What follows belongs to an exercise in optimizing a design on an open flow for small area; a production flow would make more cautious choices. Only simulation tests tie the RTL to the original design; equivalence was not proved. Not every run is shown, and edits may drop behaviour that the tests do not exercise. Power figures rest on the tool's default switching activity, not on a simulated workload.

[flow/config.mk]
export PLATFORM = sky130hd
export DESIGN_NAME = slave_apb
export DESIGN_NICKNAME = slave_apb
export VERILOG_FILES = /design/flow/design.v
export SDC_FILE = /design/flow/constraint.sdc
export NUM_CORES = 4
export LEC_CHECK = 0
export CAP_MARGIN = 20
export CORE_MARGIN = 2
export CORE_UTILIZATION = 45
export PLACE_DENSITY = 0.6
export SLEW_MARGIN = 20
[flow/constraint.sdc]
create_clock -name core_clock -period 10.0 [get_ports {pclk}]
set_input_delay 2.0000 -clock core_clock [delete_from_list [all_inputs] [get_ports {pclk}]]
set_output_delay 2.0000 -clock core_clock [all_outputs]
set_load 0.01 [all_outputs]
[flow/design.v]
module slave_apb (
                   output     [ 7 : 0 ]   prdata,
                   output                 pready,
                   output                 pslverr,
                   input                  penable,
                   input                  pwrite,
                   input                  psel,
                   input                  pclk,
                   input                  presetn,
                   input      [ 7 : 0 ]   paddr,
                   input      [ 7 : 0 ]   pwdata
                   );
  reg   [ 3 : 0 ]   cnt16;
  reg   [ 3 : 0 ]   cnt9;
  always @ ( posedge pclk ) begin
    cnt16 <= cnt16 + 4'd1;
    cnt9  <= cnt9[3] ? 4'd0 : cnt9 + 4'd1;
  end
  wire        err  = paddr > 8'd200;
  wire        hi   = paddr[7:4] == 4'd12;
  wire        hit  = hi ? ( paddr[3:0] == cnt9 ) : ( paddr[3:0] == cnt16 );
  assign pslverr = err;
  assign pready  = presetn & ( err | hit );
  wire        wr   = psel & penable & pwrite & presetn & ~err & hit;
  wire  [ 7 : 0 ]   head [ 0 : 12 ];
  genvar r;
  generate
    for ( r = 0; r < 12; r = r + 1 ) begin : g_ring
      reg   [ 127 : 0 ]   ring;
      wire                we = wr & ( paddr[7:4] == r );
      always @ ( posedge pclk )
        ring <= { ( we ? pwdata : ring[7:0] ), ring[127:8] };
      assign head[r] = ring[7:0];
    end
  endgenerate
  reg   [ 71 : 0 ]   ring12;
  always @ ( posedge pclk )
    ring12 <= { ( ( wr & hi ) ? pwdata : ring12[7:0] ), ring12[71:8] };
  assign head[12] = ring12[7:0];
  assign prdata = ( paddr[7:4] > 4'd12 ) ? head[12] : head[paddr[7:4]];
endmodule
[flow/run.sh]
#!/bin/bash
# synth_recipe.tcl (not shown) runs the flow's synth.tcl, then flattens the netlist and writes it again
# the make line also repeats each setting of config.mk as NAME=value (left out here)
make -C /OpenROAD-flow-scripts/flow DESIGN_CONFIG=/design/flow/config.mk WORK_HOME=/design/flow/orfs CLKGATE_MAP_FILE= SYNTH_SCRIPT=/design/flow/synth_recipe.tcl finish
==> run notes, run 1 <==
Resize count post-CTS 0; clk slew on worst S/H paths 0.07 ns; final setup violating endpoints 0; cell depth of the worst hold path 0; CP required 8.00 ns; Placed Area 36800 sq um; CP max FO 35; asr flop ratio synth 0%; number of H-tree levels 4; Setup Skew 0.0260 ns; Worst Hold Class reg2reg; Slew @ Worst Pin 1.06 ns; die area 80800 sq um; TritonCTS Buffers 142; Netlist cell types 59; Area contributors post-synth dfxtp_1 (91%), mux2_2 (3.4%), o2111ai_4 (0.59%); vias per inst 4.19; RSZ-0062 raised after global routing no; clk latency of the worst-skew pair 0.71 ns; Tmin final 7.28 ns; overall routed net length 52100 um; Antenna Nets Post-Route 0; Rows 102; leakage 16.5 nW; max-slew violation count 0; CTS Sinks 1616; Die X 284 um; Filler cells 6132; Core Region 77600 sq um; Synth Net Count 1995; # hold bufs at CTS 0; outcome timing/DRC/antenna clean; Layout Cell Area excl Fill 41500 sq um; Syn-to-layout area delta 17.4%; first-pass GRT wire length 79500 um; max-cap viol count 0; area leader, netlist dfxtp_1; FF/Latch Area 32400 sq um; pre-CTS WS 2.73 ns; CP startpoint kind primary input; final hold vios 0; Final Util 53.5%; mapped cell area 35400 sq um; root buffer cell clkbuf_16; R2R cell count 5; 1st-iter DRT viols 740; CTS tree yes; largest net degree at the start of global routing 50; PD cells 284 nW/um^2; number of I/O pins 31; Crit Path Category in2out; vias in the first global route 13600; period utilization 72.8%; Starting Density 45.6%; slack of the critical path 2.72 ns; Worst Setup End Kind output port; DP Cell Count 3014; clk buf depth 3; DIE HEIGHT 284 um; FF+latch count, synth 1616; via count 13700; share of cells above drive strength 1 15.6%; setup bufs post-CTS 0; share of the synthesized area in the top cell type 91.5%; setup TNS 0 ns; gp weighted congestion 0.910; GRT Resource Usage Total 13.2%; sequential-to-total area share from yosys stat 91.5%; Post-Syn Instances 1972; Post-synth EDFFs 0; First-pass DRT Iterations 5; Most used DFF post-synth dfxtp_1; Max VDD drop 0.152 mV; DR WL/cell 16.0 um; WP data arrival 5.28 ns
-- run 1: stage by stage --
stage                     total power, W  hold slack [ns]
after floorplan                  0.00662            0.310
after global placement           0.00665            0.310
after detailed placement         0.00665            0.312
after CTS                         0.0119            0.307
after global routing              0.0122            0.314
final                             0.0118            0.299
-- run 1: metal layers --
layer	GRT usage, %	vias up	wire length (um)
met5	0	-	13
met4	7.57	2	2360
met3	3.57	151	2280
met2	18.9	334	21800
met1	18.0	6483	25600
li1	-	6699	-
-- run 1: worst max-delay path, cell delays in order --
cell             delay (ns)
clkdlybuf4s50_1        0.40
buf_4                  0.25
nand4bb_4              0.36
or4_4                  0.64
o21ai_4                0.65
o21a_1                 0.28
o21a_1                 0.13
clkdlybuf4s50_1        0.53
-- run 1: final timing paths --
kind                       from                          end  slack [ns]
max                    paddr[5]                       pready        2.72
min          ring12[32]$_DFF_P_           ring12[24]$_DFF_P_        0.30
max reg2reg  cnt9[3]$_SDFF_PP0_  g_ring[2].ring[127]$_DFF_P_        7.00
min reg2reg  ring12[32]$_DFF_P_           ring12[24]$_DFF_P_        0.30
-- run 1: synthesized netlist by cell type (all sizes together), types with 2 or more instances --
master      n
nor4        2
o22ai       5
o211ai      4
and3b       3
nor3       12
xnor2       5
clkbuf     22
nand3       9
nor2       27
o31ai       3
a2111oi     3
mux4        2
a32o        2
mux2i       8
nand4       2
a21oi      12
a22oi      14
o32ai       6
nor2b      13
a211o       2
a31oi       3
a22o        2
ha          2
a32oi       2
nand2      12
o21ai       9
nand2b      6
a221oi      4
dfxtp    1616
inv        10
o2111ai    13
mux2      108
o21a        4
buf         9
or3         2
-- run 1: sequential cells by signal, summed over array words and instances, names as in the netlist --
name / count
cnt9: 4
ring12: 72
g_ring.ring: 1536
cnt16: 4
-- run 1: power by group --
group / total (W) / switching, W / internal [W]
registers: 0.00644 / 0.0000000931 / 0.00644
clock network: 0.00529 / 0.00222 / 0.00308
logic: 0.0000727 / 0.0000483 / 0.0000244
-- run 1: cell type report --
| class | instances | share of cell area [%] |
|---|---|---|
| inverter | 10 | 0.0904 |
| antenna | 2 | 0.0121 |
| clock inverter | 43 | 1.36 |
| multi-input combinational | 315 | 6.84 |
| tap | 1040 | 3.13 |
| timing repair buffer | 33 | 0.763 |
| clock buffer | 203 | 9.87 |
| sequential | 1616 | 77.9 |
-- run 1: cells by family (layout without fill, tap and decap cells) --
group                    count (synthesis)  in the layout  synth area share [%]
adder cells (fa/ha/maj)                  2              2                0.0707
buffers and inverters                   41            289                 0.541
AO/OA/AOI/OAI                           94             94                  2.54
multiplexers                           118            118                  3.79
flip-flops                            1616           1616                  91.5
XOR/XNOR                                 6              6                 0.149
other                                    0              2                     0
AND/OR/NAND/NOR                         95             95                  1.43
-- run 1: placed cells by master, fill, tap and decap left out, types with 4 or more instances in the layout --
master,count
nor3_1,12
o2111ai_4,8
a21oi_1,11
mux2i_1,8
a22oi_1,14
nand2b_1,6
inv_1,10
clkinv_2,20
clkbuf_8,25
nor2b_1,13
clkbuf_1,33
dfxtp_1,1616
clkbuf_16,145
o22ai_1,5
clkdlybuf4s50_1,28
bufinv_16,8
o32ai_1,6
nor2_1,26
nand3_1,9
mux2_2,106
clkinvlp_4,5
nand2_1,12
o21ai_0,8
o2111ai_2,4
o21a_1,4
xnor2_1,5
a221oi_1,4
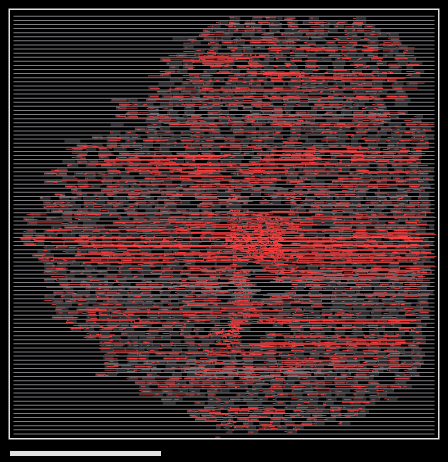
Figure 1: run 1, M1 wires.
Scale bar: 100 um. Supply wires on this layer in gray. Cells faint in the background.
wire length on this layer: 25.6 mm
main direction: horizontal
share of all routed wire: 49%

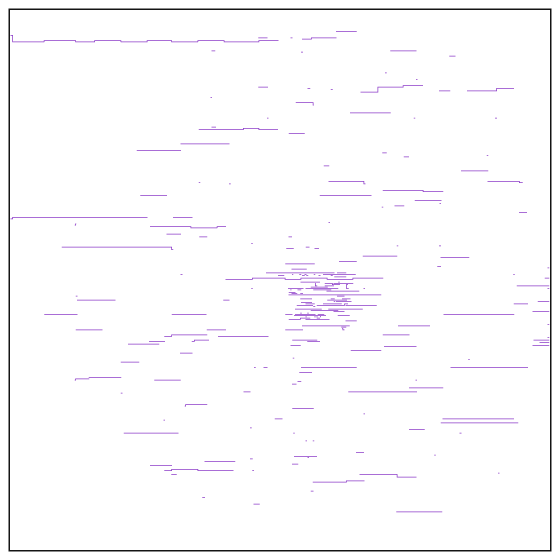
Figure 2: run 1, the metal 3 layer.
wire length on this layer: 2280 um
share of all routed wire: 4.4%

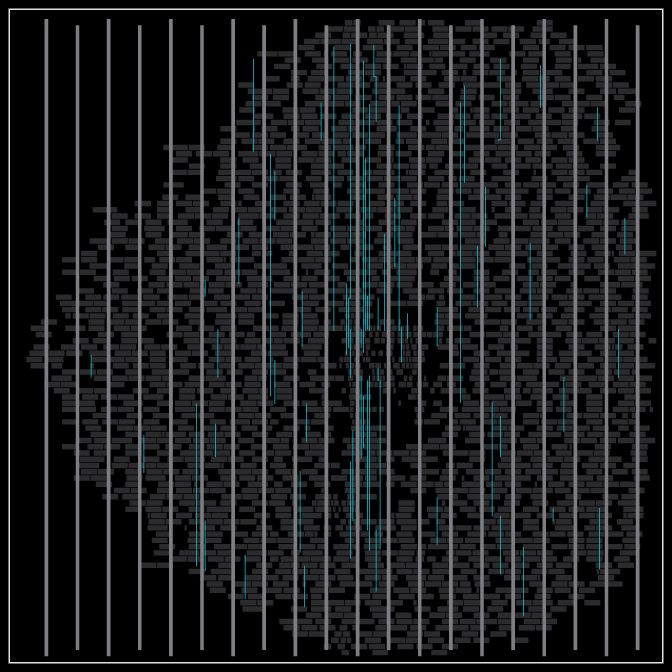
Figure 3: run 1, signal wires on met4.
Supply wires on this layer in gray. Cells faint in the background.
main direction: vertical
wire length on this layer: 2360 um
nets with wire on the layer: 38

Figure 4. Clock wiring as the flow saved it (run 1).
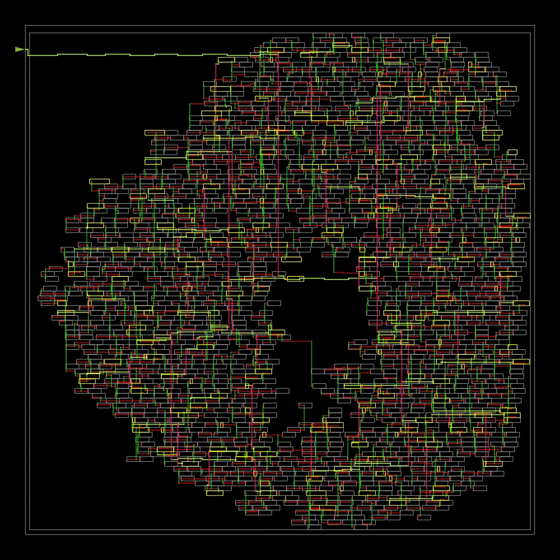

==> run 1 -> run 2 <==
--- a/flow/config.mk
+++ b/flow/config.mk
@@ -10,2 +10,3 @@
 export CORE_UTILIZATION = 45
+export CTS_BUF_LIST = sky130_fd_sc_hd__clkbuf_8
 export PLACE_DENSITY = 0.6
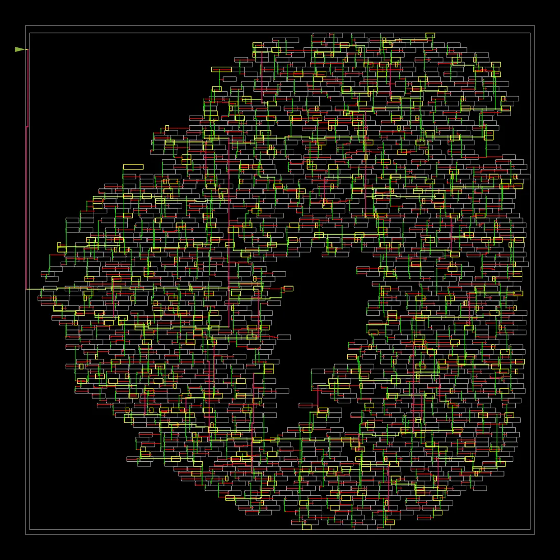
Figure 5: run 2, clock wiring as the flow saved it.
TritonCTS Buffers: 218
seq_cells: 1616
clkbuf count: 273
Setup Skew: 0.0488 ns

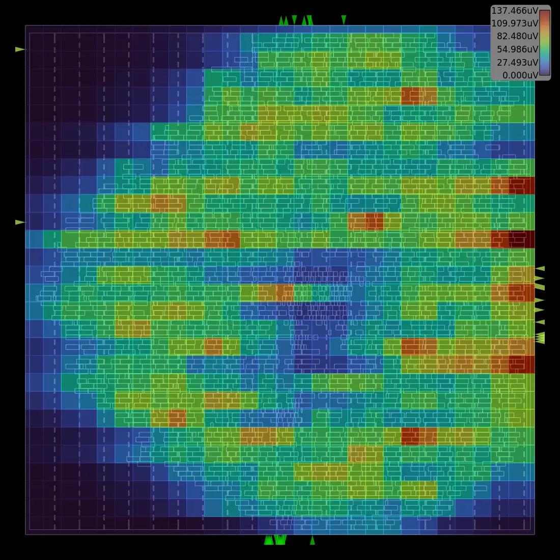
Figure 6: run 2, static IR drop.
P_int: 0.00901 W
PD cells: 272 nW/um^2

==> run 2 against run 1 <==
  * Flip-flop and latch count is the same
  * Die area is the same
  * Core utilization shrank 0.35 points
  * Clock power shrank 11%
  * Synthesized cell count is the same
  * First-iteration DRC count shrank 19%
  * Hold slack lost 0.0098 ns
  * Area after synthesis is the same
  * Count of clock-buffer cells in the layout grew 70
  * Sequential share of layout area grew 0.51 points
  * Critical path type unchanged
  * Largest cell class unchanged
  * Highest routed layer unchanged
==> run notes, run 2 <==
outcome timing/DRC/antenna clean; mapped cell area 35400 sq um (unchanged); cell depth of the worst hold path 0 (unchanged); top-count cell post-synth dfxtp_1; worst path cell trace clkdlybuf4s50_1 -> buf_4 -> nand4bb_4 -> or4_4 -> o21ai_4 -> o21a_1 -> o21a_1 -> clkdlybuf4s50_1; top cells by instance count after synthesis dfxtp_1 (1616), mux2_2 (106), nor2_1 (27); Worst path slowest cell o21ai_4; Syn-to-layout area delta 16.6%; leakage 16.8 nW (+1.6%); yosys warns 1; R2R cell count 5 (unchanged); grt ovf 0; Final nets 2217; FF+latch count, synth 1616 (unchanged); DIE HEIGHT 284 um (unchanged); Post-Syn Instances 1972 (unchanged); CP required 8.00 ns (about the same); Post-synth EDFFs 0 (unchanged); register-to-register path setup slack 6.96 ns (-0.04 ns); Top reg by flops g_ring.ring; pre-CTS WS 2.73 ns (unchanged); FF/Latch Area 32400 sq um (unchanged); sequential-to-total area share from yosys stat 91.5% (unchanged); Mean Syn Cell Area 17.9 sq um; GRT Resource Usage Total 13.1% (-0.14 points); Max-slew headroom 29.0%; initial antenna violation count 3; r2r startpoint cnt9[3]$_SDFF_PP0_; Final Util 53.1% (-0.35 points); CP bufs+invs 3 (unchanged); Worst Setup End Kind output port; Worst Hold Class reg2reg; maximum clock frequency 0.137 GHz; Filler cells 6226 (+1.5%); commonest non-fill, non-tap cell in the layout dfxtp_1; final hold vios 0 (unchanged); max-slew violation count 0 (unchanged); Area contributors post-synth dfxtp_1 (91%), mux2_2 (3.4%), o2111ai_4 (0.59%); IO Port Bufs 30; 1st-iter DRT viols 602 (-19%); Layout Cell Area excl Fill 41200 sq um (-0.65%); root buffer cell clkbuf_8; clk buf depth 3 (unchanged); Max VDD drop 0.115 mV (-25%); setup bufs post-CTS 0 (unchanged); period utilization 72.8% (about the same); asr flop ratio synth 0% (unchanged); CTS tree yes; CP startpoint kind primary input; vias in the first global route 14000 (+3.0%); Non-Filler Instances 3395; RSZ-0062 raised after global routing no; setup TNS 0 ns (unchanged); Placed Area 36800 sq um (unchanged); share of the synthesized area in the top cell type 91.5% (unchanged); Setup crit start paddr[5]; clk slew on worst S/H paths 0.06 ns (about the same); biggest cell delay along the critical path 0.65 ns (about the same); Die X 284 um (unchanged); largest net degree at the start of global routing 50 (unchanged); vias per inst 4.12 (-1.7%); dpl hpwl 31500 um; First-pass DRT Iterations 5 (unchanged); DRC viols 0; Crit Path Category in2out; commonest cells after routing, fill and taps aside dfxtp_1 (1616), clkbuf_8 (273), mux2_2 (106); die area 80800 sq um (unchanged); Levels on crit path 8 (unchanged); gp weighted congestion 0.910 (unchanged); Multi-input gate area 2840 sq um; WP data arrival 5.28 ns (about the same); Tmin final 7.28 ns (+0.00108 ns); Resize count post-CTS 0 (unchanged); Most used DFF post-synth dfxtp_1; Synth Net Count 1995 (unchanged); hold_sp g_ring[10].ring[56]$_DFF_P_; via count 14000 (+2.3%); max-cap viol count 0 (unchanged); number of H-tree levels 4 (unchanged); Rows 102 (unchanged); Worst path top cell family by delay buffers and inverters; # hold bufs at CTS 0 (unchanged); Netlist cell types 59 (unchanged); area leader, netlist dfxtp_1; Antenna Nets Post-Route 0 (unchanged); CTS Sinks 1616 (unchanged); final setup violating endpoints 0 (unchanged); overall routed net length 51400 um (-1.3%); Largest regs g_ring.ring (1536), ring12 (72); DP Cell Count 3014 (unchanged); share of cells above drive strength 1 18.5% (+2.9 points); number of I/O pins 31 (unchanged); max reg flops 1536 (unchanged); DR WL/cell 15.2 um (-5.1%); slack of the critical path 2.72 ns (-0.00108 ns); Core Region 77600 sq um (unchanged); first-pass GRT wire length 78900 um (-0.65%); Slew @ Worst Pin 1.06 ns (+0.00515 ns); clk latency of the worst-skew pair 0.82 ns (+0.11 ns); Starting Density 45.6% (unchanged); CP max FO 35 (unchanged)
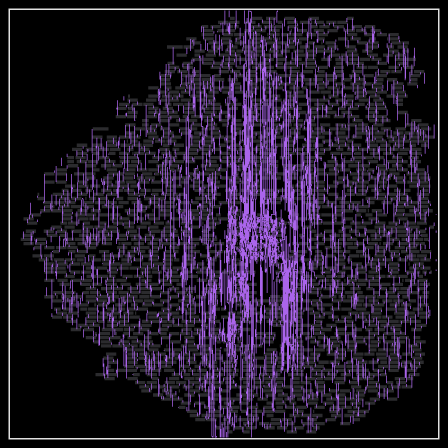
Figure 7: run 2, signal wires on met2.
Cells faint in the background.
main direction: vertical
longest straight run: 109 um
nets with wire on the layer: 1957
share of all routed wire: 43%
wire length on this layer: 22.3 mm

[run 2: power breakdown]
part           switching [W]  internal [W]   total, W
sequential      0.0000000920       0.00644    0.00644
combinational      0.0000482     0.0000244  0.0000726
clock                0.00218       0.00254    0.00472
[run 2: final timing paths]
kind	end
setup / recovery	pready
hold / removal	g_ring[10].ring[48]$_DFF_P_
setup reg to reg	g_ring[2].ring[127]$_DFF_P_
hold reg to reg	g_ring[10].ring[48]$_DFF_P_
[run 2: cells by family (layout without fill, tap and decap cells)]
kind of cell             after synthesis  in the layout  share of synthesized area (%)
adder cells (fa/ha/maj)                2              2                         0.0707
AND/OR/NAND/NOR                       95             95                           1.43
multiplexers                         118            118                           3.79
AO/OA/AOI/OAI                         94             94                           2.54
buffers and inverters                 41            422                          0.541
other                                  0              2                              0
XOR/XNOR                               6              6                          0.149
flip-flops                          1616           1616                           91.5
[run 2: metal layers]
metal | global-route usage [%] | wire [um] | vias to the layer above
li1 | - | - | 6890
met1 | 17.5 | 25300 | 6668
met2 | 19.0 | 22300 | 332
met3 | 4.37 | 2360 | 90
met4 | 6.21 | 1420 | 2
met5 | 0 | 13 | -
[run 2: through the flow]
stage,hold WS (ns),power [W]
after global routing,0.283,0.0117
after detailed placement,0.312,0.00665
after CTS,0.289,0.0114
final,0.289,0.0112
after global placement,0.310,0.00665
after floorplan,0.310,0.00662
[run 2: cell type report]
| cell class | instances | area share [%] |
|---|---|---|
| Multi-Input combinational cell | 315 | 6.89 |
| Timing Repair Buffer | 33 | 0.768 |
| Clock buffer | 273 | 9.11 |
| Tap cell | 1040 | 3.16 |
| Sequential cell | 1616 | 78.4 |
| Antenna cell | 2 | 0.0121 |
| Clock inverter | 106 | 1.53 |
| Inverter | 10 | 0.0910 |
Figure 8. M1 wires (run 2).
Scale bar: 100 um. Supply wires on this layer in gray. Cells faint in the background.
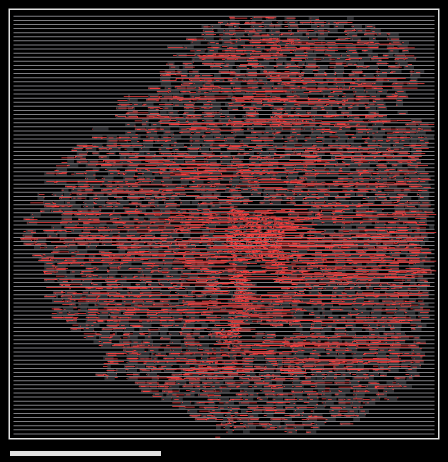

==> run 2 -> run 3 <==
--- a/flow/config.mk
+++ b/flow/config.mk
@@ -9,5 +9,6 @@
 export CORE_MARGIN = 2
-export CORE_UTILIZATION = 45
-export CTS_BUF_LIST = sky130_fd_sc_hd__clkbuf_8
-export PLACE_DENSITY = 0.6
+export CORE_UTILIZATION = 60
+export CTS_BUF_LIST = sky130_fd_sc_hd__clkbuf_4
+export CTS_CLUSTER_SIZE = 30
+export PLACE_DENSITY = 0.75
 export SLEW_MARGIN = 20
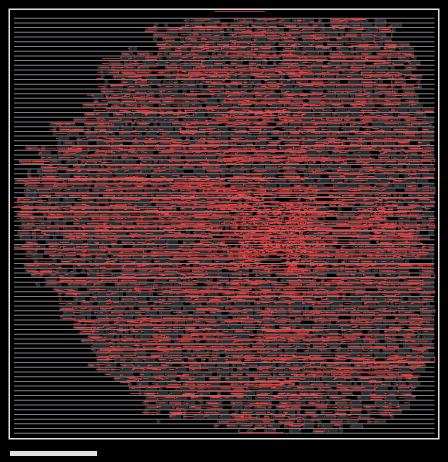
Figure 9: run 3, M1 wires.
Scale bar: 50 um. Supply wires on this layer in gray. Cells faint in the background.
main direction: horizontal
wire length on this layer: 25.0 mm

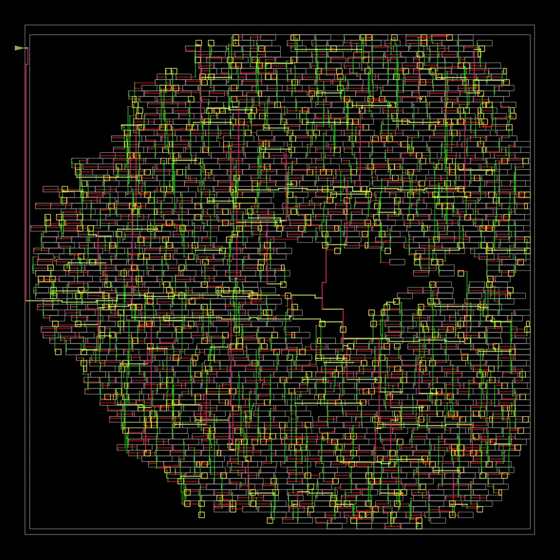
Figure 10: run 3, clock wiring as the flow saved it.
clock-net power: 0.00481 W
TritonCTS Buffers: 363
CTS Sinks: 1616
clk latency of the worst-skew pair: 1.15 ns

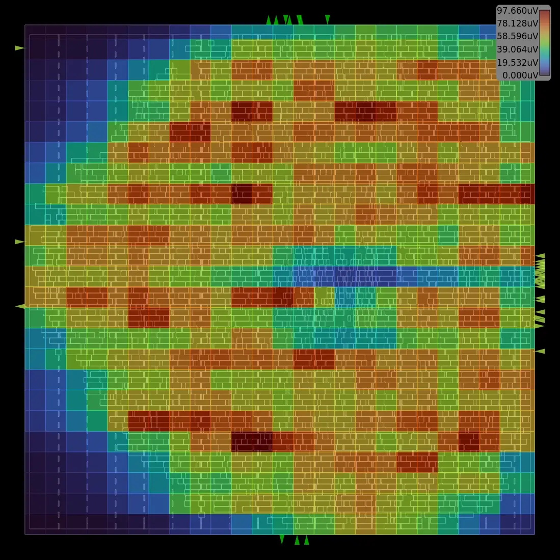
Figure 11: run 3, static IR drop.
P_sw: 0.00228 W
Final Power: 0.0113 W
PD cells: 276 nW/um^2
P_int: 0.00904 W

==> run 3 against run 2 <==
  * Still clean
  * Clock power increased by 2%
  * Via count increased by 8.7%
  * First-iteration DRC count increased by 47%
  * Maximum frequency increased by 0.60%
  * Register-to-register slack got worse by 0.12 ns
  * Hold slack got worse by 0.029 ns
  * Critical path depth unchanged
  * Cell count decreased by 1.3%
  * Area after synthesis unchanged
  * Core utilization increased by 17 points
  * Critical path type unchanged
  * Largest power group unchanged
==> run notes, run 3 <==
Top reg by flops g_ring.ring; Antenna Nets Post-Route 0 (unchanged); Placed Area 36500 sq um (-0.96%); vias in the first global route 15900 (+14%); Core Region 58000 sq um (-25%); asr flop ratio synth 0% (unchanged); Filler cells 3446 (-45%); CP required 8.00 ns (about the same); Worst path top cell family by delay buffers and inverters; clk slew on worst S/H paths 0.07 ns (about the same); leakage 16.9 nW (+0.88%); setup bufs post-CTS 0 (unchanged); number of I/O pins 31 (unchanged); maximum clock frequency 0.138 GHz (+0.60%); top cells by instance count after synthesis dfxtp_1 (1616), mux2_2 (106), nor2_1 (27); via count 15200 (+8.7%); outcome timing/DRC/antenna clean; final hold vios 0 (unchanged); CP bufs+invs 3 (unchanged); largest net degree at the start of global routing 50 (unchanged); FF/Latch Area 32400 sq um (unchanged); # hold bufs at CTS 0 (unchanged); Syn-to-layout area delta 15.8%; share of the synthesized area in the top cell type 91.5% (unchanged); grt ovf 0 (unchanged); first-pass GRT wire length 84000 um (+6.5%); biggest cell delay along the critical path 0.64 ns (about the same); RSZ-0062 raised after global routing no; First-pass DRT Iterations 6 (+1); top-count cell post-synth dfxtp_1; 1st-iter DRT viols 882 (+47%); Starting Density 60.9% (+15 points); Area contributors post-synth dfxtp_1 (91%), mux2_2 (3.4%), o2111ai_4 (0.59%); vias per inst 4.54 (+10%); max reg flops 1536 (unchanged); Max-slew headroom 27.7% (-1.3 points); number of H-tree levels 5 (+1); GRT Resource Usage Total 18.7% (+5.7 points); share of cells above drive strength 1 27.2% (+8.7 points); Crit Path Category in2out; Worst path slowest cell or4_4; Slew @ Worst Pin 1.08 ns (+0.0194 ns); Multi-input gate area 2850 sq um (+0.18%); DIE HEIGHT 247 um (-13%); Max VDD drop 0.172 mV (+50%); Die X 247 um (-13%); root buffer cell clkbuf_4; max-slew violation count 0 (unchanged); DR WL/cell 16.4 um (+8.4%); Rows 88 (-14%); Layout Cell Area excl Fill 41000 sq um (-0.69%); CP startpoint kind primary input; FF+latch count, synth 1616 (unchanged); Worst Hold Class reg2reg; yosys warns 1 (unchanged); Resize count post-CTS 0 (unchanged); die area 60900 sq um (-25%); sequential-to-total area share from yosys stat 91.5% (unchanged); period utilization 72.4% (-0.44 points); commonest non-fill, non-tap cell in the layout dfxtp_1; Tmin final 7.24 ns (-0.0435 ns); Post-synth EDFFs 0 (unchanged); area leader, netlist dfxtp_1; worst path cell trace clkdlybuf4s50_1 -> buf_4 -> nand4bb_4 -> or4_4 -> o21ai_4 -> o21a_1 -> o21a_1 -> clkdlybuf4s50_1; DRC viols 0 (unchanged); Setup Skew 0.0948 ns (+0.0460 ns); pre-CTS WS 2.79 ns (+0.0564 ns); WP data arrival 5.24 ns (-0.04 ns); initial antenna violation count 5 (+2); dpl hpwl 31600 um (+0.17%)
-- run 3: final cells by class --
| type | count | area share (%) |
|---|---|---|
| Sequential cell | 1616 | 79.0 |
| Multi-Input combinational cell | 315 | 6.95 |
| Clock buffer | 553 | 10.1 |
| Tap cell | 765 | 2.34 |
| Antenna cell | 9 | 0.0550 |
| Timing Repair Buffer | 33 | 0.782 |
| Clock inverter | 49 | 0.663 |
| Inverter | 10 | 0.0916 |
-- run 3: path summary, 6_finish.rpt --
check        cells after the start  slack [ns]                       start                     endpoint
max                              8        2.76                    paddr[5]                       pready
min                              0        0.26  g_ring[5].ring[46]$_DFF_P_   g_ring[5].ring[38]$_DFF_P_
max reg2reg                      5        6.84          cnt9[3]$_SDFF_PP0_  g_ring[1].ring[125]$_DFF_P_
min reg2reg                      0        0.26  g_ring[5].ring[46]$_DFF_P_   g_ring[5].ring[38]$_DFF_P_
-- run 3: power breakdown --
part	leakage, nW	internal, W	switching, W
sequential	13.0	0.00643	0.0000000963
clock	2.69	0.00258	0.00223
combinational	1.22	0.0000248	0.0000464
-- run 3: kinds of logic after synthesis --
logic type	Yosys count	share of synthesized area, %
compound gates	94	2.54
xor+xnor	6	0.149
fa+ha+maj	2	0.0707
buf+inv	41	0.541
flops	1616	91.5
mux	118	3.79
simple gates	95	1.43
-- run 3: layer usage --
metal  track usage [%]  wire length (um)
met1              23.6             25000
met2              28.2             25000
met3              6.12              2920
met4              11.3              2000
met5                 0                13
-- run 3: worst reg2reg max path: stages (launching register included) --
cell and delay, ns:
dfxtp_1 0.36, nor2b_1 0.15, or4_4 0.53, o21ai_4 0.64
o2111ai_2 0.73, mux2_2 0.57
-- run 3: metrics by stage --
stage | total power (W) | utilization, % | hold slack (ns) | std cells
floorplan | 0.00662 | - | 0.310 | 1972
global placement | 0.00665 | 62.9 | 0.310 | 2738
detailed placement | 0.00665 | 62.9 | 0.312 | 2738
CTS | 0.0115 | 70.5 | 0.249 | 3340
global route | 0.0118 | 70.6 | 0.258 | 3343
finish | 0.0113 | 70.6 | 0.260 | 3350
Figure 12. Signal wires on met4 (run 3).
Supply wires on this layer in gray. Cells faint in the background.
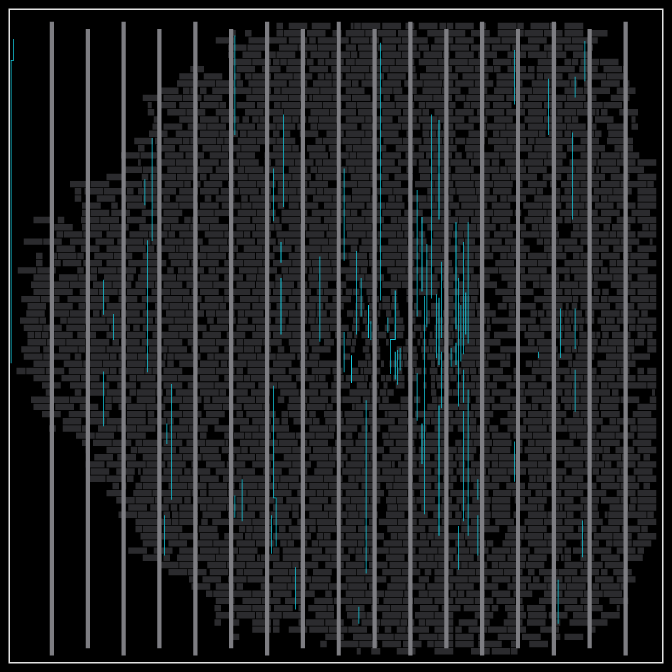

==> run 3 -> run 4 <==
--- a/flow/design.v
+++ b/flow/design.v
@@ -25,17 +25,19 @@
   wire  [ 7 : 0 ]   head [ 0 : 12 ];
+  wire  [ 7 : 0 ]   rd   [ 0 : 12 ];
   genvar r;
   generate
-    for ( r = 0; r < 12; r = r + 1 ) begin : g_ring
-      reg   [ 127 : 0 ]   ring;
-      wire                we = wr & ( paddr[7:4] == r );
+    for ( r = 0; r < 13; r = r + 1 ) begin : g_ring
+      localparam N = ( r < 12 ) ? 16 : 9;           
+      reg   [ 8*N-1 : 0 ]   ring;
+      wire                  sel  = paddr[7:4] == r;
+      wire                  we   = wr & sel;
+      wire                  keep = ~we;
       always @ ( posedge pclk )
-        ring <= { ( we ? pwdata : ring[7:0] ), ring[127:8] };
+        ring <= { ( ( {8{we}} & pwdata ) | ( {8{keep}} & ring[7:0] ) ), ring[8*N-1:8] };
       assign head[r] = ring[7:0];
+      assign rd[r]   = {8{sel}} & ring[7:0];
     end
   endgenerate
-  reg   [ 71 : 0 ]   ring12;
-  always @ ( posedge pclk )
-    ring12 <= { ( ( wr & hi ) ? pwdata : ring12[7:0] ), ring12[71:8] };
-  assign head[12] = ring12[7:0];
-  assign prdata = ( paddr[7:4] > 4'd12 ) ? head[12] : head[paddr[7:4]];
+  assign prdata = rd[0] | rd[1] | rd[2]  | rd[3]  | rd[4]  | rd[5] | rd[6] |
+                  rd[7] | rd[8] | rd[9]  | rd[10] | rd[11] | rd[12];
 endmodule
==> flow/flow/run.sh (new file) <==
#!/bin/bash
set -euo pipefail
export CTS_ARGS="-sink_clustering_enable -repair_clock_nets -dont_use_dummy_load -buf_list sky130_fd_sc_hd__clkbuf_8 -sink_clustering_size 20 -sink_clustering_max_diameter 100"
bash standard.sh finish > standard_make.log 2>&1
==> flow/standard.sh (new file) <==
#!/bin/bash
# synth_recipe.tcl (not shown) runs the flow's synth.tcl, then flattens the netlist and writes it again
# the make line also repeats each setting of config.mk as NAME=value (left out here)
make -C /OpenROAD-flow-scripts/flow DESIGN_CONFIG=/design/flow/config.mk WORK_HOME=/design/flow/orfs CLKGATE_MAP_FILE= SYNTH_SCRIPT=/design/flow/synth_recipe.tcl "${@:-finish}"
--- a/flow/config.mk
+++ b/flow/config.mk
@@ -9,6 +9,4 @@
 export CORE_MARGIN = 2
-export CORE_UTILIZATION = 60
-export CTS_BUF_LIST = sky130_fd_sc_hd__clkbuf_4
-export CTS_CLUSTER_SIZE = 30
-export PLACE_DENSITY = 0.75
+export CORE_UTILIZATION = 45
+export PLACE_DENSITY = 0.6
 export SLEW_MARGIN = 20
removed: flow/run.sh
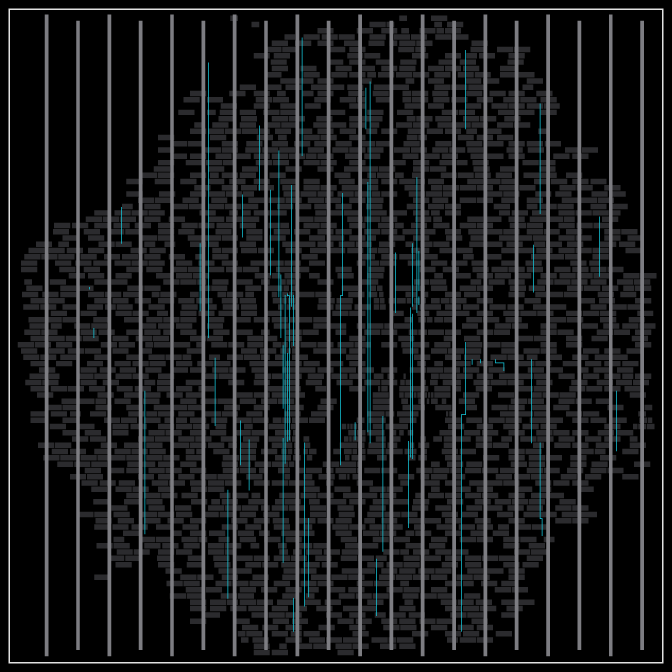
Figure 13: run 4, signal wires on met4.
Supply wires on this layer in gray. Cells faint in the background.
main direction: vertical
wire length on this layer: 2180 um

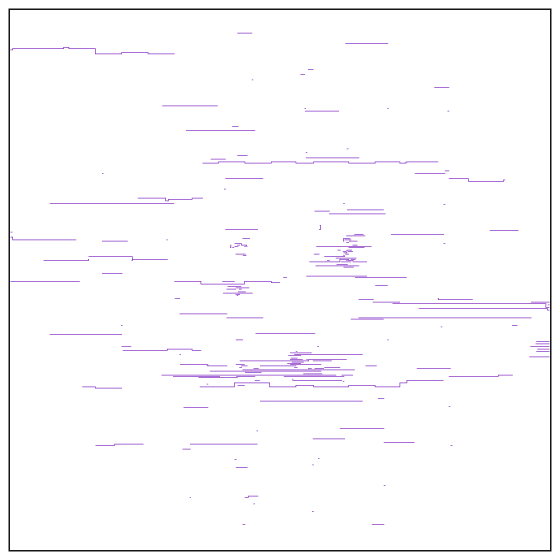
Figure 14: run 4, the metal 3 layer.
share of all routed wire: 5.7%
longest straight run: 91.1 um
nets with wire on the layer: 79
main direction: horizontal
wire length on this layer: 2750 um

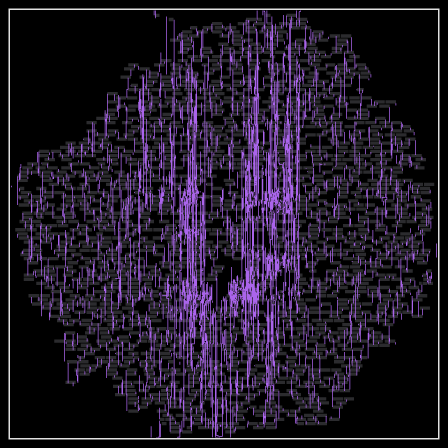
Figure 15: run 4, signal wires on met2.
Cells faint in the background.
wire length on this layer: 19500 um
main direction: vertical
longest straight run: 133 um
share of all routed wire: 41%
nets with wire on the layer: 1764

==> run 4 against run 3 <==
  * Clock skew decreased by 0.026 ns
  * Area after synthesis decreased by 1.4%
  * Clock power decreased by 48%
  * First-iteration DRC count increased by 2.3%
  * Sequential share of layout area increased by 7.0 points
  * Largest power group unchanged
  * Critical endpoint unchanged
  * Cell count decreased by 9.6%
  * Hold slack improved by 0.020 ns
==> run notes, run 4 <==
clk slew on worst S/H paths 0.11 ns (+0.04 ns); Adder-Cell Fraction of Synth Area 0.0718% (+0.0010 points); top cells by instance count after synthesis dfxtp_1 (1616), mux2_2 (100), a22oi_1 (40); TritonCTS Buffers 90 (-75%); DRC viols 0 (unchanged); WP data arrival 5.72 ns (+0.48 ns); Resize count post-CTS 0 (unchanged); Area contributors post-synth dfxtp_1 (93%), mux2_2 (3.2%), a22oi_1 (0.86%); vias per inst 4.16 (-8.4%); biggest cell delay along the critical path 0.78 ns (+0.14 ns); final hold vios 0 (unchanged); FF+latch count, synth 1616 (unchanged); root buffer cell clkbuf_8; CP startpoint kind primary input; Tmin final 7.72 ns (+0.481 ns); Slew @ Worst Pin 1.16 ns (+0.0779 ns); # hold bufs at CTS 0 (unchanged); DP Cell Count 2934 (+7.2%); clk latency of the worst-skew pair 0.73 ns (-0.42 ns); setup bufs post-CTS 0 (unchanged); DR WL/cell 15.8 um (-3.8%); yosys warns 1 (unchanged); post-synthesis compound-gate area fraction 1.37% (-1.2 points); worst hold slack 0.280 ns (+0.0199 ns); CP bufs+invs 3 (unchanged); First-pass DRT Iterations 7 (+1); leakage 14.7 nW (-13%); maximum clock frequency 0.130 GHz (-6.2%); die area 79700 sq um (+31%); worst path cell trace clkdlybuf4s50_1 -> nor4bb_4 -> buf_4 -> mux2i_1 -> a22oi_4 -> a31oi_1 -> nor2b_1 -> clkdlybuf4s50_1; 1st-iter DRT viols 902 (+2.3%); Crit Path Category in2out; top-count cell post-synth dfxtp_1; via count 12600 (-17%); share of cells above drive strength 1 11.0% (-16 points); number of I/O pins 31 (unchanged); Placed Area 36400 sq um (-0.32%); period utilization 77.2% (+4.8 points); Filler cells 6407 (+86%); PD cells 238 nW/um^2 (-14%); Worst Hold Class reg2reg; share of the synthesized area in the top cell type 92.8% (+1.3 points); area leader, netlist dfxtp_1; sequential-to-total area share from yosys stat 92.8% (+1.3 points); Synth Area in Simple Gates 1.81% (+0.37 points); number of H-tree levels 3 (-2); commonest non-fill, non-tap cell in the layout dfxtp_1; Non-Filler Instances 3027 (-9.6%); Die X 282 um (+14%); Worst path top cell family by delay buffers and inverters; grt ovf 0 (unchanged); asr flop ratio synth 0% (unchanged); Setup Skew 0.0691 ns (-0.0257 ns); Starting Density 45.2% (-16 points); post-synthesis xor/xnor area fraction 0.0754% (-0.073 points); outcome timing/DRC/antenna clean; CP required 8.00 ns (about the same); initial antenna violation count 8 (+3); post-synthesis mux area share 3.45% (-0.34 points); Syn-to-layout area delta 7.97%; GRT Resource Usage Total 12.2% (-6.5 points); max-slew violation count 0 (unchanged); max reg flops 1608 (+4.7%)
[run 4: changes by cell type after synthesis, sizes merged, moves of 7 or more]
cell / change
nand4: +20
nand2: -9
a21oi: -12
a222oi: +8
inv: -7
nand3: -8
nor2b: -8
clkbuf: -9
o21ai: -9
and3: +7
a22oi: +27
nor2: -17
o2111ai: -13
[run 4: logic make-up after synthesis]
group	count (synthesis)
buffers and inverters	23
muxes	106
and+or+nand+nor	77
DFF	1616
xor gates and xnor gates	3
adders and majority gates	2
AOI/OAI and AO/OA	56
[run 4: worst paths after layout]
path                                   start                     endpoint  slack [ns]  cells after the start
setup / recovery                    paddr[7]                       pready        2.28                      8
hold / removal    g_ring[0].ring[75]$_DFF_P_   g_ring[0].ring[67]$_DFF_P_        0.28                      0
setup reg to reg            cnt16[1]$_DFF_P_  g_ring[2].ring[123]$_DFF_P_        7.05                      4
hold reg to reg   g_ring[0].ring[75]$_DFF_P_   g_ring[0].ring[67]$_DFF_P_        0.28                      0
[run 4: metrics by stage]
| step | power [W] | setup slack (ns) |
|---|---|---|
| floorplan | 0.00661 | 4.50 |
| global placement | 0.00662 | 2.14 |
| detailed placement | 0.00663 | 2.32 |
| CTS | 0.00909 | 2.32 |
| global route | 0.00933 | 2.09 |
| finish | 0.00897 | 2.28 |
[run 4: layout make-up]
type                       count  area (sq um)  share of cell area, %
multi-input combinational    244          2410                   6.41
inverter                       3          11.3                 0.0299
clock buffer                  90          1240                   3.29
timing repair buffer          32           319                  0.848
antenna                        2          5.00                 0.0133
tap                         1040          1300                   3.46
sequential                  1616         32400                   85.9
[run 4: layer usage]
layer,wire length (um),track usage [%]
met5,42,0
met4,2180,5.98
met3,2750,3.44
met2,19500,17.5
met1,23400,17.0
[run 4: report_power, final]
| part | internal (W) | total [W] | switching, W | leakage [nW] |
|---|---|---|---|---|
| sequential | 0.00643 | 0.00644 | 0.000000930 | 13.0 |
| clock | 0.000815 | 0.00249 | 0.00168 | 0.647 |
| combinational | 0.0000139 | 0.0000443 | 0.0000304 | 1.07 |
Figure 16. Clock wiring as the flow saved it (run 4).
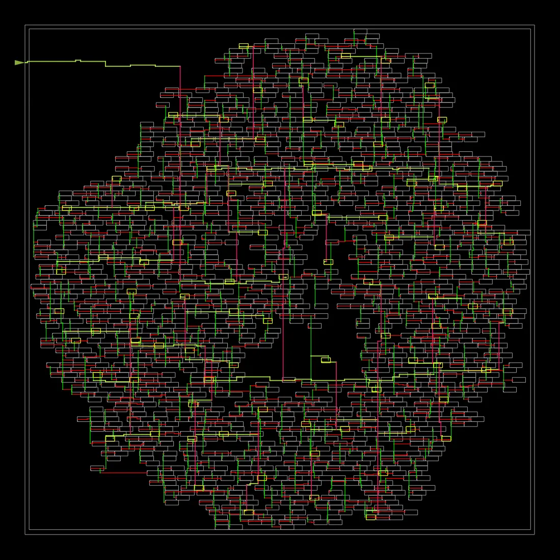

==> run 4 -> run 5 <==
==> flow/flow/run.sh (replaced) <==
#!/bin/bash
set -euo pipefail
here=$(pwd)
export BUFFER_PORTS_ARGS="-buffer_cell sky130_fd_sc_hd__buf_1"
export POST_FLOORPLAN_TCL="$here/flow/downsize.tcl"
export CTS_ARGS="-sink_clustering_enable -repair_clock_nets -dont_use_dummy_load -buf_list sky130_fd_sc_hd__clkbuf_8 -sink_clustering_size 16 -sink_clustering_max_diameter 100"
bash standard.sh finish > standard_make.log 2>&1
==> flow/flow/downsize.tcl (new file) <==
# Swap each combinational cell that synthesis upsized for its smallest drive
# strength of the same function; repair_design and repair_timing, which run
# later in the standard flow, size back up whatever then needs it.
set n_swapped 0
foreach inst [get_cells *] {
  set cell [get_property $inst ref_name]
  if {![regexp {^(sky130_fd_sc_hd__[a-z0-9]+)_([0-9]+)$} $cell -> base size]} { continue }
  if {[regexp {df|dl|sdf|edf|clk|tap|fill|decap|diode|conb} $base]} { continue }
  set best ""
  set best_area 1e9
  foreach s {0 1 2 4} {
    set lc [get_lib_cells -quiet */${base}_$s]
    if {$lc eq ""} { continue }
    if {[get_property $lc dont_use]} { continue }
    set a [get_property $lc area]
    if {$a < $best_area} { set best_area $a; set best ${base}_$s }
  }
  if {$best ne "" && $best ne $cell && $best_area < [get_property [get_lib_cells */$cell] area]} {
    replace_cell $inst $best
    incr n_swapped
  }
}
puts "downsize: swapped $n_swapped cells"
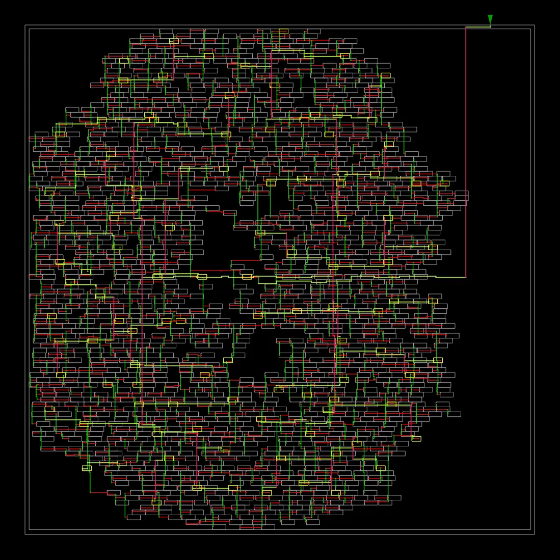
Figure 17: run 5, clock wiring as the flow saved it.
clkbuf count: 111
clk latency of the worst-skew pair: 0.74 ns
TritonCTS Buffers: 111

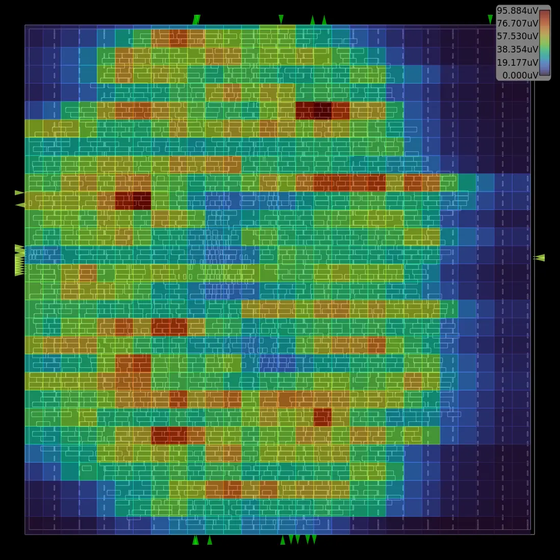
Figure 18: run 5, static IR drop.
PD cells: 245 nW/um^2
P_sw: 0.00175 W

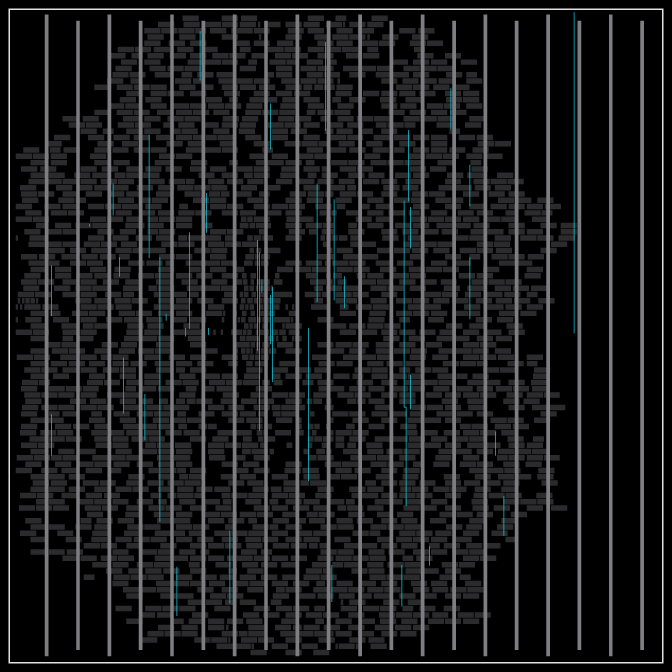
Figure 19: run 5, signal wires on met4.
Supply wires on this layer in gray. Cells faint in the background.
longest straight run: 139 um
wire length on this layer: 1300 um
main direction: vertical
nets with wire on the layer: 20
share of all routed wire: 2.8%

==> run 5 against run 4 <==
  * Still clean
  * Register-to-register slack lost 0.22 ns
  * Die area is the same
  * Maximum frequency grew 11%
  * Synthesized cell count is the same
  * Clock skew shrank 0.0037 ns
  * Routed wire length shrank 1.3%
  * First-iteration DRC count shrank 10%
  * Hold slack lost 0.0028 ns
  * Largest cell class unchanged
  * Highest routed layer unchanged
==> run notes, run 5 <==
Synth Net Count 1906; reg2reg end g_ring[3].ring[122]$_DFF_P_; Rows 102; setup bufs post-CTS 0 (unchanged); Tmin final 6.95 ns (-0.765 ns); Starting Density 45.2% (unchanged); RSZ-0062 raised after global routing no; CP startpoint kind primary input; Mean Syn Cell Area 18.5 sq um; vias per inst 4.16 (about the same); cell depth of the worst hold path 0 (unchanged); yosys warns 1 (unchanged); Worst path slowest cell a22oi_1; 1st-iter DRT viols 809 (-10%); switching share of power 19.1% (+0.026 points); DR WL/cell 15.5 um (-2.0%); pre-CTS WS 2.84 ns (+0.519 ns); grt ovf 0 (unchanged); clk buf depth 3; Slew @ Worst Pin 1.05 ns (-0.108 ns); hold_sp g_ring[2].ring[11]$_DFF_P_; Seq pwr share 70.1% (-1.6 points); WHS Endpoint g_ring[2].ring[3]$_DFF_P_; number of I/O pins 31 (unchanged); Clock Power Share 29.6% (+1.8 points); Syn-to-layout area delta 7.66%; maximum clock frequency 0.144 GHz (+11%); share of the synthesized area in the top cell type 92.8% (unchanged); Antenna Nets Post-Route 0; FF+latch count, synth 1616 (unchanged); r2r startpoint cnt16[3]$_DFF_P_; vias in the first global route 12600; Worst Hold Class reg2reg; Crit Path Category in2out; Worst Setup End Kind output port; Setup Skew 0.0655 ns (-0.00365 ns); setup TNS 0 ns; max-slew violation count 0 (unchanged); Resize count post-CTS 0 (unchanged); Netlist cell types 38; largest net degree at the start of global routing 18; IO Port Bufs 30; Comb pwr share 0.4% (about the same); asr flop ratio synth 0% (unchanged); WP data arrival 4.95 ns (-0.77 ns); most used cell, CP buf_1; CTS Sinks 1616; First-pass DRT Iterations 5 (-2); area leader, netlist dfxtp_1; biggest cell delay along the critical path 0.80 ns (+0.02 ns); Post-synth EDFFs 0; final setup violating endpoints 0; dpl hpwl 28800 um; CP required 8.00 ns (about the same); Final nets 2030; register-to-register path setup slack 6.83 ns (-0.22 ns); slack of the critical path 3.05 ns (+0.765 ns); overall routed net length 47200 um; GRT Resource Usage Total 12.2% (-0.018 points); top-count cell post-synth dfxtp_1; R2R cell count 4 (unchanged); worst path cell trace buf_1 -> nor4bb_4 -> buf_6 -> mux2i_1 -> a22oi_1 -> a31oi_1 -> nor2b_1 -> buf_1; first-pass GRT wire length 72400 um; Area contributors post-synth dfxtp_1 (93%), mux2_2 (3.2%), a22oi_1 (0.86%); Largest regs g_ring.ring (1608), cnt16 (4), cnt9 (4); final hold vios 0 (unchanged); via count 12700 (+0.76%); sequential-to-total area share from yosys stat 92.8% (unchanged); max-cap viol count 0; Max-slew headroom 29.5%; mapped cell area 34900 sq um; Most used DFF post-synth dfxtp_1; gp weighted congestion 0.770; root buffer cell clkbuf_8; period utilization 69.5% (-7.6 points); # hold bufs at CTS 0 (unchanged); CP max FO 14; number of H-tree levels 3 (unchanged); share of cells above drive strength 1 11.0% (about the same); DIE HEIGHT 282 um; commonest cells after routing, fill and taps aside dfxtp_1 (1616), clkbuf_8 (111), mux2_2 (100); initial antenna violation count 10 (+2); max reg flops 1608 (unchanged); Max VDD drop 0.143 mV; outcome timing/DRC/antenna clean; top cells by instance count after synthesis dfxtp_1 (1616), mux2_2 (100), a22oi_1 (40); DRC viols 0 (unchanged); clk slew on worst S/H paths 0.10 ns (about the same); commonest non-fill, non-tap cell in the layout dfxtp_1; Top reg by flops g_ring.ring; CTS tree yes; leakage 14.7 nW (-0.18%); Die X 282 um (unchanged); P_int 0.00743 W (+2.3%); Core Region 77100 sq um; die area 79700 sq um (unchanged); Post-Syn Instances 1883
## run 5: layer usage
layer,GRT usage [%],part of all wire (%)
met1,17.6,50
met5,0,0.091
met2,17.2,41
met3,3.44,5.8
met4,5.25,2.8
## run 5: cells by family (layout without fill, tap and decap cells)
kind of cell / after synthesis / count (layout) / share of synthesized area (%)
DFF: 1616 / 1616 / 92.8
muxes: 106 / 106 / 3.45
and+or+nand+nor: 77 / 77 / 1.81
AOI/OAI and AO/OA: 56 / 56 / 1.37
buffers and inverters: 23 / 145 / 0.431
xor gates and xnor gates: 3 / 3 / 0.0754
adders and majority gates: 2 / 2 / 0.0718
other: 0 / 4 / 0
## run 5: how the worst max path moves through the flow
| stage | from | endpoint | slack, ns |
|---|---|---|---|
| 3_3_place_gp | paddr[7] | pready | 3.12 |
| 6_report | paddr[7] | pready | 3.05 |
| 3_5_place_dp | paddr[7] | pready | 2.84 |
| 5_1_grt | paddr[7] | pready | 2.82 |
| 4_1_cts | paddr[7] | pready | 2.80 |
| 2_1_floorplan | paddr[5] | pready | 4.50 |
## run 5: area by class of cell
class / instances / area [sq um]
Clock buffer: 111 / 1530
Inverter: 3 / 11.3
Antenna cell: 4 / 10.0
Sequential cell: 1616 / 32400
Timing Repair Buffer: 31 / 124
Tap cell: 1040 / 1300
Fill cell: 6451 / 39600
Multi-Input combinational cell: 244 / 2200
## run 5: power groups by stage
stage / clock network [W] / logic [W] / registers (W)
after detailed placement: 0 / 0.0000310 / 0.00658
after global placement: 0 / 0.0000283 / 0.00658
after global routing: 0.00309 / 0.0000347 / 0.00644
after CTS: 0.00284 / 0.0000310 / 0.00643
after floorplan: 0 / 0.0000249 / 0.00658
final: 0.00272 / 0.0000325 / 0.00643
## run 5: worst max-delay path, delay by kind of cell
family	cells	cell delay [ns]
mux	1	0.10
simple gates	2	0.81
compound gates	2	1.17
buf+inv	3	0.86
## run 5: through the flow
step	instance area (sq um)	std cells	hold WS [ns]	util, %	total power (W)
6_report	37500	3049	0.277	48.7	0.00918
5_1_grt	37500	3048	0.281	48.7	0.00956
4_1_cts	37500	3044	0.280	48.6	0.00930
3_5_place_dp	36000	2933	0.312	46.7	0.00662
3_3_place_gp	35900	2933	0.309	46.6	0.00661
2_1_floorplan	34900	1883	0.310	-	0.00661
Figure 20. Signal wires on met2 (run 5).
Cells faint in the background.
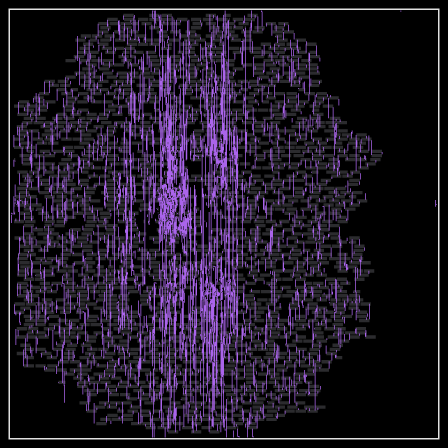

==> run 5 -> run 6 <==
--- a/flow/config.mk
+++ b/flow/config.mk
@@ -9,4 +9,4 @@
 export CORE_MARGIN = 2
-export CORE_UTILIZATION = 45
-export PLACE_DENSITY = 0.6
+export CORE_UTILIZATION = 65
+export PLACE_DENSITY = 0.8
 export SLEW_MARGIN = 20
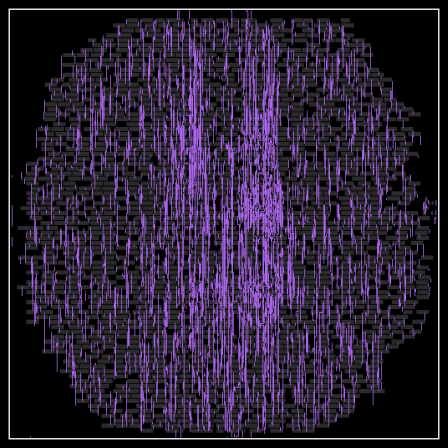
Figure 21: run 6, signal wires on met2.
Cells faint in the background.
share of all routed wire: 43%
nets with wire on the layer: 1838

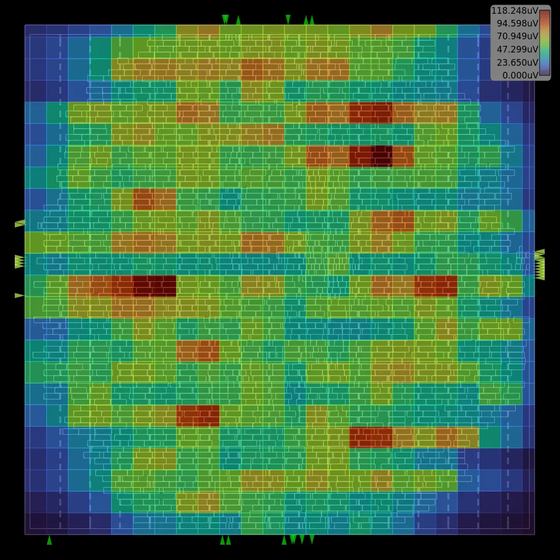
Figure 22: run 6, static IR drop.
P_int: 0.00742 W
P_sw: 0.00176 W
Final Power: 0.00918 W
PD cells: 248 nW/um^2

==> run 6 against run 5 <==
  * Clock skew shrank 0.021 ns
  * Design area down 1.2%
  * Cell count shrank 12%
  * Total power hardly changed
  * Synthesized cell count did not move
  * Worst setup slack worse by 0.057 ns
  * Sequential share of layout area up 1.1 points
  * Global-route usage is 6.2 points higher
  * Core utilization rose by 22 points
  * Critical endpoint unchanged
  * Largest cell class unchanged
==> run notes, run 6 <==
outcome timing/DRC/antenna clean; top-count cell post-synth dfxtp_1; GRT Resource Usage Total 18.4% (+6.2 points); Filler cells 2992 (-54%); commonest cells after routing, fill and taps aside dfxtp_1 (1616), clkbuf_8 (110), mux2_2 (100); DR WL/cell 18.6 um (+20%); Area contributors post-synth dfxtp_1 (93%), mux2_2 (3.2%), a22oi_1 (0.86%); Core Region 52800 sq um (-32%); number of H-tree levels 3 (unchanged); R2R cell count 4 (unchanged); worst path cell trace buf_1 -> nor4bb_4 -> buf_6 -> mux2i_1 -> a22oi_1 -> a31oi_1 -> nor2b_1 -> buf_1; Netlist cell types 38 (unchanged); maximum clock frequency 0.143 GHz (-0.81%); Max VDD drop 0.133 mV (-6.7%); first-pass GRT wire length 75900 um (+4.9%); FF+latch count, synth 1616 (unchanged); clk buf depth 3 (unchanged); cell depth of the worst hold path 0 (unchanged); overall routed net length 50100 um (+6.2%); IO Port Bufs 30 (unchanged); Most used DFF post-synth dfxtp_1; leakage 14.7 nW (about the same); Mean Syn Cell Area 18.5 sq um (unchanged); yosys warns 1 (unchanged); Die X 236 um (-17%); max reg flops 1608 (unchanged); Tmin final 7.01 ns (+0.0565 ns); asr flop ratio synth 0% (unchanged); vias in the first global route 13100 (+4.1%); vias per inst 4.78 (+15%); number of I/O pins 31 (unchanged); Final nets 2031 (+0.049%); sequential-to-total area share from yosys stat 92.8% (unchanged); Placed Area 35500 sq um (-1.2%); max-cap viol count 0 (unchanged); CP max FO 14 (unchanged); CP bufs+invs 3 (unchanged); area leader, netlist dfxtp_1; RSZ-0062 raised after global routing no; clk slew on worst S/H paths 0.09 ns (about the same); Rows 84 (-18%); Syn-to-layout area delta 6.34%; Largest regs g_ring.ring (1608), cnt16 (4), cnt9 (4); Starting Density 66.1% (+21 points); Worst path top cell family by delay compound AO/OA/AOI/OAI gates; Max-slew headroom 18.5% (-11 points); top cells by instance count after synthesis dfxtp_1 (1616), mux2_2 (100), a22oi_1 (40); CTS Sinks 1616 (unchanged); Top reg by flops g_ring.ring; Antenna Nets Post-Route 0 (unchanged); setup TNS 0 ns (unchanged); initial antenna violation count 10 (unchanged); First-pass DRT Iterations 7 (+2); Worst Hold Class reg2reg; share of the synthesized area in the top cell type 92.8% (unchanged); dpl hpwl 30300 um (+5.5%); most used cell, CP buf_1; gp weighted congestion 0.796 (+3.4%); final hold vios 0 (unchanged); DIE HEIGHT 236 um (-17%); Post-Syn Instances 1883 (unchanged); Synth Net Count 1906 (unchanged); period utilization 70.1% (+0.57 points); mapped cell area 34900 sq um (unchanged); Crit Path Category in2out; die area 55500 sq um (-30%); Levels on crit path 8 (unchanged); largest net degree at the start of global routing 18 (unchanged); 1st-iter DRT viols 841 (+4.0%); Worst path slowest cell a22oi_1; Post-synth EDFFs 0 (unchanged); via count 12900 (+1.7%); biggest cell delay along the critical path 0.84 ns (+0.04 ns); Setup Skew 0.0449 ns (-0.0206 ns); Final Util 70.3% (+22 points); WP data arrival 5.01 ns (+0.06 ns); Worst Setup End Kind output port; final setup violating endpoints 0 (unchanged); grt ovf 0 (unchanged); share of cells above drive strength 1 11.0% (about the same); Resize count post-CTS 0 (unchanged); CTS tree yes; DRC viols 0 (unchanged); Layout Cell Area excl Fill 37100 sq um (-1.2%); # hold bufs at CTS 0 (unchanged); setup bufs post-CTS 0 (unchanged); root buffer cell clkbuf_8; CP startpoint kind primary input; max-slew violation count 0 (unchanged); CP required 8.00 ns (about the same); commonest non-fill, non-tap cell in the layout dfxtp_1; Slew @ Worst Pin 1.22 ns (+0.164 ns)
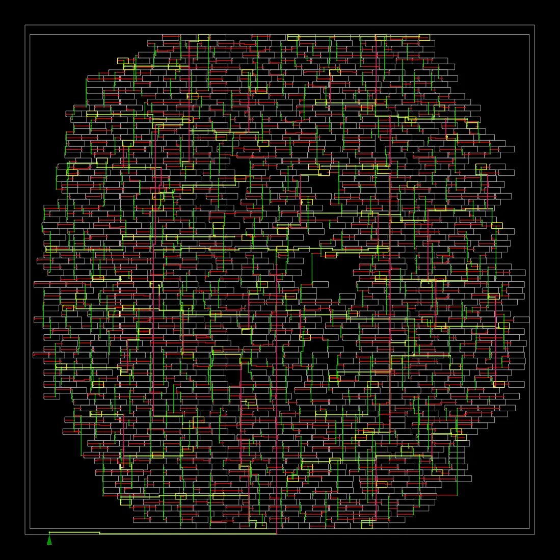
Figure 23: run 6, clock wiring as the flow saved it.
clkbuf count: 110
clock-net power: 0.00272 W
TritonCTS Buffers: 110
clk latency of the worst-skew pair: 0.71 ns

[run 6: cell counts after synthesis]
Identical to the previous run, type by type.
[run 6: report_power, final]
part	switching [W]	total [W]	internal, W
combinational	0.0000267	0.0000332	0.00000656
clock	0.00173	0.00272	0.000985
sequential	0.00000103	0.00643	0.00643
[run 6: worst register-to-register path: stages (launching register included)]
cell and delay, ns:
dfxtp_1 0.42, mux2i_1 0.12, a22oi_1 0.81, nand4_1 1.02, mux2_2 0.62
[run 6: layout make-up]
cell class              count  area, sq um  share of cell area [%]
multi-input cells         244         2190                    5.91
repair buffers             33          139                   0.375
clock buffers             110         1510                    4.08
diodes                      2         5.00                  0.0135
flip-flops and latches   1616        32400                    87.3
well taps                 688          861                    2.32
inverters                   3         11.3                  0.0304
[run 6: cells by family after synthesis]
kind of cell / share of synthesized area [%]
flip-flops: 92.8
multiplexers: 3.45
AND/OR/NAND/NOR: 1.81
AO/OA/AOI/OAI: 1.37
buffers and inverters: 0.431
XOR/XNOR: 0.0754
adder cells (fa/ha/maj): 0.0718
[run 6: metal layers]
metal | track usage (%) | part of all wire [%] | vias up | routed length, um
met5 | 0 | 0.080 | - | 40
met4 | 7.43 | 3.4 | 6 | 1680
met3 | 4.75 | 6.9 | 130 | 3470
met2 | 27.3 | 43 | 376 | 21300
met1 | 26.0 | 47 | 6144 | 23600
li1 | - | - | 6229 | -
[run 6: metrics by stage]
step / setup WS, ns / power [W] / hold slack, ns / std cells
2_1_floorplan: 4.50 / 0.00661 / 0.310 / 1883
3_3_place_gp: 3.00 / 0.00661 / 0.310 / 2583
4_1_cts: 2.80 / 0.00925 / 0.291 / 2693
6_report: 2.99 / 0.00918 / 0.295 / 2696
3_5_place_dp: 2.79 / 0.00662 / 0.312 / 2583
5_1_grt: 2.81 / 0.00947 / 0.300 / 2695
[run 6: path summary, 6_finish.rpt]
| path | startpoint | end | slack, ns |
|---|---|---|---|
| max | paddr[7] | pready | 2.99 |
| min | g_ring[5].ring[61]$_DFF_P_ | g_ring[5].ring[53]$_DFF_P_ | 0.29 |
| max reg2reg | cnt9[3]$_SDFF_PP0_ | g_ring[3].ring[122]$_DFF_P_ | 6.88 |
| min reg2reg | g_ring[5].ring[61]$_DFF_P_ | g_ring[5].ring[53]$_DFF_P_ | 0.29 |
Figure 24. The metal 3 layer (run 6).
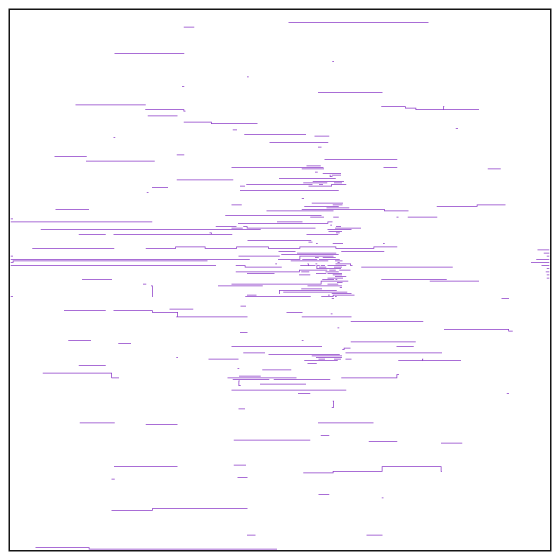

==> run 6 -> run 7 <==
--- a/flow/design.v
+++ b/flow/design.v
@@ -20,6 +20,7 @@
   wire        hi   = paddr[7:4] == 4'd12;
-  wire        hit  = hi ? ( paddr[3:0] == cnt9 ) : ( paddr[3:0] == cnt16 );
+  wire        m16  = paddr[3:0] == cnt16;
+  wire        m9   = paddr[3:0] == cnt9;
+  wire        acc  = psel & penable & pwrite & presetn;
   assign pslverr = err;
-  assign pready  = presetn & ( err | hit );
-  wire        wr   = psel & penable & pwrite & presetn & ~err & hit;
+  assign pready  = presetn & ( err | ( hi ? m9 : m16 ) );
   wire  [ 7 : 0 ]   head [ 0 : 12 ];
@@ -32,6 +33,5 @@
       wire                  sel  = paddr[7:4] == r;
-      wire                  we   = wr & sel;
-      wire                  keep = ~we;
+      wire                  we   = acc & sel & ( ( r < 12 ) ? m16 : ( m9 & ~err ) );
       always @ ( posedge pclk )
-        ring <= { ( ( {8{we}} & pwdata ) | ( {8{keep}} & ring[7:0] ) ), ring[8*N-1:8] };
+        ring <= { ( we ? pwdata : ring[7:0] ), ring[8*N-1:8] };
       assign head[r] = ring[7:0];
@@ -40,4 +40,6 @@
   endgenerate
-  assign prdata = rd[0] | rd[1] | rd[2]  | rd[3]  | rd[4]  | rd[5] | rd[6] |
-                  rd[7] | rd[8] | rd[9]  | rd[10] | rd[11] | rd[12];
+  wire  [ 7 : 0 ]   q0 = paddr[5] ? ( paddr[4] ? head[3]  : head[2]  ) : ( paddr[4] ? head[1] : head[0] );
+  wire  [ 7 : 0 ]   q1 = paddr[5] ? ( paddr[4] ? head[7]  : head[6]  ) : ( paddr[4] ? head[5] : head[4] );
+  wire  [ 7 : 0 ]   q2 = paddr[5] ? ( paddr[4] ? head[11] : head[10] ) : ( paddr[4] ? head[9] : head[8] );
+  assign prdata = paddr[7] ? ( paddr[6] ? head[12] : q2 ) : ( paddr[6] ? q1 : q0 );
 endmodule
==> flow/flow/run.sh (replaced) <==
#!/bin/bash
set -euo pipefail
here=$(pwd)
export BUFFER_PORTS_ARGS="-buffer_cell sky130_fd_sc_hd__buf_1"
export POST_FLOORPLAN_TCL="$here/flow/post_floorplan.tcl"
export CTS_ARGS="-sink_clustering_enable -repair_clock_nets -dont_use_dummy_load -buf_list sky130_fd_sc_hd__clkbuf_8 -sink_clustering_size 18 -sink_clustering_max_diameter 100"
bash standard.sh finish > standard_make.log 2>&1
==> flow/flow/post_floorplan.tcl (new file) <==
source [file join [file dirname [info script]] downsize.tcl]
source [file join [file dirname [info script]] remap.tcl]
==> flow/flow/remap.tcl (new file) <==
# Rebuild each 2:1 multiplexer that feeds a flip-flop as an AND-OR gate
# (a22o: X = S&A1 | ~S&A0) with one shared inverter per select net: the same
# function in less area.
set block [ord::get_db_block]
set db [ord::get_db]
set m_a22o [$db findMaster sky130_fd_sc_hd__a22o_1]
set m_inv  [$db findMaster sky130_fd_sc_hd__inv_1]
array set inv_of {}
set n 0
foreach inst [$block getInsts] {
  set mname [[$inst getMaster] getName]
  if {![string match "sky130_fd_sc_hd__mux2_*" $mname]} { continue }
  set x  [[$inst findITerm X] getNet]
  set s  [[$inst findITerm S] getNet]
  set a0 [[$inst findITerm A0] getNet]
  set a1 [[$inst findITerm A1] getNet]
  if {$x eq "NULL" || $s eq "NULL" || $a0 eq "NULL" || $a1 eq "NULL"} { continue }
  # only muxes whose output goes to flip-flop D pins
  set ok 1
  foreach it [$x getITerms] {
    if {[$it getInst] eq $inst} { continue }
    if {![string match "sky130_fd_sc_hd__df*" [[[$it getInst] getMaster] getName]]} { set ok 0 }
  }
  if {!$ok} { continue }
  set sname [$s getName]
  if {![info exists inv_of($sname)]} {
    set sn [odb::dbNet_create $block "${sname}_remap_n"]
    set iv [odb::dbInst_create $block $m_inv "remap_inv_[incr n]"]
    [$iv findITerm A] connect $s
    [$iv findITerm Y] connect $sn
    set inv_of($sname) $sn
  }
  set iname [$inst getName]
  foreach t {X S A0 A1} { [$inst findITerm $t] disconnect }
  odb::dbInst_destroy $inst
  set g [odb::dbInst_create $block $m_a22o $iname]
  [$g findITerm A1] connect $s
  [$g findITerm A2] connect $a1
  [$g findITerm B1] connect $inv_of($sname)
  [$g findITerm B2] connect $a0
  [$g findITerm X]  connect $x
  incr n
}
puts "remap: rebuilt [expr {$n - [array size inv_of]}] multiplexers with [array size inv_of] inverters"
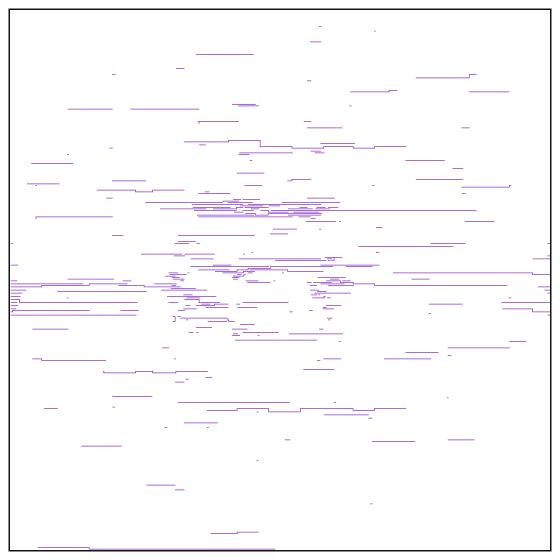
Figure 25: run 7, the metal 3 layer.
nets with wire on the layer: 129
share of all routed wire: 6.4%
wire length on this layer: 3220 um
longest straight run: 89.2 um

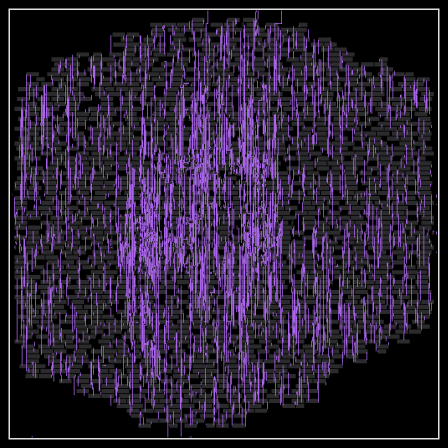
Figure 26: run 7, signal wires on met2.
Cells faint in the background.
longest straight run: 83.0 um
nets with wire on the layer: 1784
share of all routed wire: 43%
main direction: vertical
wire length on this layer: 21.7 mm

==> run 7 against run 6 <==
  * Still clean
  * Count of clock-buffer cells in the layout decreased by 11
  * Flip-flop and latch count unchanged
  * Die area decreased by 0.28%
  * Register-to-register slack improved by 0.29 ns
  * Synthesized cell count decreased by 2.3%
  * Sequential share of layout area increased by 0.83 points
  * Critical path depth decreased by 2
  * Critical endpoint unchanged
==> run notes, run 7 <==
max-slew violation count 0 (unchanged); mapped cell area 34800 sq um (-0.29%); FF+latch count, synth 1616 (unchanged); via count 12800 (-0.64%); Worst path slowest cell nor2_1; vias in the first global route 13000 (-0.84%); setup TNS 0 ns (unchanged); Final nets 1988 (-2.1%); biggest cell delay along the critical path 0.49 ns (-0.35 ns); CP max FO 33 (+19); most used cell, CP nor2_1; root buffer cell clkbuf_8; CP startpoint kind primary input; Die X 235 um (-0.14%); initial antenna violation count 10 (unchanged); IO Port Bufs 30 (unchanged); Syn-to-layout area delta 5.64%; WL met3 3220 um (-7.3%); number of I/O pins 31 (unchanged); RSZ-0062 raised after global routing no; Starting Density 65.9% (-0.19 points); Top reg by flops g_ring.ring; clk latency of the worst-skew pair 0.74 ns (+0.03 ns); share of the synthesized area in the top cell type 93.1% (+0.27 points); worst path cell trace clkbuf_2 -> nor2_1 -> nand4_1 -> nor2_1 -> o31a_1 -> buf_1; DP Cell Count 2552 (-1.2%); Max-slew headroom 33.1% (+15 points); TritonCTS Buffers 99 (-10%); Crit Path Category in2out; Resize count post-CTS 0 (unchanged); max-cap viol count 0 (unchanged); clk slew on worst S/H paths 0.10 ns (about the same); DIE HEIGHT 235 um (-0.14%); setup bufs post-CTS 0 (unchanged); period utilization 57.9% (-12 points); wl on met1 23700 um (+0.20%); Antenna Nets Post-Route 0 (unchanged); vias per inst 4.82 (+0.94%); commonest cells after routing, fill and taps aside dfxtp_1 (1616), a22o_1 (104), clkbuf_8 (99); # hold bufs at CTS 0 (unchanged); Most used DFF post-synth dfxtp_1; maximum clock frequency 0.173 GHz (+21%); Synth Net Count 1862 (-2.3%); Tmin final 5.79 ns (-1.22 ns); CTS Sinks 1616 (unchanged); sequential-to-total area share from yosys stat 93.1% (+0.27 points); yosys warns 1 (unchanged); share of cells above drive strength 1 6.52% (-4.5 points); Netlist cell types 31 (-18%); final setup violating endpoints 0 (unchanged); 1st-iter DRT viols 828 (-1.5%); Largest regs g_ring.ring (1608), cnt16 (4), cnt9 (4); area leader, netlist dfxtp_1; CP required 8.00 ns (about the same); CTS tree yes; WP data arrival 3.79 ns (-1.22 ns); number of H-tree levels 3 (unchanged); gp weighted congestion 0.876 (+10%); First-pass DRT Iterations 6 (-1); top cells by instance count after synthesis dfxtp_1 (1616), mux2_2 (104), mux4_2 (24); grt ovf 0 (unchanged); Slew @ Worst Pin 0.995 ns (-0.223 ns); Area contributors post-synth dfxtp_1 (93%), mux2_2 (3.4%), mux4_2 (1.6%); Top Layer Used met5; Worst Setup End Kind output port; clk buf depth 3 (unchanged); top-count cell post-synth dfxtp_1; leakage 14.6 nW (-0.94%); met2 wire len 21700 um (+1.8%); largest net degree at the start of global routing 34 (+16); outcome timing/DRC/antenna clean; first-pass GRT wire length 75600 um (-0.45%); Setup Skew 0.0579 ns (+0.0131 ns); Post-synth EDFFs 0 (unchanged); die area 55300 sq um (-0.28%); Post-Syn Instances 1839 (-2.3%); DRC viols 0 (unchanged); max reg flops 1608 (unchanged); Worst Hold Class reg2reg; commonest non-fill, non-tap cell in the layout dfxtp_1; GRT Resource Usage Total 18.6% (+0.27 points); Rows 84 (unchanged); Max VDD drop 0.187 mV (+40%); dpl hpwl 32900 um (+8.4%); DR WL/cell 19.1 um (+2.7%); Non-Filler Instances 2654 (-1.6%); PD cells 247 nW/um^2 (-0.30%); final hold vios 0 (unchanged); asr flop ratio synth 0% (unchanged); Core Region 52800 sq um (unchanged); overall routed net length 50700 um (+1.1%); Mean Syn Cell Area 18.9 sq um (+2.1%)
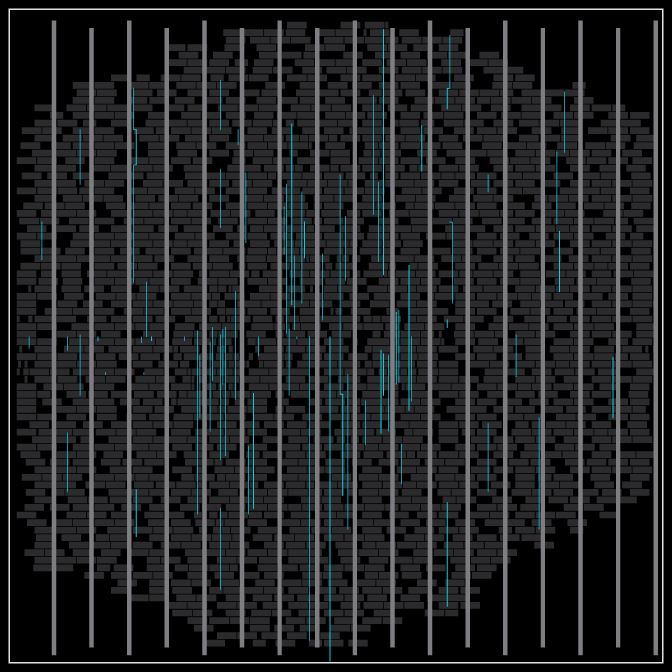
Figure 27: run 7, signal wires on met4.
Supply wires on this layer in gray. Cells faint in the background.
nets with wire on the layer: 39
wire length on this layer: 2030 um

[run 7: cell count changes after synthesis, moves of 8 or more]
cell,previous run,this run
nand4_4,9,0
and3_1,8,0
a22oi_1,40,16
a222oi_1,8,0
nor3_1,11,2
mux4_2,0,24
[run 7: worst paths after layout]
check	startpoint	end	slack [ns]	cells past startpoint
setup / recovery	paddr[5]	pready	4.21	6
hold / removal	g_ring[11].ring[110]$_DFF_P_	g_ring[11].ring[102]$_DFF_P_	0.29	0
setup reg to reg	cnt16[1]$_DFF_P_	g_ring[4].ring[124]$_DFF_P_	7.17	5
hold reg to reg	g_ring[11].ring[110]$_DFF_P_	g_ring[11].ring[102]$_DFF_P_	0.29	0
[run 7: area by class of cell]
| class | instances | area (sq um) |
|---|---|---|
| antenna | 3 | 7.51 |
| clock buffer | 99 | 1360 |
| fill | 3128 | 16000 |
| inverter | 14 | 52.6 |
| multi-input combinational | 203 | 1960 |
| sequential | 1616 | 32400 |
| tap | 688 | 861 |
| timing repair buffer | 31 | 123 |
[run 7: where the power goes]
part            total, W  internal [W]  switching, W
logic          0.0000334    0.00000858     0.0000248
clock network    0.00260      0.000892       0.00171
registers        0.00643       0.00643    0.00000112
total            0.00907       0.00733       0.00174
[run 7: stage by stage]
stage	cell area [sq um]	hold WS (ns)	utilization (%)	setup slack, ns	total power (W)
6_report	36700	0.293	69.6	4.21	0.00907
5_1_grt	36700	0.299	69.6	4.08	0.00935
4_1_cts	36700	0.289	69.6	4.27	0.00914
3_5_place_dp	35300	0.312	67.0	4.27	0.00662
3_3_place_gp	35300	0.310	67.0	4.28	0.00662
2_1_floorplan	34800	0.310	-	4.70	0.00660
[run 7: metal layers]
layer	track usage, %	up-vias
li1	-	6130
met1	26.0	6096
met2	27.9	408
met3	5.05	157
met4	7.87	12
met5	0	-
[run 7: cell families (layout without fill, tap and decap cells)]
kind of cell               after synthesis  count (layout)  synth area share (%)
xor gates and xnor gates                11              11                 0.277
and+or+nand+nor                         42              42                 0.983
DFF                                   1616            1616                  93.1
buffers and inverters                   20             144                 0.252
muxes                                  128              24                  4.92
adders and majority gates                2               2                0.0720
AOI/OAI and AO/OA                       20             124                 0.425
other                                    0               3                     0
[run 7: worst max-delay path, delay by kind of cell]
kind,cells,cell delay (ns)
AO/OA/AOI/OAI,1,0.23
AND/OR/NAND/NOR,3,0.92
buffers and inverters,2,0.62
Figure 28. Clock wiring as the flow saved it (run 7).
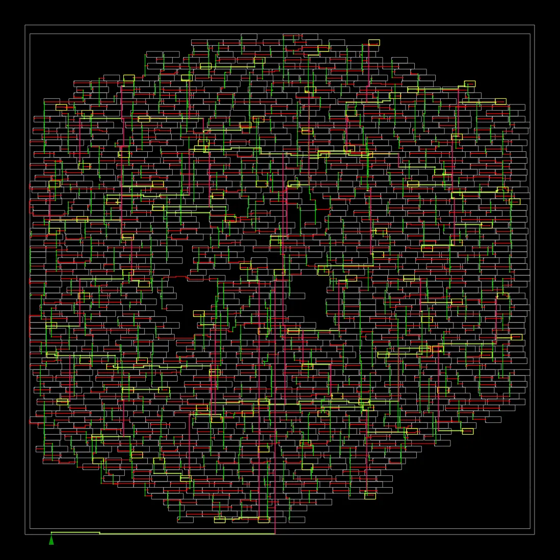

==> run 7 -> run 8 <==
==> flow/flow/run.sh (replaced) <==
#!/bin/bash
set -euo pipefail
here=$(pwd)
export BUFFER_PORTS_ARGS="-buffer_cell sky130_fd_sc_hd__buf_1"
export POST_FLOORPLAN_TCL="$here/flow/post_floorplan.tcl"
export CTS_ARGS="-sink_clustering_enable -repair_clock_nets -dont_use_dummy_load -buf_list sky130_fd_sc_hd__clkbuf_8 -sink_clustering_size 20 -sink_clustering_max_diameter 50"
bash standard.sh finish > standard_make.log 2>&1
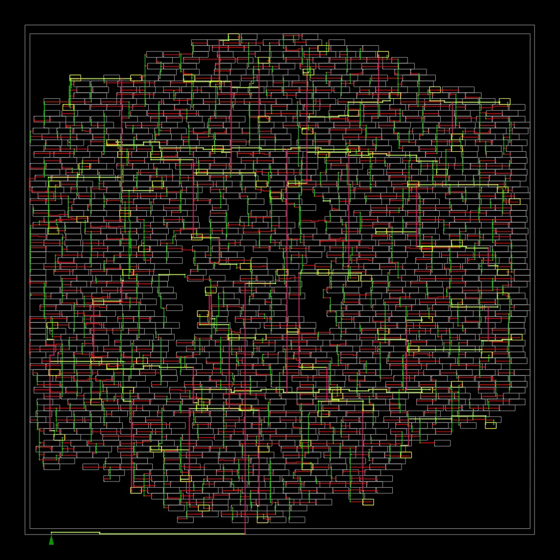
Figure 29: run 8, clock wiring as the flow saved it.
clk latency of the worst-skew pair: 0.70 ns
TritonCTS Buffers: 93
Setup Skew: 0.0380 ns

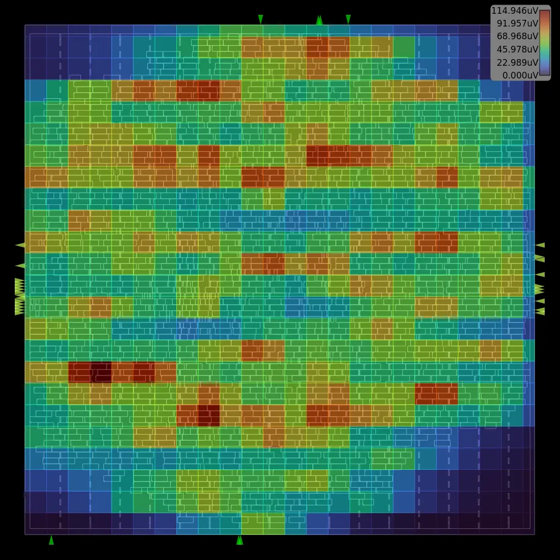
Figure 30: run 8, static IR drop.
Final Power: 0.00900 W
P_sw: 0.00171 W

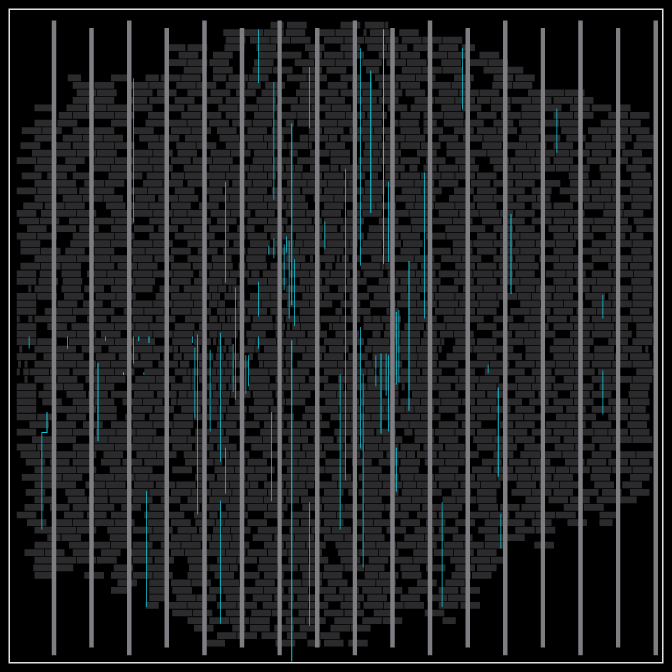
Figure 31: run 8, signal wires on met4.
Supply wires on this layer in gray. Cells faint in the background.
wire length on this layer: 1940 um
nets with wire on the layer: 41

==> run 8 against run 7 <==
  * Worst setup slack gained 0.016 ns
  * Area after synthesis is the same
  * Sequential share of layout area grew 0.20 points
  * Via count shrank 1.0%
  * Core utilization shrank 0.16 points
  * Sequential power is essentially flat
  * Clock skew shrank 0.020 ns
  * Count of clock-buffer cells in the layout shrank 6
  * Critical path depth is the same
  * Die area is the same
==> run notes, run 8 <==
Core Region 52800 sq um (unchanged); Final Util 69.4% (-0.16 points); Non-Filler Instances 2647 (-0.26%); DRC viols 0 (unchanged); root buffer cell clkbuf_8; Synth Net Count 1862 (unchanged); Starting Density 65.9% (unchanged); yosys warns 1 (unchanged); CP bufs+invs 2 (unchanged); maximum clock frequency 0.173 GHz (+0.28%); worst path cell trace clkbuf_2 -> nor2_1 -> nand4_1 -> nor2_1 -> o31a_1 -> buf_1; Rows 84 (unchanged); Die X 235 um (unchanged); Post-Syn Instances 1839 (unchanged); setup TNS 0 ns (unchanged); number of H-tree levels 3 (unchanged); Antenna Nets Post-Route 0 (unchanged); die area 55300 sq um (unchanged); routing usage on met1 25.7% (-0.23 points); gp weighted congestion 0.876 (unchanged); outcome timing/DRC/antenna clean; DIE HEIGHT 235 um (unchanged); busiest grt layer met2; top-count cell post-synth dfxtp_1; Max VDD drop 0.192 mV (+2.4%); share of cells above drive strength 1 6.23% (-0.29 points); r2r startpoint cnt16[0]$_DFF_P_; CP required 8.00 ns (about the same); register-to-register path setup slack 7.17 ns (about the same); CTS tree yes; clk slew on worst S/H paths 0.10 ns (about the same); top cells by instance count after synthesis dfxtp_1 (1616), mux2_2 (104), mux4_2 (24); 1st-iter DRT viols 845 (+2.1%); Worst Hold Class reg2reg; Area contributors post-synth dfxtp_1 (93%), mux2_2 (3.4%), mux4_2 (1.6%); Filler cells 3135 (+0.22%); RSZ-0062 raised after global routing no; Setup crit start paddr[5]; Post-synth EDFFs 0 (unchanged); Multi-input gate area 1960 sq um (unchanged); grt ovf 0 (unchanged); DP Cell Count 2552 (unchanged); overall routed net length 50100 um (-1.3%); via count 12700 (-1.0%); FF/Latch Area 32400 sq um (unchanged); hold_sp g_ring[4].ring[53]$_DFF_P_; DR WL/cell 18.9 um (-0.99%); share of the synthesized area in the top cell type 93.1% (unchanged); Netlist cell types 31 (unchanged); Most used DFF post-synth dfxtp_1; Max-slew headroom 35.6% (+2.5 points); most used cell, CP nor2_1; final hold vios 0 (unchanged); Tmin final 5.77 ns (-0.0163 ns); max reg flops 1608 (unchanged); GRT Resource Usage Total 18.3% (-0.30 points); PD cells 246 nW/um^2 (-0.59%); leakage 14.5 nW (-0.30%); Final nets 1982 (-0.30%); final setup violating endpoints 0 (unchanged); GR Util met3 4.75% (-0.30 points); area leader, netlist dfxtp_1; Slew @ Worst Pin 0.958 ns (-0.0369 ns); commonest non-fill, non-tap cell in the layout dfxtp_1; Crit Path Category in2out; IO Port Bufs 30 (unchanged); initial antenna violation count 14 (+4); asr flop ratio synth 0% (unchanged)
==> run 8: cell counts after synthesis <==
No cell type changed its count.
==> run 8: kinds of logic (layout without fill, tap and decap cells) <==
group | count (synthesis) | after routing | synth area share [%]
other | 0 | 2 | 0
flip-flops | 1616 | 1616 | 93.1
buffers and inverters | 20 | 138 | 0.252
AND/OR/NAND/NOR | 42 | 42 | 0.983
multiplexers | 128 | 24 | 4.92
XOR/XNOR | 11 | 11 | 0.277
AO/OA/AOI/OAI | 20 | 124 | 0.425
adder cells (fa/ha/maj) | 2 | 2 | 0.0720
==> run 8: path summary, 6_finish.rpt <==
| kind | to | cells past startpoint |
|---|---|---|
| max | pready | 6 |
| max reg2reg | g_ring[4].ring[120]$_DFF_P_ | 5 |
| min | g_ring[4].ring[45]$_DFF_P_ | 0 |
| min reg2reg | g_ring[4].ring[45]$_DFF_P_ | 0 |
==> run 8: per-layer routing <==
metal,up-vias,wire (um)
met5,-,76
met4,12,1940
met3,144,3220
met2,379,21400
met1,6027,23500
li1,6111,-
==> run 8: stage by stage <==
stage	setup slack, ns	cell area, sq um
2_1_floorplan	4.70	34800
3_3_place_gp	4.28	35300
3_5_place_dp	4.27	35300
4_1_cts	4.27	36600
5_1_grt	4.09	36600
6_report	4.23	36600
==> run 8: where the power goes <==
| group | internal [W] | switching (W) |
|---|---|---|
| clock network | 0.000841 | 0.00169 |
| registers | 0.00643 | 0.00000112 |
| logic | 0.00000858 | 0.0000246 |
==> run 8: cell type report <==
cell class / instances / area share [%]
multi-input cells: 203 / 5.36
clock buffers: 93 / 3.49
diodes: 2 / 0.0137
flip-flops and latches: 1616 / 88.3
repair buffers: 31 / 0.335
well taps: 688 / 2.35
inverters: 14 / 0.143
==> run 8: worst reg2reg max path: cells and delay by family (launching register included) <==
family | cells | cell delay (ns)
compound gates | 1 | 0.22
xor+xnor | 1 | 0.19
flops | 1 | 0.36
simple gates | 2 | 1.34
buf+inv | 1 | 0.65
Figure 32. The metal 3 layer (run 8).
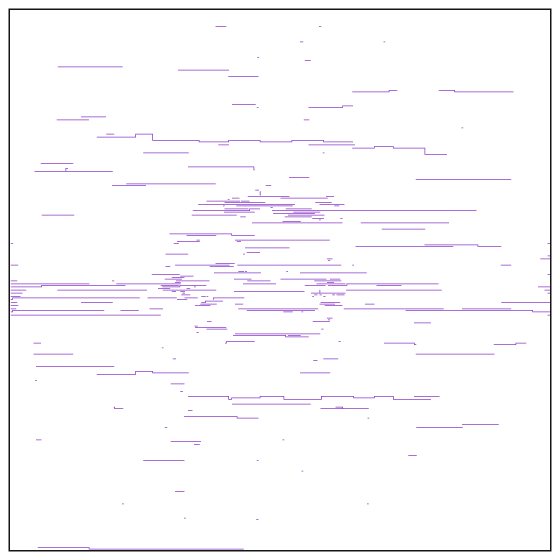

==> run 8 -> run 9 <==
==> flow/flow/run.sh (replaced) <==
#!/bin/bash
set -euo pipefail
here=$(pwd)
python3 flow/filterlib.py "$FLOW_HOME/platforms/sky130hd/lib/sky130_fd_sc_hd__tt_025C_1v80.lib" \
  "$here/rmp.lib" 'lpflow|probe' > filterlib.log 2>&1
export RMP_LIB="$here/rmp.lib"
export RMP_DIR="$here/rmp"
export BUFFER_PORTS_ARGS="-buffer_cell sky130_fd_sc_hd__buf_1"
export POST_FLOORPLAN_TCL="$here/flow/post_floorplan.tcl"
export CTS_ARGS="-sink_clustering_enable -repair_clock_nets -dont_use_dummy_load -buf_list sky130_fd_sc_hd__clkbuf_8 -sink_clustering_size 18 -sink_clustering_max_diameter 100"
bash standard.sh finish > standard_make.log 2>&1
==> flow/flow/filterlib.py (new file) <==
import re, sys
# Copy a liberty file without the cells whose names match a pattern.
src, dst, pat = sys.argv[1], sys.argv[2], re.compile(sys.argv[3])
out, skip, depth = [], False, 0
for line in open(src):
    if not skip:
        m = re.match(r'\s*cell\s*\(\s*"?([A-Za-z0-9_]+)"?\s*\)', line)
        if m and pat.search(m.group(1)):
            skip, depth = True, 0
    if skip:
        depth += line.count('{') - line.count('}')
        if depth <= 0 and '}' in line:
            skip = False
        continue
    out.append(line)
open(dst, 'w').writelines(out)
==> flow/flow/post_floorplan.tcl (replaced) <==
source [file join [file dirname [info script]] downsize.tcl]
source [file join [file dirname [info script]] remap.tcl]
source [file join [file dirname [info script]] restructure.tcl]
==> flow/flow/restructure.tcl (new file) <==
# Re-map the combinational logic for area with OpenROAD's restructure (ABC),
# using a copy of the library without the platform's don't-use cells.
file mkdir $::env(RMP_DIR)
restructure -liberty_file $::env(RMP_LIB) -target area \
  -tielo_port sky130_fd_sc_hd__conb_1/LO -tiehi_port sky130_fd_sc_hd__conb_1/HI \
  -work_dir $::env(RMP_DIR)
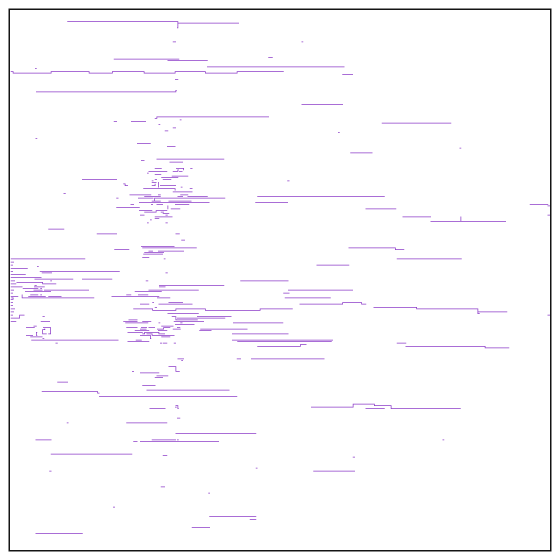
Figure 33: run 9, the metal 3 layer.
main direction: horizontal
nets with wire on the layer: 137
wire length on this layer: 2720 um

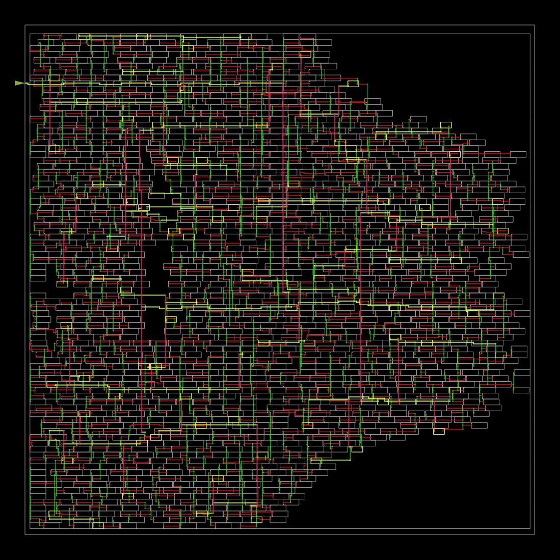
Figure 34: run 9, clock wiring as the flow saved it.
TritonCTS Buffers: 99
clock-net power: 0.00262 W
Setup Skew: 0.0729 ns

==> run 9 against run 8 <==
  * Count of clock-buffer cells in the layout grew 6
  * Clock power grew 4%
  * Clock skew grew 0.035 ns
  * Die area is the same
  * Maximum frequency shrank 17%
  * Highest routed layer unchanged
  * Core utilization shrank 0.12 points
  * Worst setup slack lost 1.2 ns
  * Global-route usage grew 0.69 points
  * Routed wire length grew 3.4%
==> run notes, run 9 <==
Core Region 52800 sq um (unchanged); clk slew on worst S/H paths 0.10 ns (about the same); CP max FO 51; GRT Resource Usage Total 19.0% (+0.69 points); top-count cell post-synth dfxtp_1; First-pass DRT Iterations 6; Most used DFF post-synth dfxtp_1; Syn-to-layout area delta 5.22%; PD cells 249 nW/um^2 (+1.4%); Slew @ Worst Pin 1.14 ns (+0.184 ns); DRC viols 0 (unchanged); DIE HEIGHT 235 um (unchanged); via count 13300 (+4.9%); final hold vios 0 (unchanged); root buffer cell clkbuf_8; WP data arrival 4.99 ns; first-pass GRT wire length 78200 um; area leader, netlist dfxtp_1; setup bufs post-CTS 0; top cells by instance count after synthesis dfxtp_1 (1616), mux2_2 (104), mux4_2 (24); maximum clock frequency 0.143 GHz (-17%); commonest non-fill, non-tap cell in the layout dfxtp_1; clk latency of the worst-skew pair 0.73 ns (+0.03 ns); Final Util 69.3% (-0.12 points); setup TNS 0 ns (unchanged); Worst Setup End Kind output port; DR WL/cell 19.2 um (+1.5%); largest net degree at the start of global routing 52; Setup crit start paddr[5]; Placed Area 35200 sq um (-0.38%); vias in the first global route 13700; max-slew violation count 0; period utilization 69.9%; CTS tree yes; CP required 8.00 ns (about the same); die area 55300 sq um (unchanged); sequential-to-total area share from yosys stat 93.1%; Filler cells 3072 (-2.0%); max-cap viol count 0; Post-synth EDFFs 0 (unchanged); Starting Density 65.9% (unchanged); hold_sp g_ring[2].ring[68]$_DFF_P_; CTS Sinks 1616; gp weighted congestion 0.888 (+1.4%); dpl hpwl 32500 um; commonest cells after routing, fill and taps aside dfxtp_1 (1616), o2bb2ai_1 (105), clkbuf_8 (99); Tmin final 6.99 ns (+1.22 ns); clk buf depth 3; leakage 14.1 nW (-3.1%); Netlist cell types 31 (unchanged); Layout Cell Area excl Fill 36600 sq um (-0.17%); Final nets 2033 (+2.6%); # hold bufs at CTS 0; pre-CTS WS 2.25 ns (-2.03 ns); RSZ-0062 raised after global routing no; IO Port Bufs 30 (unchanged); slack of the critical path 3.01 ns (-1.22 ns); yosys warns 1 (unchanged); CP startpoint kind primary input; Top reg by flops g_ring.ring; share of cells above drive strength 1 5.02% (-1.2 points); Max-slew headroom 23.8% (-12 points); grt ovf 0 (unchanged); number of I/O pins 31; outcome timing/DRC/antenna clean; initial antenna violation count 2 (-12); Max VDD drop 0.202 mV (+5.1%); Post-Syn Instances 1839 (unchanged); 1st-iter DRT viols 999 (+18%); mapped cell area 34800 sq um; asr flop ratio synth 0% (unchanged); Worst Hold Class reg2reg; share of the synthesized area in the top cell type 93.1% (unchanged); Rows 84 (unchanged); FF+latch count, synth 1616; Area contributors post-synth dfxtp_1 (93%), mux2_2 (3.4%), mux4_2 (1.6%); Antenna Nets Post-Route 0 (unchanged); overall routed net length 51800 um (+3.4%); ant diodes 0 (-2); Synth Net Count 1862 (unchanged); final setup violating endpoints 0 (unchanged); r2r startpoint cnt16[1]$_DFF_P_; max reg flops 1608 (unchanged); Mean Syn Cell Area 18.9 sq um; Crit Path Category in2out; Largest regs g_ring.ring (1608), cnt16 (4), cnt9 (4); number of H-tree levels 3 (unchanged); Resize count post-CTS 0; vias per inst 4.93; Die X 235 um (unchanged)
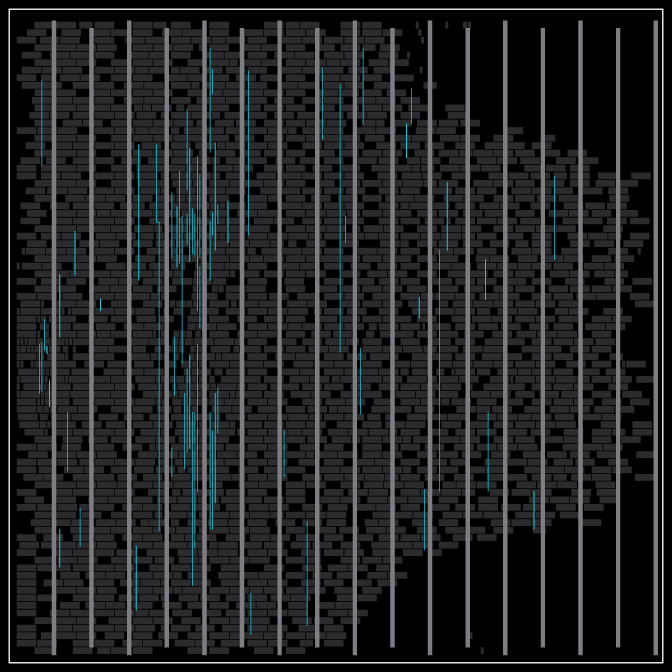
Figure 35: run 9, signal wires on met4.
Supply wires on this layer in gray. Cells faint in the background.
main direction: vertical
share of all routed wire: 3.6%
longest straight run: 111 um

-- run 9: cell types whose count changed in the layout (fill, tap and decap cells not counted), moves of 14 or more --
cell       delta
a22o_1      -104
a22oi_1      -16
clkinv_1     +24
inv_1        -14
mux4_2       -24
o22ai_1      +68
o2bb2ai_1   +105
or3_1        +15
-- run 9: cells by family after synthesis --
logic type	Yosys count	share of synthesized area, %
DFF	1616	93.1
AOI/OAI and AO/OA	20	0.425
muxes	128	4.92
buffers and inverters	20	0.252
xor gates and xnor gates	11	0.277
adders and majority gates	2	0.0720
and+or+nand+nor	42	0.983
-- run 9: cell type report --
| type | instances | area [sq um] | area share [%] |
|---|---|---|---|
| inverters | 25 | 93.8 | 0.257 |
| clock buffers | 99 | 1360 | 3.73 |
| flip-flops and latches | 1616 | 32400 | 88.5 |
| multi-input cells | 240 | 1790 | 4.90 |
| repair buffers | 30 | 114 | 0.311 |
| well taps | 688 | 861 | 2.35 |
-- run 9: final timing paths --
check	end	slack, ns	cells after the start
worst min-delay path	g_ring[2].ring[60]$_DFF_P_	0.28	0
worst max-delay path	prdata[4]	3.01	7
worst min register to register	g_ring[2].ring[60]$_DFF_P_	0.28	0
worst max register to register	g_ring[4].ring[120]$_DFF_P_	7.45	5
-- run 9: metrics by stage --
stage | std cells | hold slack, ns | total power [W]
6_report | 2698 | 0.282 | 0.00911
4_1_cts | 2698 | 0.274 | 0.00917
3_3_place_gp | 2599 | 0.309 | 0.00663
2_1_floorplan | 1839 | 0.310 | 0.00660
3_5_place_dp | 2599 | 0.312 | 0.00663
5_1_grt | 2698 | 0.269 | 0.00939
-- run 9: power breakdown --
part	internal [W]	switching, W
logic	0.0000139	0.0000408
clock network	0.000892	0.00173
registers	0.00643	0.000000554
-- run 9: critical path, stage by stage --
cell      delay (ns)
clkbuf_2        0.79
inv_2           0.65
o22ai_1         0.41
o22ai_1         0.16
a222oi_1        0.42
o21ai_0         0.29
buf_1           0.20
-- run 9: metal layers --
layer	vias to the layer above	wire, um	GRT usage [%]
li1	6406	-	-
met1	6332	24900	27.2
met2	406	22300	28.8
met3	153	2720	3.73
met4	2	1860	7.93
met5	-	12	0
Figure 36. M1 wires (run 9).
Scale bar: 50 um. Supply wires on this layer in gray. Cells faint in the background.
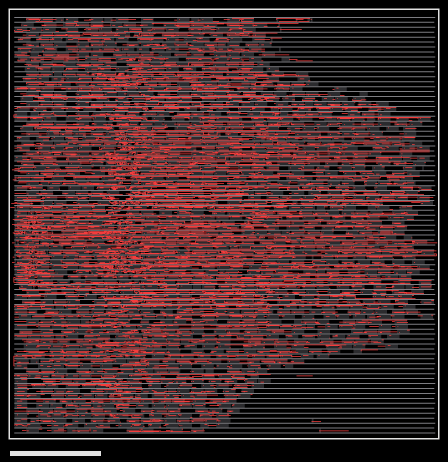

==> run 9 -> run 10 <==
==> flow/flow/post_floorplan.tcl (replaced) <==
source [file join [file dirname [info script]] downsize.tcl]
source [file join [file dirname [info script]] restructure.tcl]
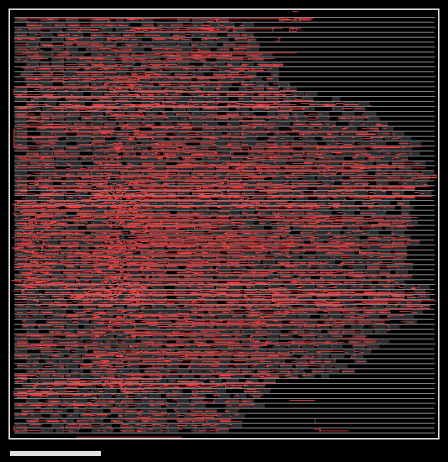
Figure 37: run 10, M1 wires.
Scale bar: 50 um. Supply wires on this layer in gray. Cells faint in the background.
share of all routed wire: 46%
main direction: horizontal

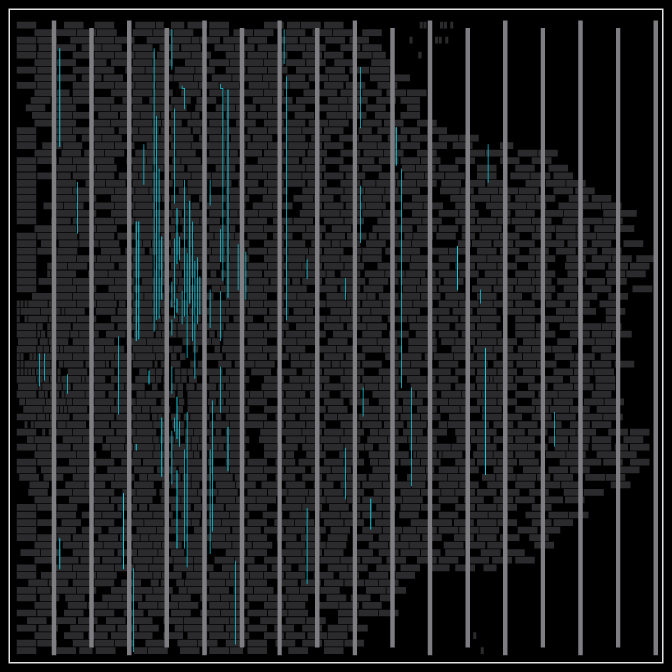
Figure 38: run 10, signal wires on met4.
Supply wires on this layer in gray. Cells faint in the background.
wire length on this layer: 1940 um
nets with wire on the layer: 48

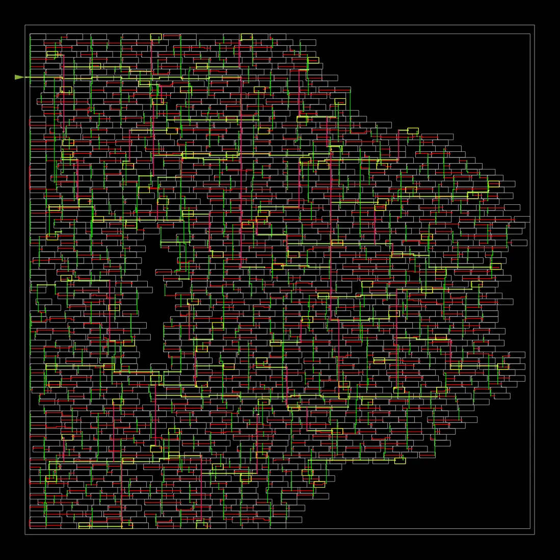
Figure 39: run 10, clock wiring as the flow saved it.
clk latency of the worst-skew pair: 0.72 ns
clkbuf count: 99
clock-net power: 0.00260 W

==> run 10 against run 9 <==
  * Still clean on timing, DRC and antenna
  * Via count grew 0.42%
  * Non-clock buffer count is the same
  * Design area is essentially flat
  * Count of clock-buffer cells in the layout is the same
  * Clock power is essentially flat
  * Die area is the same
  * Critical path depth is the same
  * Maximum frequency shrank 2.2%
  * Total power shrank 0.24%
  * Sequential share of layout area is essentially flat
  * Critical path type unchanged
  * Critical endpoint is now prdata[2]
==> run notes, run 10 <==
clk slew on worst S/H paths 0.10 ns (about the same); top cells by instance count after synthesis dfxtp_1 (1616), mux2_2 (104), mux4_2 (24); Largest regs g_ring.ring (1608), cnt16 (4), cnt9 (4); initial antenna violation count 0 (-2); slack of the critical path 2.85 ns (-0.156 ns); setup bufs post-CTS 0 (unchanged); Rows 84 (unchanged); maximum clock frequency 0.140 GHz (-2.2%); WL met3 3170 um (+16%); Die X 235 um (unchanged); Max VDD drop 0.201 mV (about the same); vias per inst 4.95 (+0.35%); share of the synthesized area in the top cell type 93.1% (unchanged); CTS Sinks 1616 (unchanged); Syn-to-layout area delta 5.23% (about the same); Starting Density 65.9% (unchanged); Top Layer Used met4; CTS tree yes; clk buf depth 3 (unchanged); wl on met1 24600 um (-1.2%); Netlist cell types 31 (unchanged); setup TNS 0 ns (unchanged); 1st-iter DRT viols 961 (-3.8%); die area 55300 sq um (unchanged); Top reg by flops g_ring.ring; Tmin final 7.15 ns (+0.156 ns); DIE HEIGHT 235 um (unchanged); dpl hpwl 33800 um (+4.3%); Final Util 69.3% (about the same); met2 wire len 23300 um (+4.8%); Setup Skew 0.0783 ns (+0.00539 ns); largest net degree at the start of global routing 52 (unchanged); Resize count post-CTS 0 (unchanged); mapped cell area 34800 sq um (unchanged); Worst Setup End Kind output port; Slew @ Worst Pin 1.05 ns (-0.0889 ns); First-pass DRT Iterations 8 (+2); outcome timing/DRC/antenna clean; worst hold slack 0.262 ns (-0.0200 ns); RSZ-0062 raised after global routing no; yosys warns 1 (unchanged); vias in the first global route 13700 (+0.12%); FF+latch count, synth 1616 (unchanged); overall routed net length 53100 um (+2.5%); final hold vios 0 (unchanged); CP required 8.00 ns (about the same); commonest non-fill, non-tap cell in the layout dfxtp_1; asr flop ratio synth 0% (unchanged); IO Port Bufs 30 (unchanged); max-slew violation count 0 (unchanged); grt ovf 0 (unchanged); WP data arrival 5.15 ns (+0.16 ns); DR WL/cell 19.7 um (+2.4%); share of cells above drive strength 1 5.02% (unchanged); Worst Hold Class reg2reg; Antenna Nets Post-Route 0 (unchanged); Area contributors post-synth dfxtp_1 (93%), mux2_2 (3.4%), mux4_2 (1.6%); Post-synth EDFFs 0 (unchanged); Post-Syn Instances 1839 (unchanged); TritonCTS Buffers 99 (unchanged)
-- run 10: cell counts after synthesis --
Identical to the previous run, type by type.
-- run 10: metrics by stage --
stage | cells | area, sq um
6_report | 2700 | 36600
5_1_grt | 2698 | 36600
4_1_cts | 2698 | 36600
3_5_place_dp | 2599 | 35200
3_3_place_gp | 2599 | 35200
2_1_floorplan | 1839 | 34800
-- run 10: kinds of logic after synthesis --
kind of cell | count (synthesis) | share of synthesized area (%)
flip-flops | 1616 | 93.1
buffers and inverters | 20 | 0.252
AO/OA/AOI/OAI | 20 | 0.425
XOR/XNOR | 11 | 0.277
AND/OR/NAND/NOR | 42 | 0.983
adder cells (fa/ha/maj) | 2 | 0.0720
multiplexers | 128 | 4.92
-- run 10: worst paths after layout --
kind | start | end | slack (ns) | depth (start not counted)
max | paddr[5] | prdata[2] | 2.85 | 7
max reg2reg | cnt16[2]$_DFF_P_ | g_ring[5].ring[124]$_DFF_P_ | 7.36 | 6
min | g_ring[10].ring[24]$_DFF_P_ | g_ring[10].ring[16]$_DFF_P_ | 0.26 | 0
min reg2reg | g_ring[10].ring[24]$_DFF_P_ | g_ring[10].ring[16]$_DFF_P_ | 0.26 | 0
-- run 10: power breakdown --
group	switching (W)	internal (W)	leakage [nW]	total (W)
clock	0.00170	0.000892	0.712	0.00260
combinational	0.0000426	0.0000139	0.352	0.0000564
sequential	0.000000567	0.00643	13.0	0.00643
total	0.00175	0.00734	14.1	0.00908
-- run 10: per-layer routing --
| metal | GRT usage, % | up-vias |
|---|---|---|
| li1 | - | 6411 |
| met1 | 26.8 | 6308 |
| met2 | 30.2 | 466 |
| met3 | 4.83 | 170 |
| met4 | 7.84 | 0 |
| met5 | 0 | - |
-- run 10: worst max-delay path, stage by stage --
cell and delay, ns:
clkbuf_2 0.75, inv_2 0.64, o22ai_1 0.40, o22ai_1 0.17, a222oi_1 0.55, o21ai_0 0.36, buf_1 0.22
-- run 10: area by class of cell --
class | count | area, sq um
Sequential cell | 1616 | 32400
Fill cell | 3086 | 16200
Multi-Input combinational cell | 240 | 1790
Clock buffer | 99 | 1360
Tap cell | 688 | 861
Timing Repair Buffer | 30 | 114
Inverter | 25 | 93.8
Antenna cell | 2 | 5.00
Figure 40. Signal wires on met2 (run 10).
Cells faint in the background.
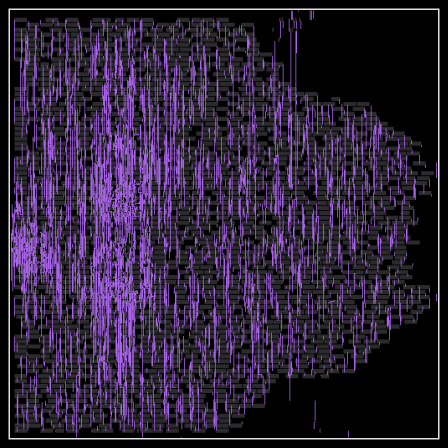

==> run 10 -> run 11 <==
--- a/flow/config.mk
+++ b/flow/config.mk
@@ -10,2 +10,4 @@
 export CORE_UTILIZATION = 65
+export GPL_ROUTABILITY_DRIVEN = 0
+export GPL_TIMING_DRIVEN = 0
 export PLACE_DENSITY = 0.8
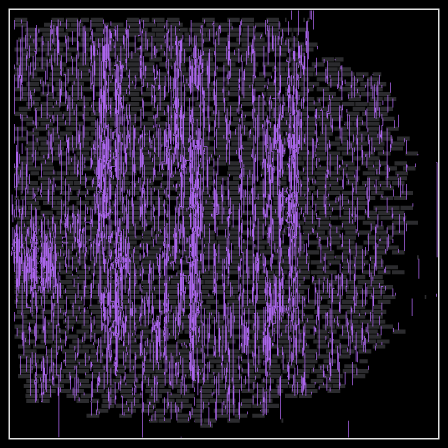
Figure 41: run 11, signal wires on met2.
Cells faint in the background.
share of all routed wire: 46%
nets with wire on the layer: 1870

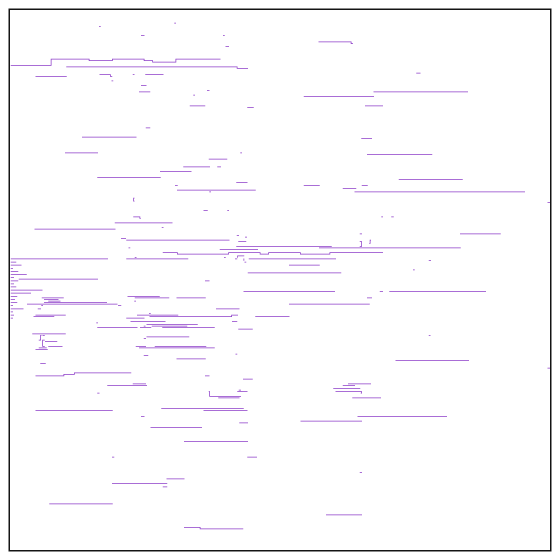
Figure 42: run 11, the metal 3 layer.
longest straight run: 74.3 um
main direction: horizontal
nets with wire on the layer: 93

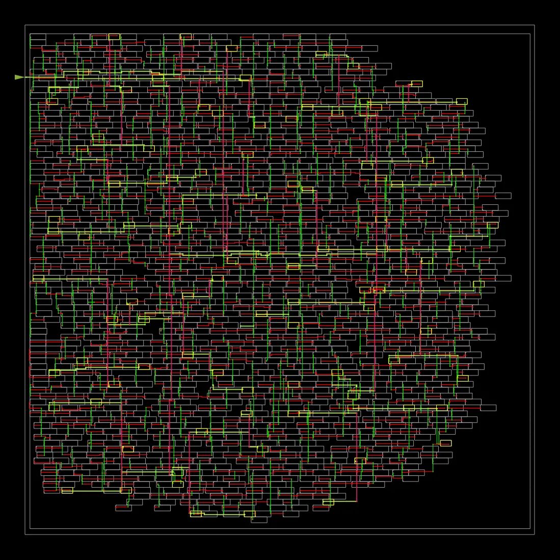
Figure 43: run 11, clock wiring as the flow saved it.
Setup Skew: 0.0467 ns
clk latency of the worst-skew pair: 0.71 ns

==> run 11 against run 10 <==
  * Highest routed layer unchanged
  * Via count is 2.0% lower
  * First-iteration DRC count is 10% lower
  * Critical path depth grew 3
  * Still clean on timing, DRC and antenna
  * Core utilization grew 0.15 points
  * Global-route usage down 1.1 points
  * Sequential power about the same
  * Worst setup slack better by 0.27 ns
  * Die area is the same
==> run notes, run 11 <==
asr flop ratio synth 0% (unchanged); die area 55300 sq um (unchanged); commonest non-fill, non-tap cell in the layout dfxtp_1; Filler cells 3090 (+0.13%); Tmin final 6.87 ns (-0.274 ns); Resize count post-CTS 0 (unchanged); Starting Density 65.9% (unchanged); slack of the critical path 3.13 ns (+0.274 ns); share of the synthesized area in the top cell type 93.1% (unchanged); vias in the first global route 13800 (+0.98%); Die X 235 um (unchanged); DP Cell Count 2602 (+0.12%); yosys warns 1 (unchanged); grt ovf 0 (unchanged); CTS tree yes; final setup violating endpoints 0; FF/Latch Area 32400 sq um (unchanged); WP data arrival 4.87 ns (-0.28 ns); leakage 14.1 nW; Antenna Nets Post-Route 0 (unchanged); Multi-input gate area 1800 sq um (+0.35%); share of cells above drive strength 1 5.27% (+0.24 points); Area contributors post-synth dfxtp_1 (93%), mux2_2 (3.4%), mux4_2 (1.6%); Max VDD drop 0.187 mV (-7.3%); CP required 8.00 ns (about the same); Netlist cell types 31 (unchanged); Worst path slowest cell a222oi_1; Top reg by flops g_ring.ring; clk buf depth 3 (unchanged); mapped cell area 34800 sq um (unchanged); First-pass DRT Iterations 6 (-2); CTS Sinks 1616 (unchanged); Slew @ Worst Pin 1.15 ns (+0.0950 ns); largest net degree at the start of global routing 37 (-29%); outcome timing/DRC/antenna clean; Largest regs g_ring.ring (1608), cnt16 (4), cnt9 (4); Worst Setup End Kind output port; worst path cell trace buf_2 -> buf_16 -> buf_16 -> clkinv_2 -> buf_12 -> o22ai_1 -> o22ai_1 -> a222oi_1 -> o21ai_0 -> buf_1; overall routed net length 50000 um (-5.7%); maximum clock frequency 0.145 GHz (+4.0%); 1st-iter DRT viols 862 (-10%); Post-Syn Instances 1839 (unchanged); RSZ-0062 raised after global routing no; vias per inst 4.84 (-2.1%); FF+latch count, synth 1616 (unchanged); IO Port Bufs 30 (unchanged); Syn-to-layout area delta 5.46%; max-slew violation count 0 (unchanged); top-count cell post-synth dfxtp_1; setup bufs post-CTS 0 (unchanged); initial antenna violation count 1 (+1); dpl hpwl 30000 um (-11%); Rows 84 (unchanged); Most used DFF post-synth dfxtp_1; DR WL/cell 18.5 um (-5.8%); Post-synth EDFFs 0 (unchanged); final hold vios 0 (unchanged); worst hold slack 0.308 ns (+0.0462 ns); TritonCTS Buffers 99 (unchanged); top cells by instance count after synthesis dfxtp_1 (1616), mux2_2 (104), mux4_2 (24); Non-Filler Instances 2702 (+0.074%); number of H-tree levels 3; via count 13100; clk slew on worst S/H paths 0.09 ns (about the same)
-- run 11: routing by layer --
layer | GRT usage, % | wire, um | up-vias
met3 | 3.55 | 2330 | 116
met4 | 7.72 | 1460 | 0
met1 | 25.5 | 23400 | 6266
met2 | 29.1 | 22800 | 283
li1 | - | - | 6423
met5 | 0 | 0 | -
-- run 11: logic make-up after synthesis --
group | synth area share, %
DFF | 93.1
muxes | 4.92
and+or+nand+nor | 0.983
AOI/OAI and AO/OA | 0.425
buffers and inverters | 0.252
xor gates and xnor gates | 0.277
adders and majority gates | 0.0720
-- run 11: worst paths after layout --
kind / from / endpoint / slack, ns / cells past startpoint
max: paddr[5] / prdata[2] / 3.13 / 10
min: g_ring[8].ring[100]$_DFF_P_ / g_ring[8].ring[92]$_DFF_P_ / 0.31 / 0
max reg2reg: cnt16[2]$_DFF_P_ / g_ring[5].ring[124]$_DFF_P_ / 7.25 / 6
min reg2reg: g_ring[8].ring[100]$_DFF_P_ / g_ring[8].ring[92]$_DFF_P_ / 0.31 / 0
-- run 11: critical path, delay by kind of cell --
kind	cells	cell delay [ns]
buf+inv	6	1.55
compound gates	4	1.30
-- run 11: power breakdown --
part,internal [W],total [W],switching [W]
clock network,0.000892,0.00260,0.00171
logic,0.0000169,0.0000681,0.0000512
registers,0.00643,0.00643,0.000000473
total,0.00734,0.00910,0.00176
-- run 11: cell type report --
| class | instances | area share [%] |
|---|---|---|
| Inverter | 25 | 0.259 |
| Clock buffer | 99 | 3.72 |
| Tap cell | 688 | 2.35 |
| Sequential cell | 1616 | 88.2 |
| Timing Repair Buffer | 33 | 0.519 |
| Antenna cell | 1 | 0.00683 |
| Multi-Input combinational cell | 240 | 4.90 |
-- run 11: per-stage QoR --
stage	area, sq um	util [%]	power (W)	TNS [ns]
5_1_grt	36700	69.5	0.00939	0
4_1_cts	36700	69.5	0.00917	0
6_report	36700	69.5	0.00910	0
3_3_place_gp	35200	66.7	0.00664	-3.09
2_1_floorplan	34800	-	0.00660	0
3_5_place_dp	35300	66.9	0.00665	0

==> gallery <==
Signal wires on met4.
Supply wires on this layer in gray. Cells faint in the background.
picture 1
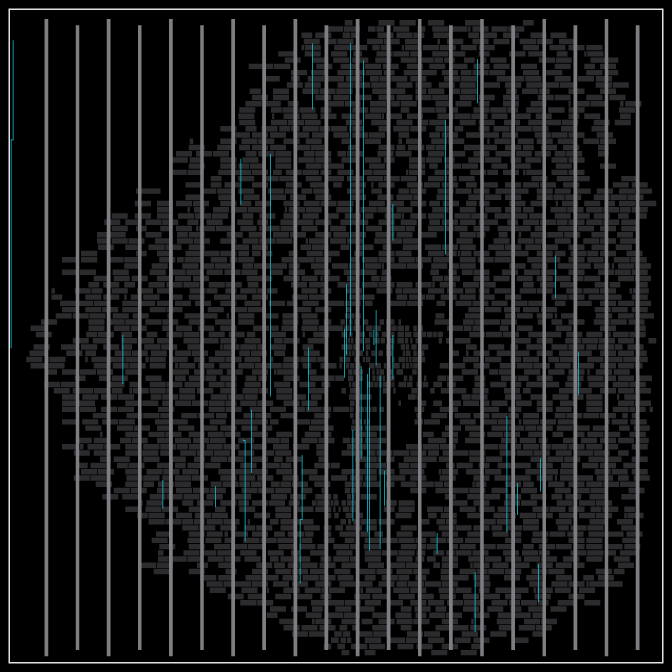
picture 2
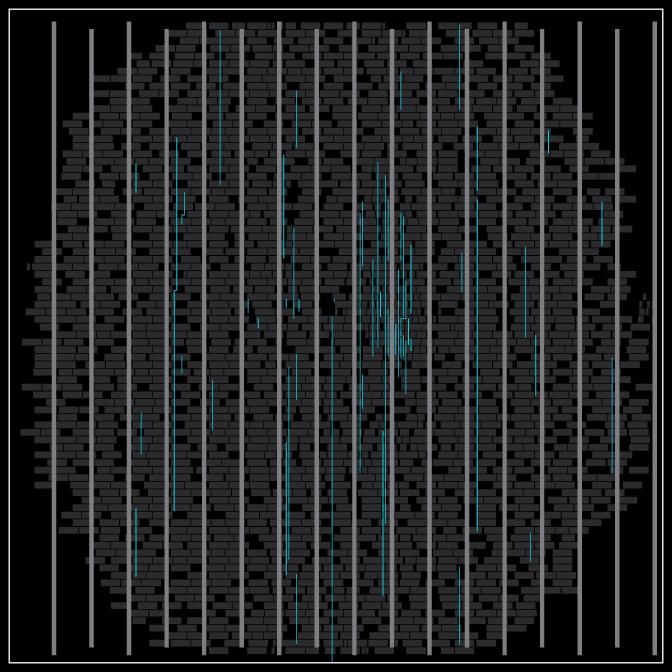
picture 3
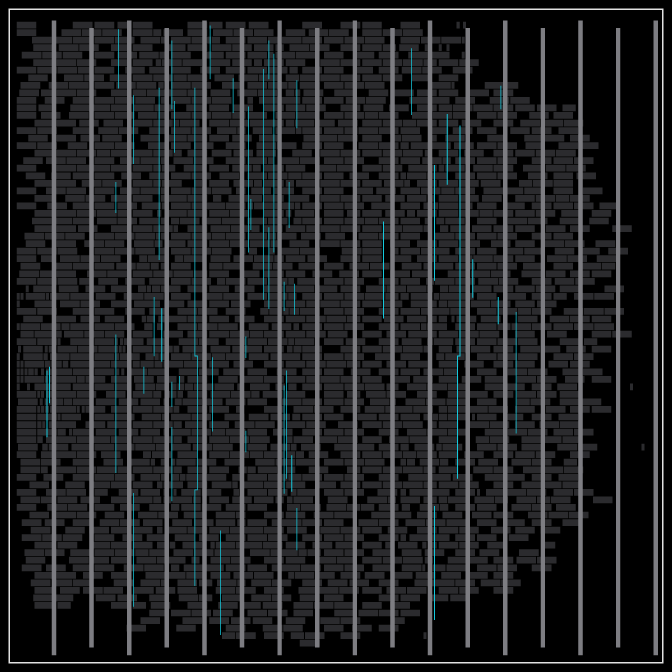
Picture 3 comes from run 11.
Picture 1 comes from run 2.
Picture 2 comes from run 6.

Key to picture 1:
share of all routed wire: 2.8%
longest straight run: 127 um
wire length on this layer: 1420 um


==> layout pictures side by side <==
M1 wires.
(a)
Scale bar: 100 um. Supply wires on this layer in gray. Cells faint in the background.
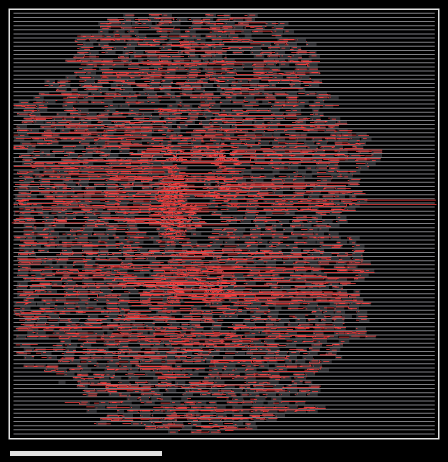
(b)
Scale bar: 50 um. Supply wires on this layer in gray. Cells faint in the background.
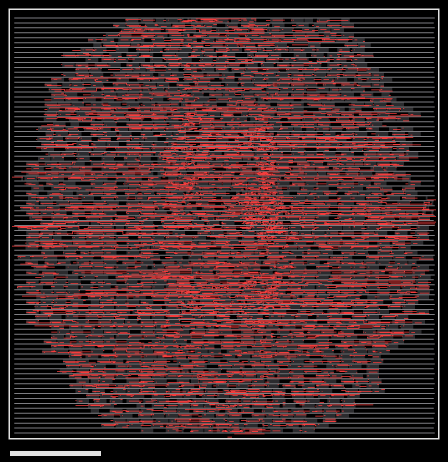
(c)
Scale bar: 50 um. Supply wires on this layer in gray. Cells faint in the background.
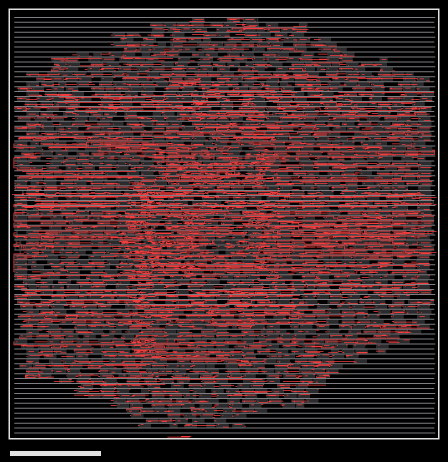
(d)
Scale bar: 100 um. Supply wires on this layer in gray. Cells faint in the background.
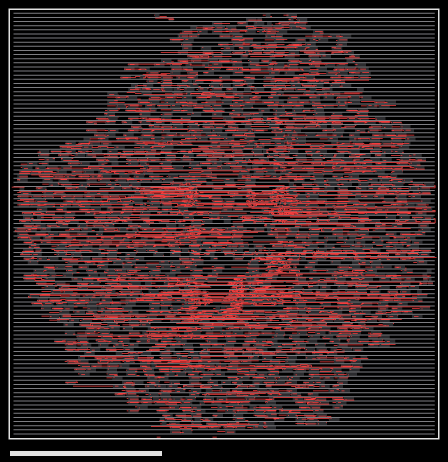
- (c) = run 7
- (a) = run 5
- (d) = run 4
- (b) = run 6

Key to (d):
longest straight run: 88.8 um
main direction: horizontal
nets with wire on the layer: 1982

[what the ideal ports hide]
No port has a modelled driver above. Below, the same layouts with a new extraction and two added sets of constraints.
Step 1 sets driving cells, clkbuf_16 on the clock port and buf_2 on the other inputs (assumed; they add their load-dependent delay and slew).
Step 2 times the ports against the registers' clock, not the clock port: input delays grow and output delays shrink by t, the midpoint of the rising clock arrivals with the driver on.
a / b / c = ideal ports / drivers / drivers and shift; a / b = the first two.
run	t, ns	setup WS [ns]	latest minus earliest clock arrival (ns)
run 1	0.762	2.719 / 2.693 / 2.693	0.027 / 0.026
run 2	0.859	2.718 / 2.692 / 2.692	0.051 / 0.051
run 3	1.149	2.761 / 2.739 / 2.739	0.117 / 0.116
run 4	0.756	2.281 / 2.210 / 2.210	0.073 / 0.073
run 5	0.764	3.046 / 2.939 / 2.939	0.067 / 0.067
run 6	0.740	2.989 / 2.897 / 2.897	0.051 / 0.051
run 7	0.762	4.210 / 4.152 / 4.152	0.060 / 0.060
run 8	0.731	4.226 / 4.169 / 4.169	0.054 / 0.054
run 9	0.744	3.007 / 2.989 / 2.989	0.083 / 0.083
run 10	0.738	2.852 / 2.831 / 2.831	0.084 / 0.083
run 11	0.735	3.126 / 3.080 / 3.080	0.052 / 0.052
After both steps every run listed still meets setup and hold. For run 5, which loses most, drivers alone change the setup slack by -0.107 ns; drivers and shift together by -0.107 ns.
